What follows belongs to an exercise in optimizing a design on an open flow for small area and few clock cycles; a production flow would make more cautious choices.
Only simulation tests tie the RTL to the original design; equivalence was not proved.
Not every run is shown, and edits may drop behaviour that the tests do not exercise.
No activity file was given, so power comes from the tool's default toggle rates.

**Run 1: met1 routing**

Supply wires on this layer in gray.
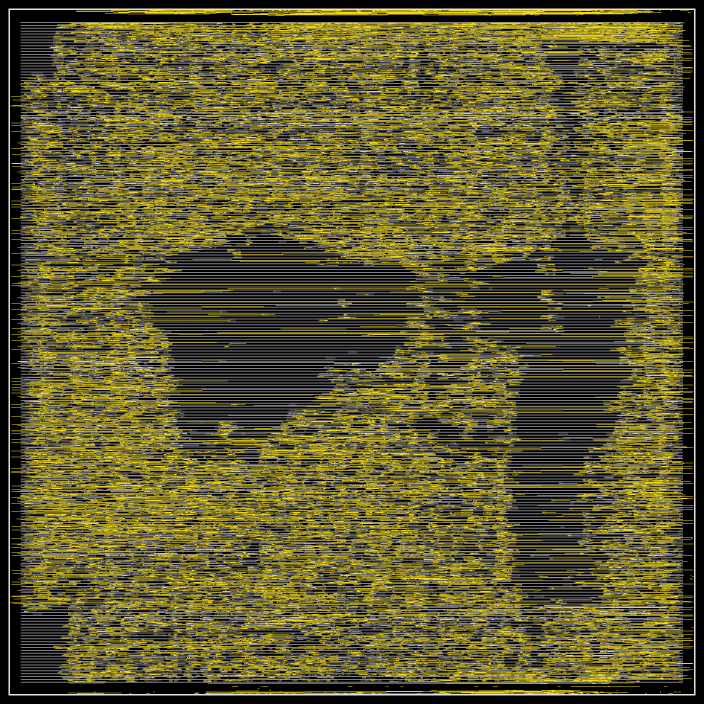
**Run 1: pin placement**

Pins as bars across the die edge, other pins in gray.
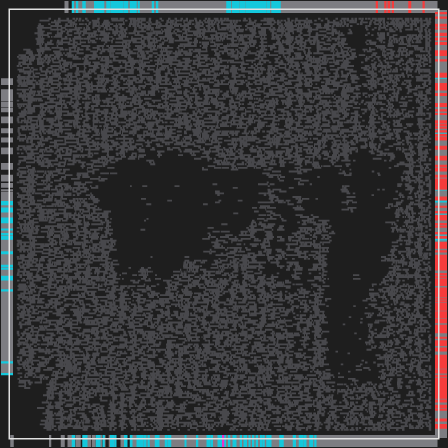
**Run 1: cell outlines without signal wires**

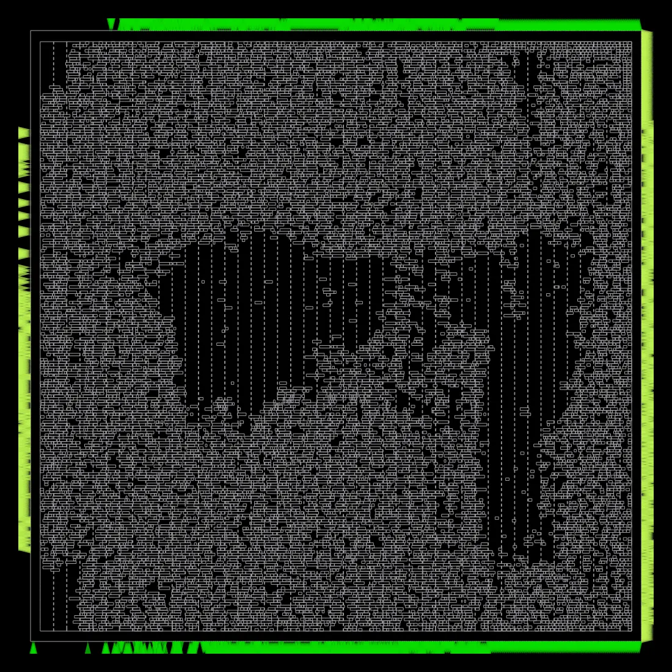
**Run 1: full-chip view from the flow's report step**

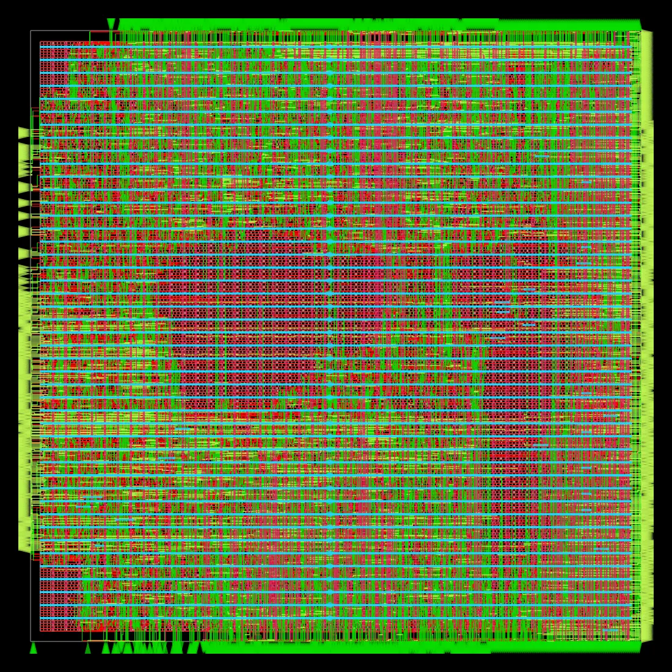
## design/flow/run.sh

```bash
#!/bin/bash
# synth_recipe.tcl (not shown) runs the flow's synth.tcl, then flattens the netlist and writes it again
# the make line also repeats each setting of config.mk as NAME=value (left out here)
make -C /OpenROAD-flow-scripts/flow DESIGN_CONFIG=/design/flow/config.mk WORK_HOME=/design/flow/orfs CLKGATE_MAP_FILE= SYNTH_SCRIPT=/design/flow/synth_recipe.tcl finish
```

## design/flow/config.mk

```make
export PLATFORM = sky130hd
export DESIGN_NAME = bluetree4
export DESIGN_NICKNAME = bluetree4
export VERILOG_FILES = /design/flow/design.v
export SDC_FILE = /design/flow/constraint.sdc
export NUM_CORES = 4
export LEC_CHECK = 0
export CAP_MARGIN = 20
export CORE_AREA = 10 10 630 630
export DIE_AREA = 0 0 640 640
export SLEW_MARGIN = 20
```

## design/flow/constraint.sdc

```tcl
create_clock -name core_clock -period 5.0 [get_ports {CLK}]
set_input_delay 1.0000 -clock core_clock [delete_from_list [all_inputs] [get_ports {CLK}]]
set_output_delay 1.0000 -clock core_clock [all_outputs]
set_load 0.01 [all_outputs]
```

## design/flow/design.v

```verilog
module FIFO2(CLK,
             RST_N,
             D_IN,
             ENQ,
             FULL_N,
             D_OUT,
             DEQ,
             EMPTY_N,
             CLR);
   parameter width = 1;
   parameter guarded = 1;
   input     CLK ;
   input     RST_N ;
   input [width - 1 : 0] D_IN;
   input                 ENQ;
   input                 DEQ;
   input                 CLR ;
   output                FULL_N;
   output                EMPTY_N;
   output [width - 1 : 0] D_OUT;
   reg                    full_reg;
   reg                    empty_reg;
   reg [width - 1 : 0]    data0_reg;
   reg [width - 1 : 0]    data1_reg;
   assign                 FULL_N = full_reg ;
   assign                 EMPTY_N = empty_reg ;
   assign                 D_OUT = data0_reg ;
   wire                   d0di = (ENQ && ! empty_reg ) || ( ENQ && DEQ && full_reg ) ;
   wire                   d0d1 = DEQ && ! full_reg ;
   wire                   d0h = ((! DEQ) && (! ENQ )) || (!DEQ && empty_reg ) || ( ! ENQ &&full_reg) ;
   wire                   d1di = ENQ & empty_reg ;
   always@(posedge CLK  )
     begin
        if (!RST_N)
          begin
             empty_reg <=  1'b0;
             full_reg  <=  1'b1;
          end  
        else
          begin
             if (CLR)
               begin
                  empty_reg <=  1'b0;
                  full_reg  <=  1'b1;
               end  
             else if ( ENQ && ! DEQ )  
               begin
                  empty_reg <=  1'b1;
                  full_reg <=  ! empty_reg ;
               end
             else if ( DEQ && ! ENQ )
               begin
                  full_reg  <=  1'b1;
                  empty_reg <=  ! full_reg;
               end  
          end  
     end  
   always@(posedge CLK   )
     begin
          begin
             data0_reg  <= 
                           {width{d0di}} & D_IN | {width{d0d1}} & data1_reg | {width{d0h}} & data0_reg ;
             data1_reg <= 
                          d1di ? D_IN : data1_reg ;
          end  
     end  
   always@(posedge CLK)
     begin: error_checks
        reg deqerror, enqerror ;
        deqerror =  0;
        enqerror = 0;
        if ( RST_N )
          begin
             if ( ! empty_reg && DEQ )
               begin
                  deqerror =  1;
                  $display( "Warning: FIFO2: %m -- Dequeuing from empty fifo" ) ;
               end
             if ( ! full_reg && ENQ && (!DEQ || guarded) )
               begin
                  enqerror = 1;
                  $display( "Warning: FIFO2: %m -- Enqueuing to a full fifo" ) ;
               end
          end
     end  
endmodule
module mkBluetreeMux2(CLK,
		      RST_N,
		      EN_client_request_get,
		      client_request_get,
		      RDY_client_request_get,
		      client_response_put,
		      EN_client_response_put,
		      RDY_client_response_put,
		      server0_request_put,
		      EN_server0_request_put,
		      RDY_server0_request_put,
		      EN_server0_response_get,
		      server0_response_get,
		      RDY_server0_response_get,
		      server1_request_put,
		      EN_server1_request_put,
		      RDY_server1_request_put,
		      EN_server1_response_get,
		      server1_response_get,
		      RDY_server1_response_get);
  input  CLK;
  input  RST_N;
  input  EN_client_request_get;
  output [197 : 0] client_request_get;
  output RDY_client_request_get;
  input  [174 : 0] client_response_put;
  input  EN_client_response_put;
  output RDY_client_response_put;
  input  [197 : 0] server0_request_put;
  input  EN_server0_request_put;
  output RDY_server0_request_put;
  input  EN_server0_response_get;
  output [174 : 0] server0_response_get;
  output RDY_server0_response_get;
  input  [197 : 0] server1_request_put;
  input  EN_server1_request_put;
  output RDY_server1_request_put;
  input  EN_server1_response_get;
  output [174 : 0] server1_response_get;
  output RDY_server1_response_get;
  wire [197 : 0] client_request_get;
  wire [174 : 0] server0_response_get, server1_response_get;
  wire RDY_client_request_get,
       RDY_client_response_put,
       RDY_server0_request_put,
       RDY_server0_response_get,
       RDY_server1_request_put,
       RDY_server1_response_get;
  wire down_valid_0_1__whas, down_valid_1_1__whas;
  reg [174 : 0] down;
  wire [174 : 0] down__D_IN;
  wire down__EN;
  reg down_valid_0;
  wire down_valid_0__D_IN, down_valid_0__EN;
  reg down_valid_1;
  wire down_valid_1__D_IN, down_valid_1__EN;
  reg [31 : 0] ticks;
  wire [31 : 0] ticks__D_IN;
  wire ticks__EN;
  wire [197 : 0] in0__D_IN, in0__D_OUT;
  wire in0__CLR, in0__DEQ, in0__EMPTY_N, in0__ENQ, in0__FULL_N;
  wire [197 : 0] in1__D_IN, in1__D_OUT;
  wire in1__CLR, in1__DEQ, in1__EMPTY_N, in1__ENQ, in1__FULL_N;
  wire [197 : 0] up__D_IN, up__D_OUT;
  wire up__CLR, up__DEQ, up__EMPTY_N, up__ENQ, up__FULL_N;
  wire CAN_FIRE_RL_relay_up_1, WILL_FIRE_RL_relay_up_0;
  wire [197 : 0] MUX_up__enq_1__VAL_1, MUX_up__enq_1__VAL_2;
  wire MUX_up__enq_1__SEL_2;
  wire [7 : 0] x__h1007, x__h1149, x__h1627, y_avValue_cpu_id__h1526;
  assign client_request_get = up__D_OUT ;
  assign RDY_client_request_get = up__EMPTY_N ;
  assign RDY_client_response_put = 1'd1 ;
  assign RDY_server0_request_put = in0__FULL_N ;
  assign server0_response_get = down ;
  assign RDY_server0_response_get = down_valid_0 ;
  assign RDY_server1_request_put = in1__FULL_N ;
  assign server1_response_get = down ;
  assign RDY_server1_response_get = down_valid_1 ;
  FIFO2 #(.width(32'd198), .guarded(32'd1)) in0(.RST_N(RST_N),
						.CLK(CLK),
						.D_IN(in0__D_IN),
						.ENQ(in0__ENQ),
						.DEQ(in0__DEQ),
						.CLR(in0__CLR),
						.D_OUT(in0__D_OUT),
						.FULL_N(in0__FULL_N),
						.EMPTY_N(in0__EMPTY_N));
  FIFO2 #(.width(32'd198), .guarded(32'd1)) in1(.RST_N(RST_N),
						.CLK(CLK),
						.D_IN(in1__D_IN),
						.ENQ(in1__ENQ),
						.DEQ(in1__DEQ),
						.CLR(in1__CLR),
						.D_OUT(in1__D_OUT),
						.FULL_N(in1__FULL_N),
						.EMPTY_N(in1__EMPTY_N));
  FIFO2 #(.width(32'd198), .guarded(32'd1)) up(.RST_N(RST_N),
					       .CLK(CLK),
					       .D_IN(up__D_IN),
					       .ENQ(up__ENQ),
					       .DEQ(up__DEQ),
					       .CLR(up__CLR),
					       .D_OUT(up__D_OUT),
					       .FULL_N(up__FULL_N),
					       .EMPTY_N(up__EMPTY_N));
  assign WILL_FIRE_RL_relay_up_0 = in0__EMPTY_N && up__FULL_N ;
  assign CAN_FIRE_RL_relay_up_1 = up__FULL_N && in1__EMPTY_N ;
  assign MUX_up__enq_1__SEL_2 =
	     CAN_FIRE_RL_relay_up_1 && !WILL_FIRE_RL_relay_up_0 ;
  assign MUX_up__enq_1__VAL_1 =
	     { in0__D_OUT[197:16], x__h1007, in0__D_OUT[7:0] } ;
  assign MUX_up__enq_1__VAL_2 =
	     { in1__D_OUT[197:16], x__h1149, in1__D_OUT[7:0] } ;
  assign down_valid_0_1__whas =
	     EN_client_response_put &&
	     (client_response_put[7:0] == 8'd255 || !client_response_put[0]) ;
  assign down_valid_1_1__whas =
	     EN_client_response_put && client_response_put[0] ;
  assign down__D_IN = { client_response_put[174:8], x__h1627 } ;
  assign down__EN = EN_client_response_put ;
  assign down_valid_0__D_IN = down_valid_0_1__whas ;
  assign down_valid_0__EN = 1'd1 ;
  assign down_valid_1__D_IN = down_valid_1_1__whas ;
  assign down_valid_1__EN = 1'd1 ;
  assign ticks__D_IN = ticks + 32'd1 ;
  assign ticks__EN = 1'd1 ;
  assign in0__D_IN = server0_request_put ;
  assign in0__ENQ = EN_server0_request_put ;
  assign in0__DEQ = WILL_FIRE_RL_relay_up_0 ;
  assign in0__CLR = 1'b0 ;
  assign in1__D_IN = server1_request_put ;
  assign in1__ENQ = EN_server1_request_put ;
  assign in1__DEQ = MUX_up__enq_1__SEL_2 ;
  assign in1__CLR = 1'b0 ;
  assign up__D_IN =
	     WILL_FIRE_RL_relay_up_0 ?
	       MUX_up__enq_1__VAL_1 :
	       MUX_up__enq_1__VAL_2 ;
  assign up__ENQ =
	     WILL_FIRE_RL_relay_up_0 ||
	     CAN_FIRE_RL_relay_up_1 && !WILL_FIRE_RL_relay_up_0 ;
  assign up__DEQ = EN_client_request_get ;
  assign up__CLR = 1'b0 ;
  assign x__h1007 =
	     (in0__D_OUT[15:8] == 8'd255) ?
	       in0__D_OUT[15:8] :
	       { in0__D_OUT[14:8], 1'd0 } ;
  assign x__h1149 =
	     (in1__D_OUT[15:8] == 8'd255) ?
	       in1__D_OUT[15:8] :
	       { in1__D_OUT[14:8], 1'd1 } ;
  assign x__h1627 =
	     (client_response_put[7:0] == 8'd255) ?
	       client_response_put[7:0] :
	       y_avValue_cpu_id__h1526 ;
  assign y_avValue_cpu_id__h1526 = { 1'd0, client_response_put[7:1] } ;
  always@(posedge CLK)
  begin
    if (!RST_N)
      begin
        down <=  175'd0;
	down_valid_0 <=  1'd0;
	down_valid_1 <=  1'd0;
	ticks <=  32'd0;
      end
    else
      begin
        if (down__EN) down <=  down__D_IN;
	if (down_valid_0__EN)
	  down_valid_0 <=  down_valid_0__D_IN;
	if (down_valid_1__EN)
	  down_valid_1 <=  down_valid_1__D_IN;
	if (ticks__EN) ticks <=  ticks__D_IN;
      end
  end
endmodule   
module bluetree4(
  input          CLK,
  input          RST_N,
  input  [197:0] p0_req,
  input          p0_req_en,
  output         p0_req_rdy,
  output [174:0] p0_resp,
  output         p0_resp_valid,
  input  [197:0] p1_req,
  input          p1_req_en,
  output         p1_req_rdy,
  output [174:0] p1_resp,
  output         p1_resp_valid,
  input  [197:0] p2_req,
  input          p2_req_en,
  output         p2_req_rdy,
  output [174:0] p2_resp,
  output         p2_resp_valid,
  input  [197:0] p3_req,
  input          p3_req_en,
  output         p3_req_rdy,
  output [174:0] p3_resp,
  output         p3_resp_valid,
  output [197:0] mem_req,
  output         mem_req_valid,
  input          mem_req_deq,
  input  [174:0] mem_resp,
  input          mem_resp_en
);
  wire [197:0] l_up, r_up;
  wire         l_up_rdy, r_up_rdy;
  wire         root_s0_rdy, root_s1_rdy;
  wire [174:0] root_s0_resp, root_s1_resp;
  wire         root_s0_valid, root_s1_valid;
  wire         l_resp_rdy, r_resp_rdy, root_resp_rdy;
  wire         l_s0_rdy, l_s1_rdy, r_s0_rdy, r_s1_rdy;
  wire l_move = l_up_rdy && root_s0_rdy;
  wire r_move = r_up_rdy && root_s1_rdy;
  mkBluetreeMux2 root(
    .CLK(CLK), .RST_N(RST_N),
    .EN_client_request_get(mem_req_deq),
    .client_request_get(mem_req),
    .RDY_client_request_get(mem_req_valid),
    .client_response_put(mem_resp),
    .EN_client_response_put(mem_resp_en),
    .RDY_client_response_put(root_resp_rdy),
    .server0_request_put(l_up),
    .EN_server0_request_put(l_move),
    .RDY_server0_request_put(root_s0_rdy),
    .EN_server0_response_get(root_s0_valid),
    .server0_response_get(root_s0_resp),
    .RDY_server0_response_get(root_s0_valid),
    .server1_request_put(r_up),
    .EN_server1_request_put(r_move),
    .RDY_server1_request_put(root_s1_rdy),
    .EN_server1_response_get(root_s1_valid),
    .server1_response_get(root_s1_resp),
    .RDY_server1_response_get(root_s1_valid));
  mkBluetreeMux2 left(
    .CLK(CLK), .RST_N(RST_N),
    .EN_client_request_get(l_move),
    .client_request_get(l_up),
    .RDY_client_request_get(l_up_rdy),
    .client_response_put(root_s0_resp),
    .EN_client_response_put(root_s0_valid),
    .RDY_client_response_put(l_resp_rdy),
    .server0_request_put(p0_req),
    .EN_server0_request_put(p0_req_en),
    .RDY_server0_request_put(p0_req_rdy),
    .EN_server0_response_get(p0_resp_valid),
    .server0_response_get(p0_resp),
    .RDY_server0_response_get(p0_resp_valid),
    .server1_request_put(p1_req),
    .EN_server1_request_put(p1_req_en),
    .RDY_server1_request_put(p1_req_rdy),
    .EN_server1_response_get(p1_resp_valid),
    .server1_response_get(p1_resp),
    .RDY_server1_response_get(p1_resp_valid));
  mkBluetreeMux2 right(
    .CLK(CLK), .RST_N(RST_N),
    .EN_client_request_get(r_move),
    .client_request_get(r_up),
    .RDY_client_request_get(r_up_rdy),
    .client_response_put(root_s1_resp),
    .EN_client_response_put(root_s1_valid),
    .RDY_client_response_put(r_resp_rdy),
    .server0_request_put(p2_req),
    .EN_server0_request_put(p2_req_en),
    .RDY_server0_request_put(p2_req_rdy),
    .EN_server0_response_get(p2_resp_valid),
    .server0_response_get(p2_resp),
    .RDY_server0_response_get(p2_resp_valid),
    .server1_request_put(p3_req),
    .EN_server1_request_put(p3_req_en),
    .RDY_server1_request_put(p3_req_rdy),
    .EN_server1_response_get(p3_resp_valid),
    .server1_response_get(p3_resp),
    .RDY_server1_response_get(p3_resp_valid));
endmodule
```

==> reports/qor.yml, run 1 <==
outcome:
  outcome: "complete, no violations"
detailed_routing:
  met1_length_mm: 228
  vias: 99800
  viasPerCell: 5.71
  wl_met3_mm: 53.1
  wire_per_inst_um: 35.5
  drtIter0Drc: 9543
  ant_nets: 0
  drc: 0
  maxUsedRoutingLayer: "met5"
  wirelength_mm: 621
  wl_met2_mm: 285
  firstDrtPassIters: 6
cells_and_area:
  n_clock_buffer: 642
  seq_share_pct: 53.1
  fillers: 32600
  multiInputGateArea_mm2: 0.0460
  mostFrequentLayoutCell: "dfxtp_1"
  area_delta_synth_final_pct: 23.7
  multi_input_area_share_pct: 24.4
  num-nonclk-buffers: 2042
  drive_gt1_share_pct: 11.0
  largest_class: "sequential cells"
  buf_share_pct: 11.2
  clk_share_pct: 7.64
  antenna_cells: 103
  multi_input_gates: 5343
  n_all_inverters: 33
  seq_area_mm2: 0.0999
  final_area_mm2: 0.188
  final_cell_mix: "dfxtp_1 (2324), clkdlybuf4s50_1 (1869), a221o_1 (1777), edfxtp_1 (1777), and2_1 (1012)"
  fin_nets: 13000
yosys:
  synth_largest_area_cell: "edfxtp_1"
  ys_seq_elements: 4103
  synth_seq_area_share_pct: 65.7
  yosysUniqueCellTypes: 40
  synth_top_family_by_area: "compound AO/OA/AOI/OAI gates"
  yosys.area.top_type_share_pct: 35.1
  synth_xor_xnor_area_share_pct: 0
  syn_avg_cell_area_um2: 14.3
  syn_nets: 11700
  synth.area.top_cells: "edfxtp_1 (35%), dfxtp_1 (31%), a221o_1 (12%)"
  netlist_area_mm2: 0.152
  yosys.area_share.simple_pct: 8.16
  synth_warnings: 2
  synth_common_cells: "dfxtp_1 (2326), a221o_1 (1780), edfxtp_1 (1777)"
  synthArstFlopShare_pct: 0
  muxShareOfSynthArea_pct: 7.83
  synthAdderAreaFrac_pct: 0.173
  synth_ff_type: "dfxtp_1"
  yosysMostFrequentCell: "dfxtp_1"
  netlist_instances: 10700
  synth_compound_area_share_pct: 13.9
sta:
  relSlewSlack_pct: 8.79
  drv_slew: 0
  setup_slack_ps: 1230
  setup_tns_ps: 0
  hold_viol: 0
  setup_viol: 0
  fin_crit_sh_pct: 75.4
  whs_ps: 438
  rsz0062_at_grt: "no"
  worst_pin_slew_ps: 1370
  fmax_ghz: 0.265
  fin_skew_ps: 61.4
  finalCriticalPeriod_ps: 3770
global_route:
  met2_usage_pct: 45.6
  grt_use_met1_pct: 33.0
  antenna_found_initial: 165
  use_met3_pct: 8.43
  gr-total-overflow: 0
  grt_max_degree: 238
  busiest_layer: "met2"
  groute.usage.overall_pct: 28.8
  grt_pass1_vias: 98400
  grt_pass1_wl_mm: 839
floorplanning:
  start_util_pct: 39.7
  ios: 1882
  dieArea_mm2: 0.410
critical_path:
  crit_required_ps: 4000
  cp.arrival_ps: 2770
  cp-end-kind: "primary output"
  crit_buf_inv: 1
  r2r-start: "right.in0.empty_reg"
  critPathTopFamily: "buffers and inverters"
  cp-startpoint: "right.down[39]"
  cp-start-kind: "flip-flop"
  path_class: "reg -> out"
  rr_endpoint: "right.in0.data0_reg[107]"
  rr_worst_depth: 6
  cp_cell_sequence: "clkdlybuf4s50_1"
  rrSetupSlack_ps: 1500
  critPathSlowestCell: "clkdlybuf4s50_1"
  crit_end: "p3_resp[39]"
  critical_path.max_fanout: 3
  max_stage_delay_ps: 1160
  cp.depth: 1
clocking:
  cts_buffers: 435
  cts_repair_resize_count: 0
  htree_levels: 5
  cts_setup_buffers: 0
  clock_latency_ps: 980
  holdBufCountCts: 0
  cts-root-buf: "clkbuf_16"
  cts_buffer_depth: 4
  cts_tree: "built"
  cts.sinks: 4103
  clkSlewWorstSetupHoldPaths_ps: 70
power:
  power_frac_seq_pct: 45.3
  finalPower_mw: 110
  power.switching_mw: 33.8
  pg_clk_mw: 32.5
  ir_drop_v: 0.000432
  p_int_mw: 75.8
  p_sw_share_pct: 30.8
  power_leader: "registers"
  pwr-share-clk_pct: 29.7
  p_leak_nw: 66.9
  combPwrFrac_pct: 25.1
  p_per_area_mw_per_mm2: 583
  pg_comb_mw: 27.5
  seq_power_mw: 49.6
run:
  cap_violations: 0
placed_design:
  placed_cell_area_mm2: 0.173
  io_buffers: 1878
  pre_cts_ws_ps: 1410
  dp_hpwl_mm: 436
  place.gp.congestion: 0.953
  place_inst: 16600
hold_path:
  hold_path_depth: 0
  worstHoldEndpoint: "root.in1.data1_reg[72]"
  hold_path.class: "reg -> reg"
  min_from: "right.up.data0_reg[72]"
Testbench counts for the RTL of run 1, summed over its fixed seeds: cycles 6,120.
Notes on 'met1 routing' above:
main direction: horizontal
wire length on this layer: 228 mm

Notes on 'pin placement' above:
[red] `p0_resp` | pins: 175 | direction: output | edge: 167 right, 8 top
[magenta] `p0_req_rdy` | pins: 1 | direction: output | edge: bottom
[cyan] `mem_req` | pins: 198 | direction: output | edge: 92 top, 75 bottom, 22 left, 9 right

Notes on 'cell outlines without signal wires' above:
site row count: 227
Non-Filler Instances: 17.5k
core area: 0.383 mm^2
tap cell count: 5038
FF+latch count: 4103

Notes on 'full-chip view from the flow's report step' above:
final design utilization: 49.2%
Die W: 640 um

==> inputs of run 2 (changes only) <==
==> design/flow/design.v (replaced) <==
module bluetree4(
  input          CLK,
  input          RST_N,
  input  [197:0] p0_req,
  input          p0_req_en,
  output         p0_req_rdy,
  output [174:0] p0_resp,
  output         p0_resp_valid,
  input  [197:0] p1_req,
  input          p1_req_en,
  output         p1_req_rdy,
  output [174:0] p1_resp,
  output         p1_resp_valid,
  input  [197:0] p2_req,
  input          p2_req_en,
  output         p2_req_rdy,
  output [174:0] p2_resp,
  output         p2_resp_valid,
  input  [197:0] p3_req,
  input          p3_req_en,
  output         p3_req_rdy,
  output [174:0] p3_resp,
  output         p3_resp_valid,
  output [197:0] mem_req,
  output         mem_req_valid,
  input          mem_req_deq,
  input  [174:0] mem_resp,
  input          mem_resp_en
);
  reg [197:0] slot0, slot1, slot2, slot3;
  reg [3:0]   full;       
  reg [3:0]   sel;        
  reg         out_v;      
  reg [3:0]   last;       
  wire [3:0] en = {p3_req_en, p2_req_en, p1_req_en, p0_req_en};
  always @(posedge CLK) begin
    if (!full[0]) slot0 <= p0_req;
    if (!full[1]) slot1 <= p1_req;
    if (!full[2]) slot2 <= p2_req;
    if (!full[3]) slot3 <= p3_req;
  end
  wire       taken  = out_v & mem_req_deq;
  wire [3:0] full_n = (full & ~(sel & {4{taken}})) | en;
  wire       hold   = out_v & ~mem_req_deq;
  wire [7:0] dbl  = {full_n, full_n};
  reg  [3:0] pick;
  always @(*) begin
    pick = 4'b0000;
    case (1'b1)
      last[0]: pick = dbl[1] ? 4'b0010 : dbl[2] ? 4'b0100 : dbl[3] ? 4'b1000 : dbl[4] ? 4'b0001 : 4'b0000;
      last[1]: pick = dbl[2] ? 4'b0100 : dbl[3] ? 4'b1000 : dbl[4] ? 4'b0001 : dbl[5] ? 4'b0010 : 4'b0000;
      last[2]: pick = dbl[3] ? 4'b1000 : dbl[4] ? 4'b0001 : dbl[5] ? 4'b0010 : dbl[6] ? 4'b0100 : 4'b0000;
      default: pick = dbl[4] ? 4'b0001 : dbl[5] ? 4'b0010 : dbl[6] ? 4'b0100 : dbl[7] ? 4'b1000 : 4'b0000;
    endcase
  end
  always @(posedge CLK) begin
    if (!RST_N) begin
      full  <= 4'b0000;
      out_v <= 1'b0;
      sel   <= 4'b0000;
      last  <= 4'b0001;
    end else begin
      full <= full_n;
      if (!hold) begin
        sel   <= pick;
        out_v <= |full_n;
        if (|full_n) last <= pick;
      end
    end
  end
  assign p0_req_rdy = ~full[0];
  assign p1_req_rdy = ~full[1];
  assign p2_req_rdy = ~full[2];
  assign p3_req_rdy = ~full[3];
  wire [197:0] m = ({198{sel[0]}} & slot0) | ({198{sel[1]}} & slot1) |
                   ({198{sel[2]}} & slot2) | ({198{sel[3]}} & slot3);
  wire       pb0 = sel[1] | sel[3];
  wire       pb1 = sel[2] | sel[3];
  wire [7:0] id  = m[15:8];
  wire       bc  = (&id[6:0]) & (id[7] | pb0);
  assign mem_req       = {m[197:16], bc ? 8'hFF : {id[5:0], pb0, pb1}, m[7:0]};
  assign mem_req_valid = out_v;
  reg [174:0] rsp;
  reg [3:0]   rv;
  wire [7:0] rid  = mem_resp[7:0];
  wire       rbc  = &rid;
  wire [1:0] rdst = {rid[0], rid[1]};    
  always @(posedge CLK) begin
    rsp <= {mem_resp[174:8], rbc ? 8'hFF : {2'b00, rid[7:2]}};
    if (!RST_N) rv <= 4'b0000;
    else if (!mem_resp_en) rv <= 4'b0000;
    else if (rbc) rv <= 4'b1111;
    else rv <= 4'b0001 << rdst;
  end
  assign p0_resp = rsp;
  assign p1_resp = rsp;
  assign p2_resp = rsp;
  assign p3_resp = rsp;
  assign {p3_resp_valid, p2_resp_valid, p1_resp_valid, p0_resp_valid} = rv;
endmodule
**Run 2: pin placement**

Pins as bars across the die edge, other pins in gray.
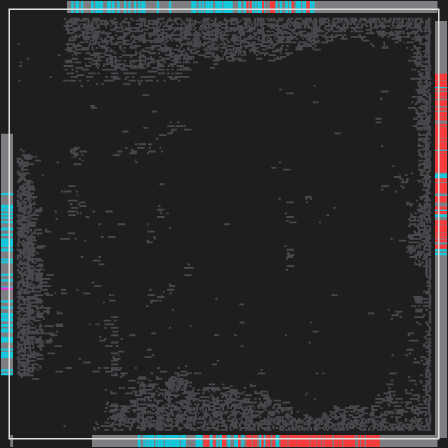
[red] `p0_resp` | pins: 175 | direction: output | edge: 83 bottom, 83 right, 9 top
[magenta] `p0_req_rdy` | pins: 1 | direction: output | edge: left
[cyan] `mem_req` | pins: 198 | direction: output | edge: 82 top, 57 bottom, 42 left, 17 right

**Run 2: cell outlines without signal wires**

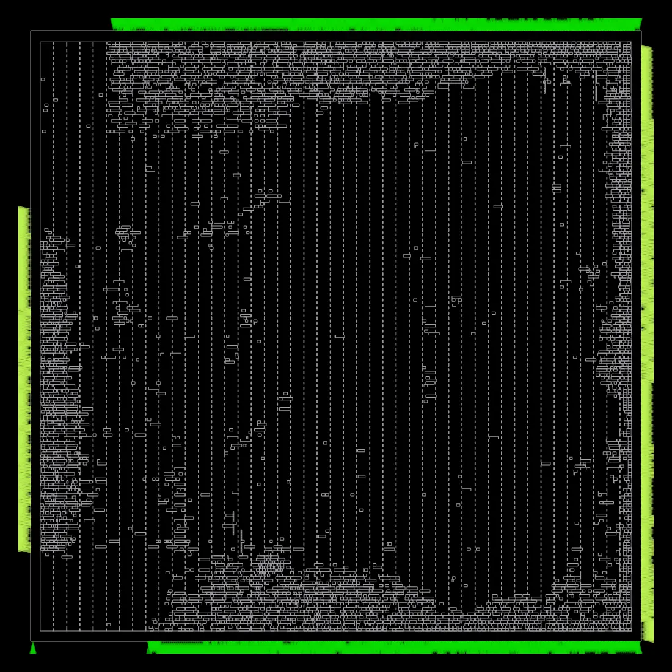
Fill cells: 41.9k
sequential cell area share: 44.6%
final design utilization: 16.1%
Non-Filler Instances: 8926

==> reports/qor.yml, run 2 <==
yosys:
  synth_ff_type: "edfxtp_1"
  yosysMostFrequentCell: "edfxtp_1"
  synthAdderAreaFrac_pct: 0
  yosysUniqueCellTypes: 35
  netlist_instances: 2273
  syn_avg_cell_area_um2: 15.8
  netlist_area_mm2: 0.0360
  yosys.area.top_type_share_pct: 65.9
  muxShareOfSynthArea_pct: 0
  synth_compound_area_share_pct: 8.71
  synth_warnings: 1
  synth_top_family_by_area: "buffers and inverters"
  synth.area.top_cells: "edfxtp_1 (66%), buf_4 (11%), dfxtp_1 (11%)"
  synth_seq_area_share_pct: 76.5
  synth_xor_xnor_area_share_pct: 0
clocking:
  cts_repair_resize_count: 0
  cts_buffers: 123
  htree_levels: 3
  clkSlewWorstSetupHoldPaths_ps: 60
  clock_latency_ps: 920
  cts_buffer_depth: 4
  cts.sinks: 980
  cts_tree: "built"
  holdBufCountCts: 0
  cts-root-buf: "clkbuf_16"
global_route:
  grt_max_degree: 97
  grt_pass1_wl_mm: 349
  met2_usage_pct: 23.3
  grt_use_met1_pct: 14.0
  groute.usage.overall_pct: 13.3
  busiest_layer: "met2"
hold_path:
  worstHoldEndpoint: "last[2]"
  hold_path.class: "reg -> reg"
  hold_path_depth: 2
  min_from: "last[2]"
sta:
  setup_slack_ps: 332
  setup_tns_ps: 0
  relSlewSlack_pct: 14.6
  fmax_ghz: 0.214
  drv_slew: 0
  hold_viol: 0
  fin_crit_sh_pct: 93.4
  finalCriticalPeriod_ps: 4670
  setup_viol: 0
  whs_ps: 517
  fin_skew_ps: 124
  rsz0062_at_grt: "no"
power:
  seq_power_mw: 10.1
  p_sw_share_pct: 26.9
  p_int_mw: 16.6
  power_frac_seq_pct: 44.6
  ir_drop_v: 0.000330
  p_leak_nw: 21.0
  finalPower_mw: 22.7
  combPwrFrac_pct: 14.3
  power.switching_mw: 6.10
  pg_comb_mw: 3.25
cells_and_area:
  n_all_inverters: 8
  fin_nets: 4688
  multiInputGateArea_mm2: 0.00414
  num-nonclk-buffers: 1937
  n_clock_buffer: 154
  multi_input_gates: 663
  multi_input_area_share_pct: 6.70
  seq_area_mm2: 0.0275
  clk_share_pct: 6.65
critical_path:
  rrSetupSlack_ps: 2500
  rr_worst_depth: 3
  critical_path.max_fanout: 28
  critPathSlowestCell: "a22oi_1"
  critPathTopFamily: "compound AO/OA/AOI/OAI gates"
  crit_required_ps: 4000
  rr_endpoint: "slot3[58]"
  max_stage_delay_ps: 1040
  cp_cell_sequence: "buf_12 -> a22oi_1 -> nand2_1 -> clkdlybuf4s50_1"
  r2r-start: "full[3]"
  cp-start-kind: "flip-flop"
  cp.depth: 4
placed_design:
  place_inst: 8626
  place.gp.congestion: 0.926
  pre_cts_ws_ps: 1220
run:
  cap_violations: 0
detailed_routing:
  wire_per_inst_um: 32.7
  wl_met2_mm: 145
  ant_nets: 0
  firstDrtPassIters: 5
  viasPerCell: 3.12
  wl_met3_mm: 30.8
  vias: 27800
  met1_length_mm: 100
floorplanning:
  ios: 1882
  fp.dieW_um: 640
  tap-cell-count: 5038
  dieArea_mm2: 0.410
  start_util_pct: 9.41
outcome:
  outcome: "complete, no violations"
Testbench counts for the RTL of run 2, summed over its fixed seeds: cycles 5,489.
==> inputs of run 3 (changes only) <==
--- a/design/flow/design.v
+++ b/design/flow/design.v
@@ -31,7 +31,6 @@
   reg [3:0]   full;       
   reg [3:0]   sel;        
   reg         out_v;      
-  reg [3:0]   last;       
   wire [3:0] en = {p3_req_en, p2_req_en, p1_req_en, p0_req_en};
   always @(posedge CLK) begin
     if (!full[0]) slot0 <= p0_req;
@@ -42,30 +41,42 @@
   wire       taken  = out_v & mem_req_deq;
   wire [3:0] full_n = (full & ~(sel & {4{taken}})) | en;
   wire       hold   = out_v & ~mem_req_deq;
-  wire [7:0] dbl  = {full_n, full_n};
+  reg [2:0] d0, d1, d2, d3;
+  wire [2:0] dd [0:3];
+  assign dd[0] = d0; assign dd[1] = d1; assign dd[2] = d2; assign dd[3] = d3;
   reg  [3:0] pick;
+  integer i, j;
   always @(*) begin
-    pick = 4'b0000;
-    case (1'b1)
-      last[0]: pick = dbl[1] ? 4'b0010 : dbl[2] ? 4'b0100 : dbl[3] ? 4'b1000 : dbl[4] ? 4'b0001 : 4'b0000;
-      last[1]: pick = dbl[2] ? 4'b0100 : dbl[3] ? 4'b1000 : dbl[4] ? 4'b0001 : dbl[5] ? 4'b0010 : 4'b0000;
-      last[2]: pick = dbl[3] ? 4'b1000 : dbl[4] ? 4'b0001 : dbl[5] ? 4'b0010 : dbl[6] ? 4'b0100 : 4'b0000;
-      default: pick = dbl[4] ? 4'b0001 : dbl[5] ? 4'b0010 : dbl[6] ? 4'b0100 : dbl[7] ? 4'b1000 : 4'b0000;
-    endcase
+    for (i = 0; i < 4; i = i + 1) begin
+      pick[i] = full_n[i];
+      for (j = 0; j < 4; j = j + 1)
+        if (j < i && full_n[j] && !(dd[i] <  dd[j])) pick[i] = 1'b0;
+        else if (j > i && full_n[j] && !(dd[i] <= dd[j])) pick[i] = 1'b0;
+    end
   end
+  wire [3:0] served = sel & {4{taken}};
+  wire       at_max = |(served & {d3 == 3'd7, d2 == 3'd7, d1 == 3'd7, d0 == 3'd7});
+  wire [2:0] u0 = served[0] ? (at_max ? d0 : d0 + 3'd1) : (at_max && d0 != 3'd0) ? d0 - 3'd1 : d0;
+  wire [2:0] u1 = served[1] ? (at_max ? d1 : d1 + 3'd1) : (at_max && d1 != 3'd0) ? d1 - 3'd1 : d1;
+  wire [2:0] u2 = served[2] ? (at_max ? d2 : d2 + 3'd1) : (at_max && d2 != 3'd0) ? d2 - 3'd1 : d2;
+  wire [2:0] u3 = served[3] ? (at_max ? d3 : d3 + 3'd1) : (at_max && d3 != 3'd0) ? d3 - 3'd1 : d3;
+  wire       all_nz = (u0 != 3'd0) && (u1 != 3'd0) && (u2 != 3'd0) && (u3 != 3'd0);
   always @(posedge CLK) begin
     if (!RST_N) begin
       full  <= 4'b0000;
       out_v <= 1'b0;
       sel   <= 4'b0000;
-      last  <= 4'b0001;
+      d0 <= 3'd0; d1 <= 3'd0; d2 <= 3'd0; d3 <= 3'd0;
     end else begin
       full <= full_n;
       if (!hold) begin
         sel   <= pick;
         out_v <= |full_n;
-        if (|full_n) last <= pick;
       end
+      d0 <= all_nz ? u0 - 3'd1 : u0;
+      d1 <= all_nz ? u1 - 3'd1 : u1;
+      d2 <= all_nz ? u2 - 3'd1 : u2;
+      d3 <= all_nz ? u3 - 3'd1 : u3;
     end
   end
   assign p0_req_rdy = ~full[0];
==> design/flow/flow/run.sh (new file) <==
#!/bin/bash
# The standard layout, with the port buffers that global placement inserts
# made the smallest buffer (buf_1) instead of the one buffer_ports picks.
set -euo pipefail
export BUFFER_PORTS_ARGS="-buffer_cell sky130_fd_sc_hd__buf_1"
bash standard.sh finish > standard_flow.log 2>&1
==> design/flow/standard.sh (new file) <==
#!/bin/bash
# synth_recipe.tcl (not shown) runs the flow's synth.tcl, then flattens the netlist and writes it again
# the make line also repeats each setting of config.mk as NAME=value (left out here)
make -C /OpenROAD-flow-scripts/flow DESIGN_CONFIG=/design/flow/config.mk WORK_HOME=/design/flow/orfs CLKGATE_MAP_FILE= SYNTH_SCRIPT=/design/flow/synth_recipe.tcl "${@:-finish}"
--- a/design/flow/config.mk
+++ b/design/flow/config.mk
@@ -6,6 +6,8 @@
 export NUM_CORES = 4
 export LEC_CHECK = 0
 export CAP_MARGIN = 20
-export CORE_AREA = 10 10 630 630
-export DIE_AREA = 0 0 640 640
+export CORE_AREA = 10 10 530 530
+export CTS_CLUSTER_DIAMETER = 100
+export CTS_CLUSTER_SIZE = 20
+export DIE_AREA = 0 0 540 540
 export SLEW_MARGIN = 20
removed: design/flow/run.sh
**Run 3: full-chip view from the flow's report step**

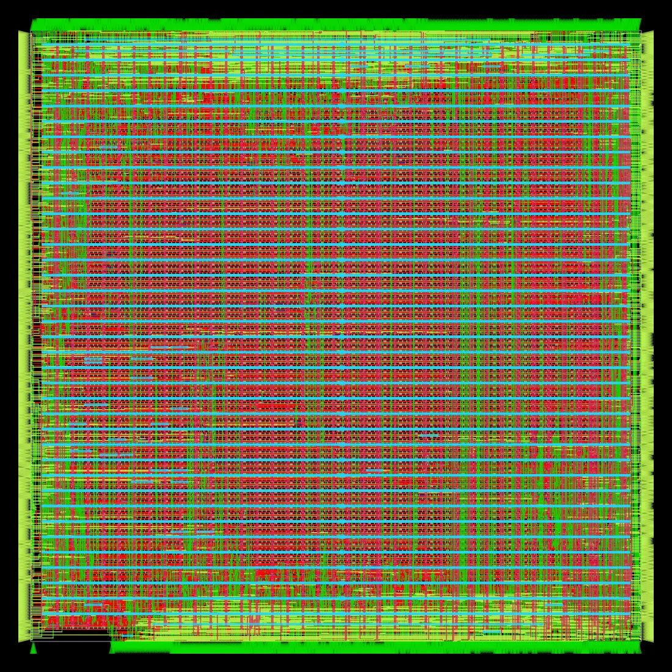
Ports: 1882
Die W: 540 um
site row count: 190

**Run 3: register map, names as in the netlist**

Other sequential cells in the stronger gray, the rest of the logic in the fainter gray.
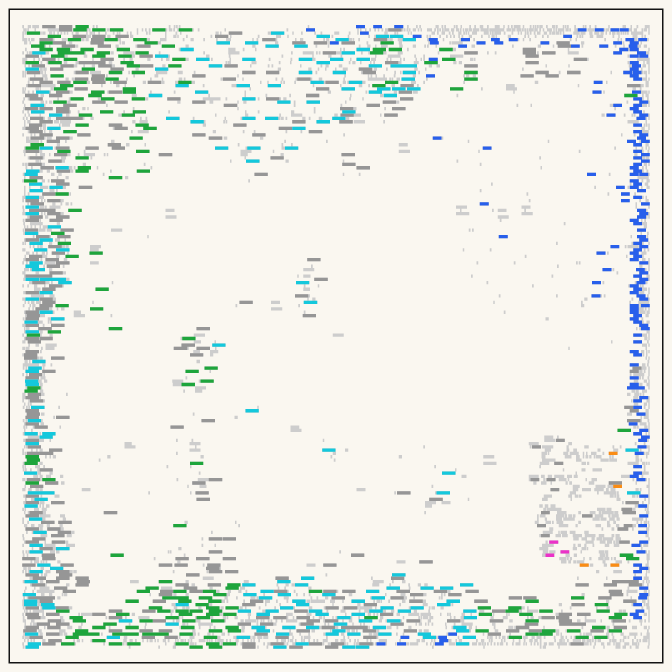
[magenta] `d2` | placed flops: 3
[cyan] `slot0` | placed flops: 198
[orange] `full` | placed flops: 4 | where: bottom right
[blue] `rsp` | placed flops: 174
[green] `slot3` | placed flops: 197 | where: widely spread
not colored: 413

==> reports/qor.yml, run 3 <==
critical_path:
  cp.arrival_ps: 3270
  rrSetupSlack_ps: 1350
  cp-startpoint: "sel[0]"
  rr_endpoint: "d1[2]"
  max_stage_delay_ps: 630
  critPathSlowestCell: "dfxtp_4"
  crit_end: "mem_req[164]"
yosys:
  synth_common_cells: "edfxtp_1 (790), buf_4 (530), a22oi_1 (394)"
  yosysMostFrequentCell: "edfxtp_1"
  syn_nets: 3496
  synth_compound_area_share_pct: 9.37
  yosys.area_share.simple_pct: 3.45
  muxShareOfSynthArea_pct: 0.205
  syn_avg_cell_area_um2: 15.2
  ys_seq_elements: 989
  synthAdderAreaFrac_pct: 1.39
  yosysUniqueCellTypes: 57
  synth_ff_type: "edfxtp_1"
  synth.area.top_cells: "edfxtp_1 (63%), dfxtp_1 (11%), buf_4 (11%)"
power:
  finalPower_mw: 19.3
  pg_comb_mw: 2.41
  power_leader: "registers"
  p_leak_nw: 16.0
  power.switching_mw: 6.08
  seq_power_mw: 10.1
  pwr-share-clk_pct: 35.3
clocking:
  holdBufCountCts: 0
  cts-root-buf: "clkbuf_16"
  clock_latency_ps: 750
  cts_tree: "built"
  cts_buffer_depth: 3
  cts.sinks: 989
  cts_setup_buffers: 0
cells_and_area:
  clk_share_pct: 5.39
  seq_cell_count: 989
  mostFrequentLayoutCell: "buf_1"
  multiInputGateArea_mm2: 0.00557
  final_cell_mix: "buf_1 (1857), edfxtp_1 (790), a22oi_1 (394)"
  area_delta_synth_final_pct: 28.4
  n_clock_buffer: 92
  antenna_cells: 103
  final_area_mm2: 0.0485
  fin_nets: 4885
global_route:
  met2_usage_pct: 32.2
  busiest_layer: "met2"
  grt_max_degree: 116
  grt_pass1_vias: 28500
  antenna_found_initial: 163
  use_met3_pct: 11.3
  grt_pass1_wl_mm: 379
detailed_routing:
  vias: 29600
  maxUsedRoutingLayer: "met5"
  firstDrtPassIters: 7
  wl_met2_mm: 142
sta:
  drv_slew: 0
  setup_tns_ps: 0
  fmax_ghz: 0.234
  setup_slack_ps: 733
outcome:
  outcome: "complete, no violations"
placed_design:
  io_buffers: 1879
  place_inst: 7340
  dp_hpwl_mm: 275
  placed_cell_area_mm2: 0.0456
Testbench counts for the RTL of run 3, summed over its fixed seeds: cycles 5,279.
==> inputs of run 4 (changes only) <==
--- a/design/flow/config.mk
+++ b/design/flow/config.mk
@@ -7,7 +7,7 @@
 export LEC_CHECK = 0
 export CAP_MARGIN = 20
 export CORE_AREA = 10 10 530 530
-export CTS_CLUSTER_DIAMETER = 100
-export CTS_CLUSTER_SIZE = 20
+export CTS_CLUSTER_DIAMETER = 70
+export CTS_CLUSTER_SIZE = 26
 export DIE_AREA = 0 0 540 540
 export SLEW_MARGIN = 20
**Run 4: pin placement**

Pins as bars across the die edge, other pins in gray.
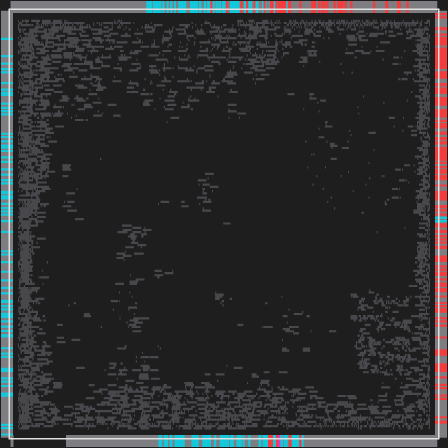
[cyan] `mem_req` | pins: 198 | direction: output | edge: 67 left, 65 bottom, 63 top, 3 right
[magenta] `p0_req_rdy` | pins: 1 | direction: output | edge: bottom
[red] `p0_resp` | pins: 175 | direction: output | edge: 129 right, 40 top, 6 bottom

**Run 4: cell area per tile**

27 x 27 tiles, from white (low) to dark blue (high), 0 to 100% covered.
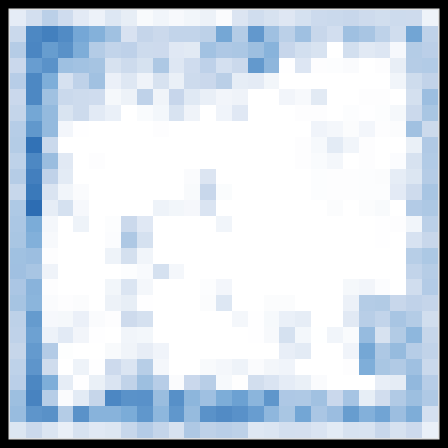
tiles over 75% full: 0.10%
nearly empty tiles: 40%
densest ninth of the die: top left
mean over tiles: 15%
fullest tile: 75%

==> reports/qor.yml, run 4 <==
outcome:
  outcome: "complete, no violations"
detailed_routing:
  wire_per_inst_um: 42.1
  drtIter0Drc: 4235
  ant_nets: 0
  firstDrtPassIters: 9
  viasPerCell: 3.94
  maxUsedRoutingLayer: "met5"
  wirelength_mm: 321
  met1_length_mm: 113
  drc: 0
clocking:
  htree_levels: 3
  clkSlewWorstSetupHoldPaths_ps: 80
  cts_tree: "built"
  cts-root-buf: "clkbuf_16"
  cts_buffers: 98
  clock_latency_ps: 890
  cts_repair_resize_count: 0
  holdBufCountCts: 0
sta:
  setup_slack_ps: 624
  rsz0062_at_grt: "no"
  fmax_ghz: 0.229
  setup_tns_ps: 0
  fin_crit_sh_pct: 87.5
  fin_skew_ps: 73.7
  relSlewSlack_pct: 2.50
  hold_viol: 0
  worst_pin_slew_ps: 1470
cells_and_area:
  mostFrequentLayoutCell: "buf_1"
  final_cell_mix: "buf_1 (1857), edfxtp_1 (790), a22oi_1 (394)"
  buf_share_pct: 15.6
  clk_share_pct: 7.65
  fin_nets: 4906
  final_cells: 7620
  final_util_pct: 18.5
  n_all_inverters: 24
  antenna_cells: 101
  n_clock_buffer: 103
  final_area_mm2: 0.0496
  num-nonclk-buffers: 1943
  seq_cell_count: 989
  multi_input_gates: 833
  seq_area_mm2: 0.0277
  largest_class: "sequential cells"
  multi_input_area_share_pct: 11.2
  multiInputGateArea_mm2: 0.00557
  drive_gt1_share_pct: 7.21
global_route:
  groute.usage.overall_pct: 20.7
  grt_use_met1_pct: 22.2
  grt_max_degree: 116
  busiest_layer: "met2"
  grt_pass1_wl_mm: 380
hold_path:
  min_from: "mem_resp[63]"
  hold_path_depth: 1
  hold_path.class: "in -> reg"
power:
  ir_drop_v: 0.000362
  combPwrFrac_pct: 11.3
  p_per_area_mw_per_mm2: 429
  finalPower_mw: 21.3
  power_frac_seq_pct: 47.5
  pg_comb_mw: 2.41
  p_leak_nw: 16.5
  pwr-share-clk_pct: 41.1
  p_sw_share_pct: 30.9
critical_path:
  crit_end: "mem_req[164]"
  crit_required_ps: 4000
  cp-end-kind: "primary output"
  cp_cell_sequence: "buf_4 -> buf_4 -> a22oi_1 -> nand2_1 -> buf_1"
  critPathTopFamily: "buffers and inverters"
  cp.depth: 5
  critical_path.max_fanout: 41
  crit_buf_inv: 3
  rrSetupSlack_ps: 1340
  cp-start-kind: "flip-flop"
  rr_worst_depth: 10
  path_class: "reg -> out"
  cp-startpoint: "sel[0]"
  max_stage_delay_ps: 640
yosys:
  synth_warnings: 1
  synthArstFlopShare_pct: 0
  synth_compound_area_share_pct: 9.37
  synth_common_cells: "edfxtp_1 (790), buf_4 (530), a22oi_1 (394)"
  muxShareOfSynthArea_pct: 0.205
  netlist_area_mm2: 0.0378
  yosys.area.top_type_share_pct: 62.8
  synthAdderAreaFrac_pct: 1.39
  synth_top_family_by_area: "buffers and inverters"
  synth_ff_type: "edfxtp_1"
  synth_xor_xnor_area_share_pct: 0.331
  synth_largest_area_cell: "edfxtp_1"
  synth.area.top_cells: "edfxtp_1 (63%), dfxtp_1 (11%), buf_4 (11%)"
  yosys.area_share.simple_pct: 3.45
  ys_seq_elements: 989
  netlist_instances: 2479
floorplanning:
  dieArea_mm2: 0.292
  fp.dieW_um: 540
  placementRows: 190
  start_util_pct: 14.1
  ios: 1882
  core_mm2: 0.269
placed_design:
  placed_cell_area_mm2: 0.0456
  place.gp.congestion: 1.13
  dp_hpwl_mm: 275
  pre_cts_ws_ps: 1320
  io_buffers: 1879
==> inputs of run 5 (changes only) <==
==> design/flow/config.mk (replaced) <==
export PLATFORM = sky130hd
export DESIGN_NAME = bluetree4
export DESIGN_NICKNAME = bluetree4
export VERILOG_FILES = /design/flow/design.v
export SDC_FILE = /design/flow/constraint.sdc
export NUM_CORES = 4
export LEC_CHECK = 0
export CAP_MARGIN = 20
export CORE_AREA = 10 10 630 630
export DIE_AREA = 0 0 640 640
export SLEW_MARGIN = 20
**Run 5: pin placement**

Pins as bars across the die edge, other pins in gray.
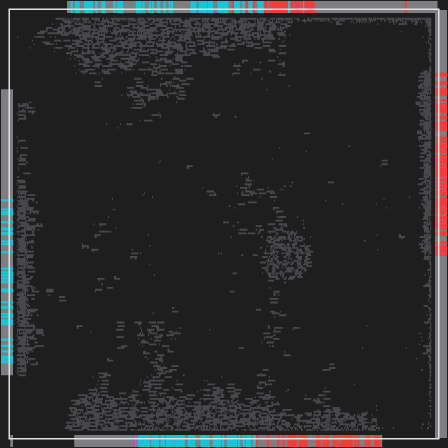
[red] `p0_resp` | pins: 175 | direction: output | edge: 86 right, 46 bottom, 43 top
[magenta] `p0_req_rdy` | pins: 1 | direction: output | edge: bottom
[cyan] `mem_req` | pins: 198 | direction: output | edge: 85 top, 75 bottom, 38 left
all pins by edge: 600 top, 500 bottom, 469 right, 313 left

**Run 5: cell outlines without signal wires**

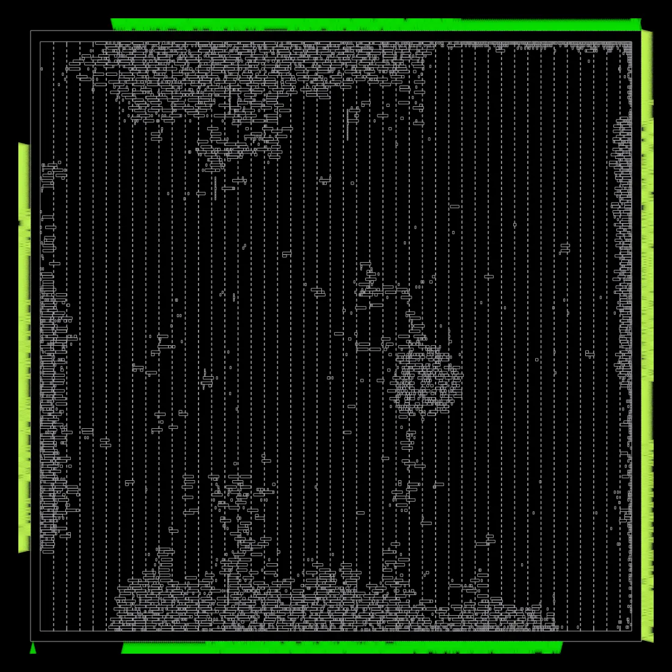
site row count: 227
FF+latch count: 989
Non-Filler Instances: 9156
Fill cells: 43.1k
final design utilization: 13.5%

==> reports/qor.yml, run 5 <==
cells_and_area:
  largestRegisters: "slot0: 198 flops, slot2: 198 flops"
  seq_area_mm2: 0.0277
  fin_nets: 4928
  multi_input_gates: 833
  n_clock_buffer: 146
  largest_class: "sequential cells"
  area_delta_synth_final_pct: 36.7
  mostFrequentLayoutCell: "buf_1"
  num-nonclk-buffers: 1941
  final_cell_mix: "buf_1 (1864), edfxtp_1 (790), a22oi_1 (393)"
  multi_input_area_share_pct: 10.8
  drive_gt1_share_pct: 7.38
  final_area_mm2: 0.0516
  antenna_cells: 107
  n_all_inverters: 24
  seq_share_pct: 53.7
  buf_share_pct: 14.8
critical_path:
  cp.depth: 5
  path_class: "reg -> out"
  crit_required_ps: 4000
  cp-startpoint: "sel[0]"
  max_stage_delay_ps: 620
  cp.arrival_ps: 3570
  critical_path.max_fanout: 64
  cp-start-kind: "flip-flop"
  r2r-start: "sel[2]"
  cp_cell_sequence: "buf_12 -> buf_4 -> a22oi_1 -> nand2_1 -> buf_1"
  critPathTopFamily: "buffers and inverters"
  critPathSlowestCell: "buf_4"
  crit_buf_inv: 3
  crit_end: "mem_req[82]"
  rrSetupSlack_ps: 1370
  rr_endpoint: "d1[1]"
placed_design:
  io_buffers: 1879
  pre_cts_ws_ps: 935
  place.gp.congestion: 0.957
  place_inst: 8824
  placed_cell_area_mm2: 0.0474
  dp_hpwl_mm: 279
hold_path:
  hold_path_depth: 1
  worstHoldEndpoint: "rsp[164]"
  min_from: "mem_resp[164]"
  hold_path.class: "in -> reg"
yosys:
  synth_common_cells: "edfxtp_1 (790), buf_4 (530), a22oi_1 (394)"
  synth_seq_area_share_pct: 73.4
  yosys.area.top_type_share_pct: 62.8
  ys_seq_elements: 989
  netlist_instances: 2479
  syn_avg_cell_area_um2: 15.2
  synthArstFlopShare_pct: 0
  muxShareOfSynthArea_pct: 0.205
  yosys.area_share.simple_pct: 3.45
  netlist_area_mm2: 0.0378
  synth_top_family_by_area: "buffers and inverters"
  yosysUniqueCellTypes: 57
  synth_largest_area_cell: "edfxtp_1"
  synth_xor_xnor_area_share_pct: 0.331
  syn_nets: 3496
  synth.area.top_cells: "edfxtp_1 (63%), dfxtp_1 (11%), buf_4 (11%)"
  synth_warnings: 1
  synthAdderAreaFrac_pct: 1.39
  synth_ff_type: "edfxtp_1"
  synth_compound_area_share_pct: 9.37
  yosysMostFrequentCell: "edfxtp_1"
clocking:
  cts-root-buf: "clkbuf_16"
  cts_buffers: 122
  htree_levels: 3
  holdBufCountCts: 0
  cts_tree: "built"
  cts_buffer_depth: 4
  cts.sinks: 989
  clkSlewWorstSetupHoldPaths_ps: 60
  cts_setup_buffers: 1
  clock_latency_ps: 940
  cts_repair_resize_count: 0
global_route:
  grt_use_met1_pct: 14.6
  grt_max_degree: 109
  grt_pass1_wl_mm: 377
  met2_usage_pct: 25.7
  groute.usage.overall_pct: 14.8
  gr-total-overflow: 0
  use_met3_pct: 7.94
  busiest_layer: "met2"
  antenna_found_initial: 278
floorplanning:
  dieArea_mm2: 0.410
  core_mm2: 0.383
  ios: 1882
  start_util_pct: 9.87
  fp.dieW_um: 640
power:
  p_per_area_mw_per_mm2: 412
  p_int_mw: 15.2
  power_frac_seq_pct: 47.5
  ir_drop_v: 0.000421
  power_leader: "registers"
  pg_clk_mw: 9.06
  combPwrFrac_pct: 9.9
  p_leak_nw: 16.6
  pwr-share-clk_pct: 42.6
  p_sw_share_pct: 28.6
  pg_comb_mw: 2.11
  finalPower_mw: 21.3
  seq_power_mw: 10.1
  power.switching_mw: 6.08
outcome:
  outcome: "complete, no violations"
detailed_routing:
  wirelength_mm: 324
  maxUsedRoutingLayer: "met5"
  viasPerCell: 3.21
  wl_met2_mm: 158
  wl_met3_mm: 44.7
  met1_length_mm: 102
  ant_nets: 0
  wire_per_inst_um: 35.3
  vias: 29400
  drc: 0
  firstDrtPassIters: 6
  drtIter0Drc: 3335
sta:
  setup_slack_ps: 434
  finalCriticalPeriod_ps: 4570
  fin_crit_sh_pct: 91.3
  worst_pin_slew_ps: 1300
  hold_viol: 0
  setup_viol: 0
  setup_tns_ps: 0
run:
  cap_violations: 0
==> inputs of run 6 (changes only) <==
--- a/design/flow/config.mk
+++ b/design/flow/config.mk
@@ -7,5 +7,6 @@
 export LEC_CHECK = 0
 export CAP_MARGIN = 20
 export CORE_AREA = 10 10 630 630
+export CTS_BUF_LIST = sky130_fd_sc_hd__clkbuf_4 sky130_fd_sc_hd__clkbuf_8
 export DIE_AREA = 0 0 640 640
 export SLEW_MARGIN = 20
**Run 6: pin placement**

Pins as bars across the die edge, other pins in gray.
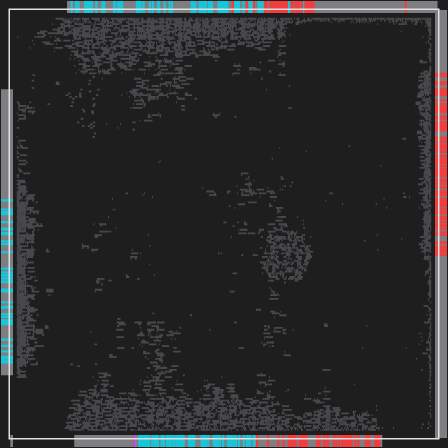
[cyan] `mem_req` | pins: 198 | direction: output | edge: 85 top, 75 bottom, 38 left
[magenta] `p0_req_rdy` | pins: 1 | direction: output | edge: bottom
[red] `p0_resp` | pins: 175 | direction: output | edge: 86 right, 46 bottom, 43 top
all pins by edge: 600 top, 500 bottom, 469 right, 313 left

**Run 6: full-chip view from the flow's report step**

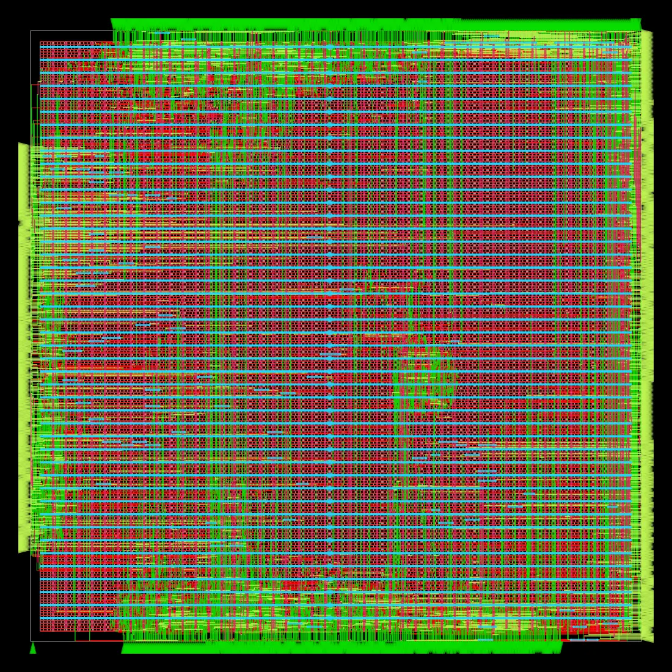
Die W: 640 um
full die area: 0.410 mm^2
final design utilization: 14.1%
post-route cell area: 0.0539 mm^2

==> reports/qor.yml, run 6 <==
power:
  seq_power_mw: 10.1
  p_int_mw: 15.1
  p_leak_nw: 17.7
  power_leader: "registers"
  p_sw_share_pct: 28.9
  combPwrFrac_pct: 10.9
  pwr-share-clk_pct: 41.4
  pg_comb_mw: 2.31
  finalPower_mw: 21.2
  pg_clk_mw: 8.77
  power.switching_mw: 6.12
  p_per_area_mw_per_mm2: 393
  power_frac_seq_pct: 47.8
  ir_drop_v: 0.000275
critical_path:
  crit_end: "mem_req[142]"
  cp_cell_sequence: "buf_4 -> buf_4 -> a22oi_1 -> nand2_1 -> buf_1"
  crit_required_ps: 4000
  rr_worst_depth: 10
  rr_endpoint: "d1[1]"
  critical_path.max_fanout: 51
  r2r-start: "sel[2]"
  cp.arrival_ps: 3560
  max_stage_delay_ps: 680
  cp-startpoint: "sel[1]"
  cp-end-kind: "primary output"
  cp-start-kind: "flip-flop"
  cp.depth: 5
  rrSetupSlack_ps: 1310
  critPathTopFamily: "buffers and inverters"
  crit_buf_inv: 3
  critPathSlowestCell: "dfxtp_4"
  path_class: "reg -> out"
clocking:
  holdBufCountCts: 241
  cts-root-buf: "clkbuf_8"
  clkSlewWorstSetupHoldPaths_ps: 70
  cts_buffers: 186
  htree_levels: 4
  cts_tree: "built"
  cts.sinks: 989
  cts_repair_resize_count: 0
  cts_buffer_depth: 4
  cts_setup_buffers: 1
cells_and_area:
  n_clock_buffer: 240
  seq_cell_count: 989
  buf_share_pct: 18.7
  largest_class: "sequential cells"
  multi_input_area_share_pct: 10.3
  multiInputGateArea_mm2: 0.00557
  final_cells: 9484
  seq_area_mm2: 0.0277
  clk_share_pct: 7.31
  fin_nets: 5233
  final_cell_mix: "buf_1 (1865), edfxtp_1 (790), a22oi_1 (393)"
  mostFrequentLayoutCell: "buf_1"
  area_delta_synth_final_pct: 42.8
  drive_gt1_share_pct: 9.40
  seq_share_pct: 51.4
  n_all_inverters: 24
  largestRegisters: "slot0: 198 flops, slot2: 198 flops"
  multi_input_gates: 833
  antenna_cells: 86
  fillers: 42800
sta:
  setup_viol: 0
  setup_slack_ps: 435
  rsz0062_at_grt: "no"
  finalCriticalPeriod_ps: 4560
  setup_tns_ps: 0
  worst_pin_slew_ps: 1330
  relSlewSlack_pct: 11.6
  whs_ps: 158
  fin_skew_ps: 115
  fin_crit_sh_pct: 91.3
  hold_viol: 0
  drv_slew: 0
  fmax_ghz: 0.219
placed_design:
  place_inst: 8824
  dp_hpwl_mm: 279
  place.gp.congestion: 0.957
  io_buffers: 1879
  pre_cts_ws_ps: 935
  placed_cell_area_mm2: 0.0474
detailed_routing:
  drc: 0
  wire_per_inst_um: 34.4
  met1_length_mm: 105
  ant_nets: 0
  wl_met2_mm: 159
  viasPerCell: 3.26
  drtIter0Drc: 3636
  vias: 30900
  wl_met3_mm: 43.1
  firstDrtPassIters: 6
  wirelength_mm: 327
global_route:
  busiest_layer: "met2"
  antenna_found_initial: 283
  gr-total-overflow: 0
  grt_max_degree: 109
  groute.usage.overall_pct: 14.9
  grt_pass1_vias: 29500
  grt_pass1_wl_mm: 384
  use_met3_pct: 7.58
  grt_use_met1_pct: 14.9
  met2_usage_pct: 26.0
yosys:
  synth_largest_area_cell: "edfxtp_1"
  synth_common_cells: "edfxtp_1 (790), buf_4 (530), a22oi_1 (394)"
  synth_warnings: 1
  synth_seq_area_share_pct: 73.4
  yosysUniqueCellTypes: 57
  synth_compound_area_share_pct: 9.37
  ys_seq_elements: 989
  netlist_area_mm2: 0.0378
  syn_avg_cell_area_um2: 15.2
  synth_xor_xnor_area_share_pct: 0.331
  yosysMostFrequentCell: "edfxtp_1"
  synth_top_family_by_area: "buffers and inverters"
  synthArstFlopShare_pct: 0
  syn_nets: 3496
  yosys.area.top_type_share_pct: 62.8
  synth_ff_type: "edfxtp_1"
  yosys.area_share.simple_pct: 3.45
  synthAdderAreaFrac_pct: 1.39
  netlist_instances: 2479
  muxShareOfSynthArea_pct: 0.205
floorplanning:
  ios: 1882
  placementRows: 227
  core_mm2: 0.383
  start_util_pct: 9.87
hold_path:
  hold_path.class: "in -> reg"
  min_from: "mem_resp[111]"
  worstHoldEndpoint: "rsp[111]"
  hold_path_depth: 1
outcome:
  outcome: "complete, no violations"
run:
  cap_violations: 0
==> inputs of run 7 (changes only) <==
--- a/design/flow/design.v
+++ b/design/flow/design.v
@@ -41,26 +41,25 @@
   wire       taken  = out_v & mem_req_deq;
   wire [3:0] full_n = (full & ~(sel & {4{taken}})) | en;
   wire       hold   = out_v & ~mem_req_deq;
-  reg [2:0] d0, d1, d2, d3;
-  wire [2:0] dd [0:3];
-  assign dd[0] = d0; assign dd[1] = d1; assign dd[2] = d2; assign dd[3] = d3;
+  reg  [2:0] d0, d1, d2, d3;
+  wire [2:0] d [0:3];
+  assign d[0] = d0; assign d[1] = d1; assign d[2] = d2; assign d[3] = d3;
   reg  [3:0] pick;
   integer i, j;
   always @(*) begin
     for (i = 0; i < 4; i = i + 1) begin
       pick[i] = full_n[i];
       for (j = 0; j < 4; j = j + 1)
-        if (j < i && full_n[j] && !(dd[i] <  dd[j])) pick[i] = 1'b0;
-        else if (j > i && full_n[j] && !(dd[i] <= dd[j])) pick[i] = 1'b0;
+        if (j < i && full_n[j] && !(d[i] <  d[j])) pick[i] = 1'b0;
+        else if (j > i && full_n[j] && !(d[i] <= d[j])) pick[i] = 1'b0;
     end
   end
   wire [3:0] served = sel & {4{taken}};
-  wire       at_max = |(served & {d3 == 3'd7, d2 == 3'd7, d1 == 3'd7, d0 == 3'd7});
-  wire [2:0] u0 = served[0] ? (at_max ? d0 : d0 + 3'd1) : (at_max && d0 != 3'd0) ? d0 - 3'd1 : d0;
-  wire [2:0] u1 = served[1] ? (at_max ? d1 : d1 + 3'd1) : (at_max && d1 != 3'd0) ? d1 - 3'd1 : d1;
-  wire [2:0] u2 = served[2] ? (at_max ? d2 : d2 + 3'd1) : (at_max && d2 != 3'd0) ? d2 - 3'd1 : d2;
-  wire [2:0] u3 = served[3] ? (at_max ? d3 : d3 + 3'd1) : (at_max && d3 != 3'd0) ? d3 - 3'd1 : d3;
-  wire       all_nz = (u0 != 3'd0) && (u1 != 3'd0) && (u2 != 3'd0) && (u3 != 3'd0);
+  wire [3:0] zero   = {d3 == 3'd0, d2 == 3'd0, d1 == 3'd0, d0 == 3'd0};
+  wire [3:0] top    = {d3 == 3'd7, d2 == 3'd7, d1 == 3'd7, d0 == 3'd7};
+  wire       dec    = |(served & zero) && ((zero & ~served) == 4'b0000);
+  wire [3:0] up     = served & ~top & {4{~dec}};
+  wire [3:0] down   = ~served & {4{dec}};
   always @(posedge CLK) begin
     if (!RST_N) begin
       full  <= 4'b0000;
@@ -73,10 +72,10 @@
         sel   <= pick;
         out_v <= |full_n;
       end
-      d0 <= all_nz ? u0 - 3'd1 : u0;
-      d1 <= all_nz ? u1 - 3'd1 : u1;
-      d2 <= all_nz ? u2 - 3'd1 : u2;
-      d3 <= all_nz ? u3 - 3'd1 : u3;
+      if (up[0]) d0 <= d0 + 3'd1; else if (down[0]) d0 <= d0 - 3'd1;
+      if (up[1]) d1 <= d1 + 3'd1; else if (down[1]) d1 <= d1 - 3'd1;
+      if (up[2]) d2 <= d2 + 3'd1; else if (down[2]) d2 <= d2 - 3'd1;
+      if (up[3]) d3 <= d3 + 3'd1; else if (down[3]) d3 <= d3 - 3'd1;
     end
   end
   assign p0_req_rdy = ~full[0];
==> design/flow/config.mk (replaced) <==
export PLATFORM = sky130hd
export DESIGN_NAME = bluetree4
export DESIGN_NICKNAME = bluetree4
export VERILOG_FILES = /design/flow/design.v
export SDC_FILE = /design/flow/constraint.sdc
export NUM_CORES = 4
export LEC_CHECK = 0
export CAP_MARGIN = 20
export CORE_AREA = 10 10 530 530
export CTS_CLUSTER_DIAMETER = 110
export CTS_CLUSTER_SIZE = 22
export DIE_AREA = 0 0 540 540
export SLEW_MARGIN = 20
**Run 7: pin placement**

Pins as bars across the die edge, other pins in gray.
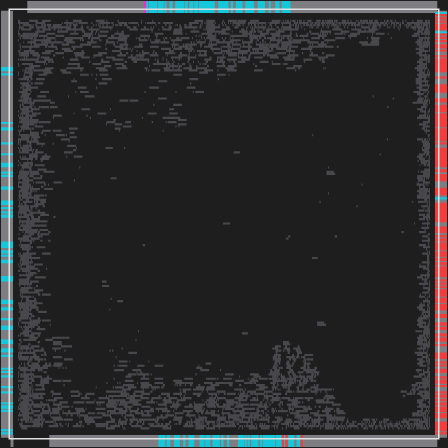
chip height: 540 um
port bufs: 1879

**Run 7: full-chip view from the flow's report step**

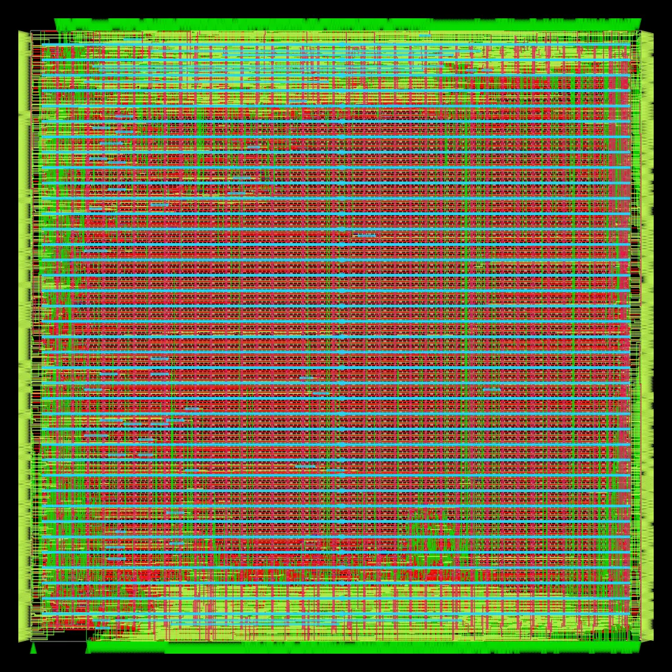
full die area: 0.292 mm^2
Die W: 540 um
post-route cell area: 0.0469 mm^2
Non-Filler Instances: 7434
final design utilization: 17.4%

==> reports/qor.yml, run 7 <==
outcome:
  outcome: "complete, no violations"
placed_design:
  place_inst: 7264
  dp_hpwl_mm: 256
  pre_cts_ws_ps: 1470
  place.gp.congestion: 1.35
sta:
  setup_viol: 0
  fin_crit_sh_pct: 86.0
  relSlewSlack_pct: 5.65
  rsz0062_at_grt: "no"
  drv_slew: 0
  setup_slack_ps: 698
  whs_ps: 312
  setup_tns_ps: 0
  finalCriticalPeriod_ps: 4300
  fin_skew_ps: 43.3
power:
  p_sw_share_pct: 31.0
  power_frac_seq_pct: 56.1
  finalPower_mw: 17.9
  p_per_area_mw_per_mm2: 381
  ir_drop_v: 0.000370
  power.switching_mw: 5.54
  seq_power_mw: 10.0
  combPwrFrac_pct: 14.4
  pwr-share-clk_pct: 29.4
  power_leader: "registers"
  pg_clk_mw: 5.26
critical_path:
  rr_endpoint: "d3[2]"
  cp.depth: 4
  cp_cell_sequence: "buf_12 -> a22oi_1 -> nand2_1 -> buf_1"
  rr_worst_depth: 10
  crit_buf_inv: 2
  cp-startpoint: "sel[2]"
  cp.arrival_ps: 3300
  cp-start-kind: "flip-flop"
  critical_path.max_fanout: 83
  r2r-start: "sel[2]"
  max_stage_delay_ps: 1030
  path_class: "reg -> out"
  rrSetupSlack_ps: 1590
  critPathSlowestCell: "a22oi_1"
clocking:
  cts-root-buf: "clkbuf_16"
  cts_tree: "built"
  holdBufCountCts: 0
  cts.sinks: 989
  clock_latency_ps: 770
  cts_setup_buffers: 0
  cts_repair_resize_count: 0
  cts_buffer_depth: 3
yosys:
  synth_largest_area_cell: "edfxtp_1"
  muxShareOfSynthArea_pct: 0.216
  yosys.area_share.simple_pct: 3.15
  synth_warnings: 1
  netlist_instances: 2389
  ys_seq_elements: 989
  synth_common_cells: "edfxtp_1 (790), buf_4 (526), a22oi_1 (394)"
  yosysUniqueCellTypes: 41
  syn_avg_cell_area_um2: 15.5
  synth_ff_type: "edfxtp_1"
hold_path:
  min_from: "mem_resp[38]"
  hold_path.class: "in -> reg"
  worstHoldEndpoint: "rsp[38]"
cells_and_area:
  multiInputGateArea_mm2: 0.00488
  area_delta_synth_final_pct: 26.7
  seq_share_pct: 59.1
  clk_share_pct: 3.70
  num-nonclk-buffers: 1950
  multi_input_gates: 755
  n_all_inverters: 20
  mostFrequentLayoutCell: "buf_1"
  n_clock_buffer: 66
  final_cell_mix: "buf_1 (1867), edfxtp_1 (790), a22oi_1 (394)"
  antenna_cells: 83
  fillers: 29700
  drive_gt1_share_pct: 4.47
  buf_share_pct: 16.6
  seq_cell_count: 989
  seq_area_mm2: 0.0277
  largest_class: "sequential cells"
  largestRegisters: "slot0: 198 flops, slot2: 198 flops"
floorplanning:
  placementRows: 190
  tap-cell-count: 3552
  ios: 1882
  core_mm2: 0.269
  start_util_pct: 13.8
global_route:
  grt_pass1_vias: 28100
  busiest_layer: "met2"
  met2_usage_pct: 27.2
  antenna_found_initial: 156
  gr-total-overflow: 0
  grt_use_met1_pct: 20.3
  groute.usage.overall_pct: 19.1
detailed_routing:
  viasPerCell: 3.98
  drc: 0
  met1_length_mm: 103
  wire_per_inst_um: 40.0
  ant_nets: 0
  wirelength_mm: 297
  firstDrtPassIters: 8
  maxUsedRoutingLayer: "met5"
  wl_met2_mm: 122
run:
  cap_violations: 0
Testbench counts for the RTL of run 7, summed over its fixed seeds: cycles 5,279.
==> inputs of run 8 (changes only) <==
--- a/design/flow/config.mk
+++ b/design/flow/config.mk
@@ -7,7 +7,7 @@
 export LEC_CHECK = 0
 export CAP_MARGIN = 20
 export CORE_AREA = 10 10 530 530
-export CTS_CLUSTER_DIAMETER = 110
-export CTS_CLUSTER_SIZE = 22
+export CTS_CLUSTER_DIAMETER = 120
+export CTS_CLUSTER_SIZE = 26
 export DIE_AREA = 0 0 540 540
 export SLEW_MARGIN = 20
**Run 8: full-chip view from the flow's report step**

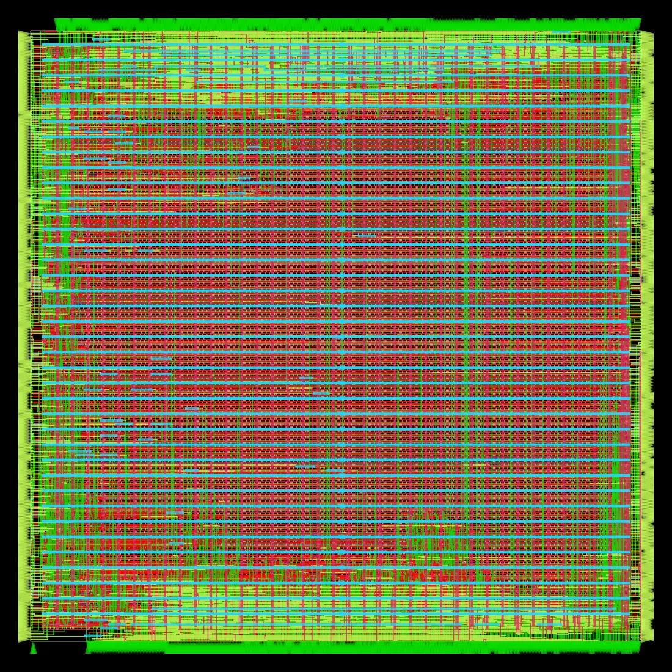
site row count: 190
Non-Filler Instances: 7414
final design utilization: 17.3%

**Run 8: register map, names as in the netlist**

Other sequential cells in the stronger gray, the rest of the logic in the fainter gray.
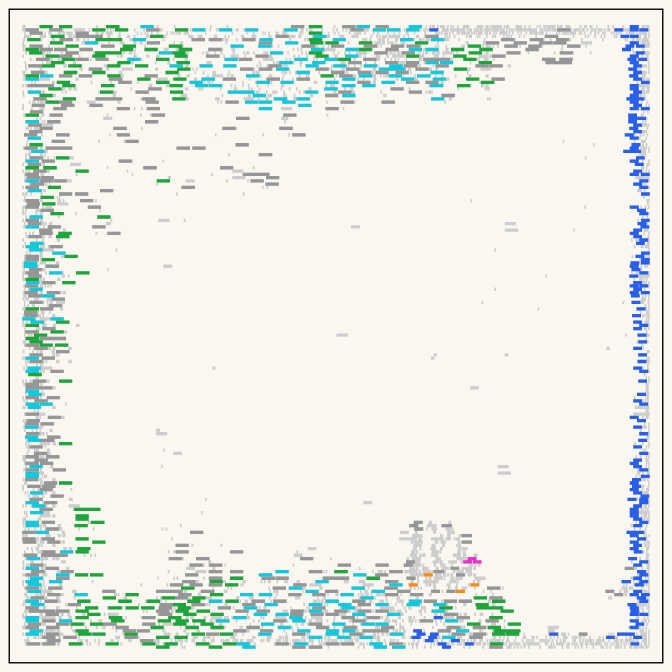
[orange] `full` | placed flops: 4
[cyan] `slot0` | placed flops: 198
[magenta] `d2` | placed flops: 3
[green] `slot3` | placed flops: 197 | where: widely spread
[blue] `rsp` | placed flops: 174 | where: a column on the right

==> reports/qor.yml, run 8 <==
outcome:
  outcome: "complete, no violations"
cells_and_area:
  area_delta_synth_final_pct: 26.0
  buf_share_pct: 16.7
  antenna_cells: 77
  fin_nets: 4760
  multiInputGateArea_mm2: 0.00488
  seq_area_mm2: 0.0277
  largest_class: "sequential cells"
  final_area_mm2: 0.0466
  largestRegisters: "slot0: 198 flops, slot2: 198 flops"
  multi_input_area_share_pct: 10.5
  n_clock_buffer: 57
  n_all_inverters: 20
  num-nonclk-buffers: 1949
  multi_input_gates: 755
  drive_gt1_share_pct: 4.07
  mostFrequentLayoutCell: "buf_1"
  seq_share_pct: 59.5
  seq_cell_count: 989
  clk_share_pct: 3.20
  final_cell_mix: "buf_1 (1869), edfxtp_1 (790), a22oi_1 (394)"
  fillers: 29700
yosys:
  synth_compound_area_share_pct: 8.82
  syn_nets: 3386
  synth_seq_area_share_pct: 74.9
  synth_xor_xnor_area_share_pct: 0.189
  netlist_area_mm2: 0.0370
  syn_avg_cell_area_um2: 15.5
  synthAdderAreaFrac_pct: 0.825
  synth_edf_count: 790
  ys_seq_elements: 989
  synth_ff_type: "edfxtp_1"
  synth_top_family_by_area: "buffers and inverters"
  synthArstFlopShare_pct: 0
  yosysUniqueCellTypes: 41
  synth.area.top_cells: "edfxtp_1 (64%), dfxtp_1 (11%), buf_4 (11%)"
  yosys.area.top_type_share_pct: 64.1
  yosys.area_share.simple_pct: 3.15
  synth_largest_area_cell: "edfxtp_1"
  synth_warnings: 1
  netlist_instances: 2389
  muxShareOfSynthArea_pct: 0.216
  synth_common_cells: "edfxtp_1 (790), buf_4 (526), a22oi_1 (394)"
  yosysMostFrequentCell: "edfxtp_1"
power:
  seq_power_mw: 10.0
  combPwrFrac_pct: 14.7
  ir_drop_v: 0.000288
  p_per_area_mw_per_mm2: 375
  power_frac_seq_pct: 57.4
  power.switching_mw: 5.44
  pg_comb_mw: 2.57
  p_leak_nw: 15.0
  power_leader: "registers"
  finalPower_mw: 17.5
  p_sw_share_pct: 31.1
  pg_clk_mw: 4.87
  pwr-share-clk_pct: 27.9
  p_int_mw: 12.0
floorplanning:
  tap-cell-count: 3552
  fp.dieW_um: 540
  core_mm2: 0.269
  ios: 1882
  start_util_pct: 13.8
  dieArea_mm2: 0.292
  die_y_um: 540
sta:
  whs_ps: 342
  finalCriticalPeriod_ps: 4320
  rsz0062_at_grt: "no"
  drv_slew: 0
  setup_tns_ps: 0
  relSlewSlack_pct: 5.67
  fin_crit_sh_pct: 86.3
  fin_skew_ps: 44.1
  worst_pin_slew_ps: 1420
  setup_slack_ps: 683
  fmax_ghz: 0.232
  setup_viol: 0
  hold_viol: 0
global_route:
  grt_pass1_vias: 28100
  use_met3_pct: 16.6
  grt_max_degree: 100
  grt_use_met1_pct: 20.1
  antenna_found_initial: 157
  grt_pass1_wl_mm: 354
  busiest_layer: "met2"
  met2_usage_pct: 27.4
  gr-total-overflow: 0
  groute.usage.overall_pct: 19.1
critical_path:
  cp-startpoint: "sel[2]"
  critPathTopFamily: "compound AO/OA/AOI/OAI gates"
  path_class: "reg -> out"
  max_stage_delay_ps: 1050
  crit_end: "mem_req[53]"
  rr_endpoint: "d3[2]"
  crit_buf_inv: 2
  critPathSlowestCell: "a22oi_1"
  cp_cell_sequence: "buf_12 -> a22oi_1 -> nand2_1 -> buf_1"
  cp.arrival_ps: 3320
  crit_required_ps: 4000
  rr_worst_depth: 10
  cp-end-kind: "primary output"
  cp.depth: 4
  rrSetupSlack_ps: 1620
  critical_path.max_fanout: 83
  cp-start-kind: "flip-flop"
  r2r-start: "sel[2]"
detailed_routing:
  drc: 0
  wire_per_inst_um: 40.1
  maxUsedRoutingLayer: "met5"
  drtIter0Drc: 4593
  met1_length_mm: 103
  ant_nets: 0
  wirelength_mm: 297
  firstDrtPassIters: 8
  viasPerCell: 3.99
  wl_met2_mm: 123
  vias: 29600
  wl_met3_mm: 57.7
placed_design:
  pre_cts_ws_ps: 1470
  io_buffers: 1879
  place_inst: 7264
  dp_hpwl_mm: 256
  placed_cell_area_mm2: 0.0449
  place.gp.congestion: 1.35
clocking:
  clkSlewWorstSetupHoldPaths_ps: 110
  cts_tree: "built"
  cts_repair_resize_count: 0
  clock_latency_ps: 780
  htree_levels: 2
  cts-root-buf: "clkbuf_16"
  cts.sinks: 989
  cts_setup_buffers: 0
  cts_buffer_depth: 3
  holdBufCountCts: 0
  cts_buffers: 48
run:
  cap_violations: 0
hold_path:
  min_from: "mem_resp[38]"
  hold_path_depth: 1
  hold_path.class: "in -> reg"
  worstHoldEndpoint: "rsp[38]"
==> inputs of run 9 (changes only) <==
--- a/design/flow/config.mk
+++ b/design/flow/config.mk
@@ -6,8 +6,8 @@
 export NUM_CORES = 4
 export LEC_CHECK = 0
 export CAP_MARGIN = 20
-export CORE_AREA = 10 10 530 530
+export CORE_AREA = 10 10 490 490
 export CTS_CLUSTER_DIAMETER = 120
 export CTS_CLUSTER_SIZE = 26
-export DIE_AREA = 0 0 540 540
+export DIE_AREA = 0 0 500 500
 export SLEW_MARGIN = 20
==> reports/qor.yml, run 9 <==
yosys:
  yosysMostFrequentCell: "edfxtp_1"
  syn_avg_cell_area_um2: 15.5
  ys_seq_elements: 989
  synth_compound_area_share_pct: 8.82
  synth_xor_xnor_area_share_pct: 0.189
  syn_nets: 3386
  yosys.area.top_type_share_pct: 64.1
  synth_edf_count: 790
  synth_top_family_by_area: "buffers and inverters"
  yosysUniqueCellTypes: 41
  synth_seq_area_share_pct: 74.9
  muxShareOfSynthArea_pct: 0.216
  synth_ff_type: "edfxtp_1"
  yosys.area_share.simple_pct: 3.15
  netlist_instances: 2389
  synth_common_cells: "edfxtp_1 (790), buf_4 (526), a22oi_1 (394)"
  synthAdderAreaFrac_pct: 0.825
  netlist_area_mm2: 0.0370
  synth_largest_area_cell: "edfxtp_1"
  synthArstFlopShare_pct: 0
  synth.area.top_cells: "edfxtp_1 (64%), dfxtp_1 (11%), buf_4 (11%)"
  synth_warnings: 1
floorplanning:
  fp.dieW_um: 500
  placementRows: 176
  die_y_um: 500
  start_util_pct: 16.1
outcome:
  outcome: "did not finish"
  error: "[ERROR PPL-0024] Number of IO pins (1882) exceeds maximum number of available positions (1812). Increase the die perimeter from 2000.00um to 2559.52um."
  last-stage-reached: "3_2_place_iop"
==> inputs of run 10 (changes only) <==
==> design/flow/flow/run.sh (replaced) <==
#!/bin/bash
# The standard layout, with two changes: the port buffers that global
# placement inserts are the smallest buffer (buf_1) instead of the one
# buffer_ports picks, and clock tree synthesis inserts no dummy loads.
set -euo pipefail
export BUFFER_PORTS_ARGS="-buffer_cell sky130_fd_sc_hd__buf_1"
export CTS_ARGS="-sink_clustering_enable -repair_clock_nets -sink_clustering_size 26 -sink_clustering_max_diameter 120 -dont_use_dummy_load"
bash standard.sh finish > standard_flow.log 2>&1
--- a/design/flow/config.mk
+++ b/design/flow/config.mk
@@ -6,8 +6,8 @@
 export NUM_CORES = 4
 export LEC_CHECK = 0
 export CAP_MARGIN = 20
-export CORE_AREA = 10 10 490 490
+export CORE_AREA = 10 10 530 530
 export CTS_CLUSTER_DIAMETER = 120
 export CTS_CLUSTER_SIZE = 26
-export DIE_AREA = 0 0 500 500
+export DIE_AREA = 0 0 540 540
 export SLEW_MARGIN = 20
**Run 10: register map, names as in the netlist**

Other sequential cells in the stronger gray, the rest of the logic in the fainter gray.
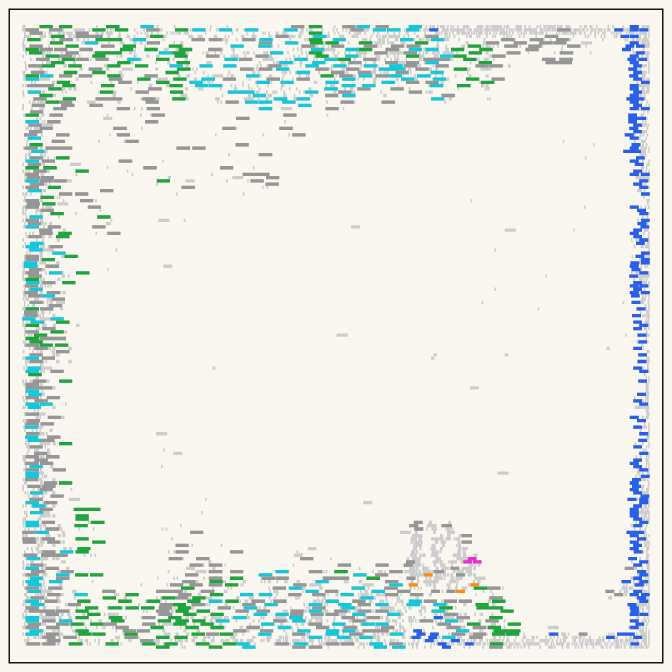
[green] `slot3` | placed flops: 197 | where: widely spread
[cyan] `slot0` | placed flops: 198
[blue] `rsp` | placed flops: 174 | where: a column on the right
[magenta] `d2` | placed flops: 3
[orange] `full` | placed flops: 4

**Run 10: cell outlines without signal wires**

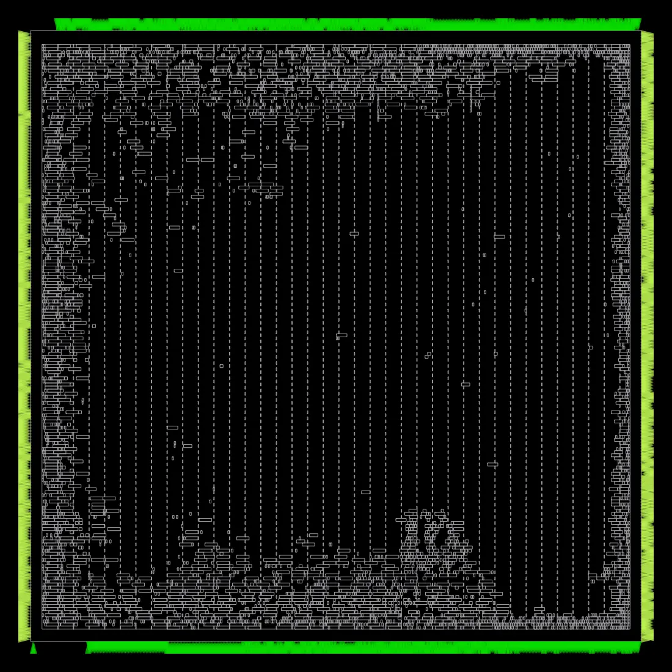
sequential cell area share: 59.8%
Non-Filler Instances: 7393

==> reports/qor.yml, run 10 <==
clocking:
  cts.sinks: 989
  cts_tree: "built"
  cts_buffer_depth: 3
  cts_repair_resize_count: 0
  htree_levels: 2
  clkSlewWorstSetupHoldPaths_ps: 120
cells_and_area:
  seq_area_mm2: 0.0277
  mostFrequentLayoutCell: "buf_1"
  n_all_inverters: 20
  seq_cell_count: 989
  final_cell_mix: "buf_1 (1867), edfxtp_1 (790), a22oi_1 (394)"
  area_delta_synth_final_pct: 25.2
  num-nonclk-buffers: 1950
  drive_gt1_share_pct: 3.77
  final_area_mm2: 0.0463
  largest_class: "sequential cells"
  fin_nets: 4761
  clk_share_pct: 2.59
  buf_share_pct: 16.8
  largestRegisters: "slot0: 198 flops, slot2: 198 flops"
  fillers: 29700
  multi_input_area_share_pct: 10.5
yosys:
  syn_nets: 3386
  synth_edf_count: 790
  synthAdderAreaFrac_pct: 0.825
  synth_common_cells: "edfxtp_1 (790), buf_4 (526), a22oi_1 (394)"
  yosys.area.top_type_share_pct: 64.1
  synthArstFlopShare_pct: 0
  synth_ff_type: "edfxtp_1"
  ys_seq_elements: 989
  synth_compound_area_share_pct: 8.82
  synth_warnings: 1
  synth_xor_xnor_area_share_pct: 0.189
  netlist_area_mm2: 0.0370
  synth_top_family_by_area: "buffers and inverters"
sta:
  relSlewSlack_pct: 4.85
  setup_slack_ps: 712
  finalCriticalPeriod_ps: 4290
  hold_viol: 0
  setup_viol: 0
  fin_crit_sh_pct: 85.8
  fin_skew_ps: 91.4
critical_path:
  r2r-start: "sel[2]"
  crit_buf_inv: 2
  cp-end-kind: "primary output"
  rr_worst_depth: 10
  crit_end: "mem_req[7]"
  critPathTopFamily: "compound AO/OA/AOI/OAI gates"
  crit_required_ps: 4000
  cp-startpoint: "sel[2]"
  critical_path.max_fanout: 83
  cp.depth: 4
  cp_cell_sequence: "buf_12 -> a22oi_1 -> nand2_1 -> buf_1"
  critPathSlowestCell: "a22oi_1"
power:
  power_frac_seq_pct: 58.8
  p_int_mw: 11.9
  finalPower_mw: 17.1
  p_per_area_mw_per_mm2: 368
  power_leader: "registers"
  seq_power_mw: 10.0
  pwr-share-clk_pct: 26.1
  pg_comb_mw: 2.57
hold_path:
  hold_path_depth: 1
  min_from: "p0_req[110]"
  hold_path.class: "in -> reg"
  worstHoldEndpoint: "slot0[110]"
detailed_routing:
  vias: 29400
  wirelength_mm: 297
  wire_per_inst_um: 40.2
  firstDrtPassIters: 7
  met1_length_mm: 105
  wl_met2_mm: 123
  drtIter0Drc: 4630
  ant_nets: 0
  viasPerCell: 3.98
  maxUsedRoutingLayer: "met5"
placed_design:
  dp_hpwl_mm: 256
  place_inst: 7264
  io_buffers: 1879
floorplanning:
  start_util_pct: 13.8
  tap-cell-count: 3552
  dieArea_mm2: 0.292
  die_y_um: 540
run:
  cap_violations: 0
outcome:
  outcome: "complete, no violations"
global_route:
  grt_use_met1_pct: 20.3
  met2_usage_pct: 27.4
  gr-total-overflow: 0
  grt_pass1_wl_mm: 354
  grt_pass1_vias: 28000
  antenna_found_initial: 158
  use_met3_pct: 16.3
==> inputs of run 11 (changes only) <==
==> design/flow/flow/run.sh (replaced) <==
#!/bin/bash
# The standard layout, with two changes: the port buffers that global
# placement inserts are the smallest buffer (buf_1) instead of the one
# buffer_ports picks, and clock tree synthesis inserts no dummy loads.
set -euo pipefail
export BUFFER_PORTS_ARGS="-buffer_cell sky130_fd_sc_hd__buf_1"
export CTS_ARGS="-sink_clustering_enable -repair_clock_nets -sink_clustering_size 24 -sink_clustering_max_diameter 115 -dont_use_dummy_load"
bash standard.sh finish > standard_flow.log 2>&1
--- a/design/flow/config.mk
+++ b/design/flow/config.mk
@@ -7,7 +7,7 @@
 export LEC_CHECK = 0
 export CAP_MARGIN = 20
 export CORE_AREA = 10 10 530 530
-export CTS_CLUSTER_DIAMETER = 120
-export CTS_CLUSTER_SIZE = 26
+export CTS_CLUSTER_DIAMETER = 115
+export CTS_CLUSTER_SIZE = 24
 export DIE_AREA = 0 0 540 540
 export SLEW_MARGIN = 20
**Run 11: cell outlines without signal wires**

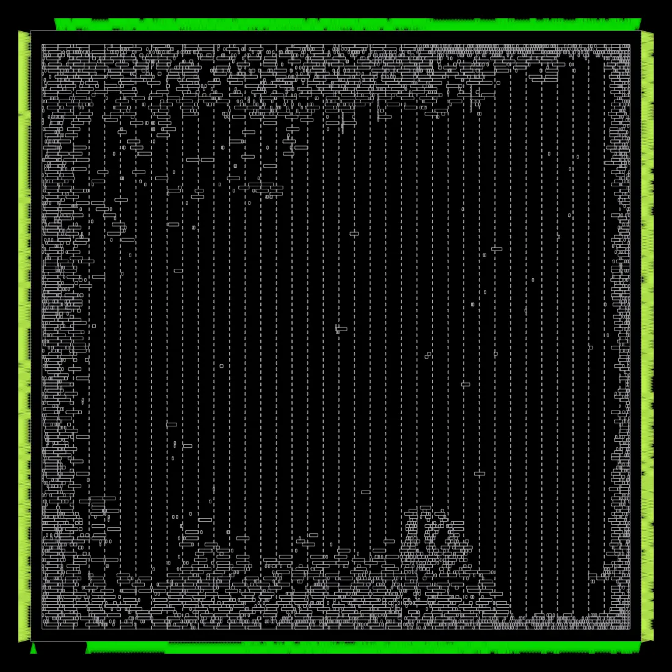
sequential cell area share: 59.7%
tap cell count: 3552

**Run 11: pin placement**

Pins as bars across the die edge, other pins in gray.
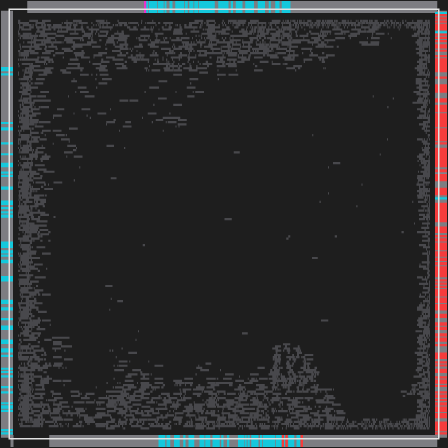
[red] `p0_resp` | pins: 175 | direction: output | edge: 172 right, 3 bottom
[cyan] `mem_req` | pins: 198 | direction: output | edge: 77 top, 61 bottom, 56 left, 4 right
[magenta] `p0_req_rdy` | pins: 1 | direction: output | edge: top
all pins by edge: 560 top, 532 bottom, 395 left, 395 right

==> reports/qor.yml, run 11 <==
critical_path:
  max_stage_delay_ps: 1140
  r2r-start: "sel[2]"
  cp_cell_sequence: "buf_12 -> a22oi_1 -> nand2_1 -> buf_1"
  rr_endpoint: "d3[2]"
  critical_path.max_fanout: 93
  path_class: "reg -> out"
  cp-startpoint: "sel[3]"
  rrSetupSlack_ps: 1590
  cp-start-kind: "flip-flop"
  cp-end-kind: "primary output"
  critPathSlowestCell: "a22oi_1"
  crit_required_ps: 4000
  critPathTopFamily: "compound AO/OA/AOI/OAI gates"
  cp.arrival_ps: 3290
  crit_buf_inv: 2
  cp.depth: 4
  crit_end: "mem_req[6]"
  rr_worst_depth: 10
detailed_routing:
  vias: 29700
  ant_nets: 0
  maxUsedRoutingLayer: "met5"
  met1_length_mm: 104
  viasPerCell: 4.01
  drc: 0
  wire_per_inst_um: 40.1
  wl_met3_mm: 56.5
  drtIter0Drc: 4464
  wirelength_mm: 297
  wl_met2_mm: 122
  firstDrtPassIters: 8
power:
  p_leak_nw: 15.0
  combPwrFrac_pct: 14.9
  power.switching_mw: 5.25
  pwr-share-clk_pct: 26.8
  pg_comb_mw: 2.57
  p_sw_share_pct: 30.4
  ir_drop_v: 0.000355
  power_leader: "registers"
  pg_clk_mw: 4.63
  power_frac_seq_pct: 58.2
  p_int_mw: 12.0
  p_per_area_mw_per_mm2: 371
  seq_power_mw: 10.0
  finalPower_mw: 17.2
yosys:
  syn_avg_cell_area_um2: 15.5
  synth_seq_area_share_pct: 74.9
  synth_common_cells: "edfxtp_1 (790), buf_4 (526), a22oi_1 (394)"
  yosysUniqueCellTypes: 41
  synth_warnings: 1
  synthArstFlopShare_pct: 0
  synth_ff_type: "edfxtp_1"
  syn_nets: 3386
  synth.area.top_cells: "edfxtp_1 (64%), dfxtp_1 (11%), buf_4 (11%)"
  synth_largest_area_cell: "edfxtp_1"
  synth_edf_count: 790
  yosysMostFrequentCell: "edfxtp_1"
  ys_seq_elements: 989
  netlist_instances: 2389
  yosys.area_share.simple_pct: 3.15
  synth_top_family_by_area: "buffers and inverters"
  yosys.area.top_type_share_pct: 64.1
  synth_xor_xnor_area_share_pct: 0.189
  synthAdderAreaFrac_pct: 0.825
  muxShareOfSynthArea_pct: 0.216
  netlist_area_mm2: 0.0370
  synth_compound_area_share_pct: 8.82
cells_and_area:
  mostFrequentLayoutCell: "buf_1"
  n_clock_buffer: 52
  seq_cell_count: 989
  antenna_cells: 93
  fillers: 29700
  multiInputGateArea_mm2: 0.00488
  largestRegisters: "slot0: 198 flops, slot2: 198 flops"
  multi_input_gates: 755
  num-nonclk-buffers: 1949
  area_delta_synth_final_pct: 25.6
  n_all_inverters: 20
  fin_nets: 4764
  drive_gt1_share_pct: 3.82
  seq_area_mm2: 0.0277
  final_cell_mix: "buf_1 (1868), edfxtp_1 (790), a22oi_1 (394)"
  final_util_pct: 17.3
  largest_class: "sequential cells"
  final_area_mm2: 0.0465
  buf_share_pct: 16.8
  final_cells: 7410
  clk_share_pct: 2.80
  multi_input_area_share_pct: 10.5
floorplanning:
  dieArea_mm2: 0.292
  core_mm2: 0.269
  fp.dieW_um: 540
  die_y_um: 540
  ios: 1882
  placementRows: 190
  start_util_pct: 13.8
global_route:
  grt_pass1_vias: 28100
  grt_pass1_wl_mm: 354
  busiest_layer: "met2"
  gr-total-overflow: 0
  grt_max_degree: 100
  use_met3_pct: 15.9
  grt_use_met1_pct: 20.5
  met2_usage_pct: 27.4
  groute.usage.overall_pct: 19.1
  antenna_found_initial: 161
sta:
  setup_tns_ps: 0
  relSlewSlack_pct: 2.66
  setup_viol: 0
  rsz0062_at_grt: "no"
  fmax_ghz: 0.233
  fin_crit_sh_pct: 85.8
  setup_slack_ps: 709
  hold_viol: 0
  drv_slew: 0
  fin_skew_ps: 75.2
  worst_pin_slew_ps: 1470
  whs_ps: 373
  finalCriticalPeriod_ps: 4290
placed_design:
  place.gp.congestion: 1.35
  placed_cell_area_mm2: 0.0449
  io_buffers: 1879
  place_inst: 7264
  dp_hpwl_mm: 256
  pre_cts_ws_ps: 1470
clocking:
  clock_latency_ps: 780
  cts_tree: "built"
  cts_repair_resize_count: 0
  cts-root-buf: "clkbuf_16"
  clkSlewWorstSetupHoldPaths_ps: 110
  cts.sinks: 989
  cts_buffers: 52
  htree_levels: 2
  cts_buffer_depth: 3
  holdBufCountCts: 0
  cts_setup_buffers: 0
hold_path:
  hold_path.class: "in -> reg"
  min_from: "mem_resp[38]"
  hold_path_depth: 1
  worstHoldEndpoint: "rsp[38]"
run:
  cap_violations: 0
outcome:
  outcome: "complete, no violations"

-- port drivers added, routing unchanged --
The results above use ideal ports. As a check the final layouts listed here were re-extracted and re-timed, cells and wires unchanged.
Step 1, drivers: a clkbuf_16 drives CLK and a buf_2 each remaining input, both assumed.
Step 2 times the ports against the registers' clock, not the clock port: input delays grow and output delays shrink by t, the midpoint of the rising clock arrivals with the driver on.
a / b / c = ideal / step 1 / step 2; a / b = the first two.
run	t, ns	slack for setup (ns)	worst hold slack (ns)	pins driven straight from the clock port
run 1	1.049	1.232 / 1.125 / 1.183	0.438 / 0.438 / 0.438	1
run 2	0.944	0.332 / 0.246 / 1.191	0.517 / 0.510 / 0.517	1
run 3	0.829	0.733 / 0.630 / 1.259	0.335 / 0.279 / 0.665	1
run 4	0.915	0.624 / 0.524 / 1.276	0.249 / 0.196 / 0.668	1
run 5	0.950	0.434 / 0.349 / 1.127	0.225 / 0.171 / 0.646	1
run 6	1.040	0.435 / 0.351 / 1.113	0.158 / 0.106 / 0.640	1
run 7	0.858	0.698 / 0.597 / 1.446	0.312 / 0.246 / 0.565	1
run 8	0.846	0.683 / 0.582 / 1.428	0.342 / 0.278 / 0.574	1
run 10	0.819	0.712 / 0.611 / 1.429	0.365 / 0.304 / 0.569	1
run 11	0.814	0.709 / 0.609 / 1.422	0.373 / 0.305 / 0.565	1
After both steps setup and hold are still met in every run listed. For run 1, which loses most, drivers alone change the setup slack by -0.107 ns; drivers and shift together by -0.049 ns.
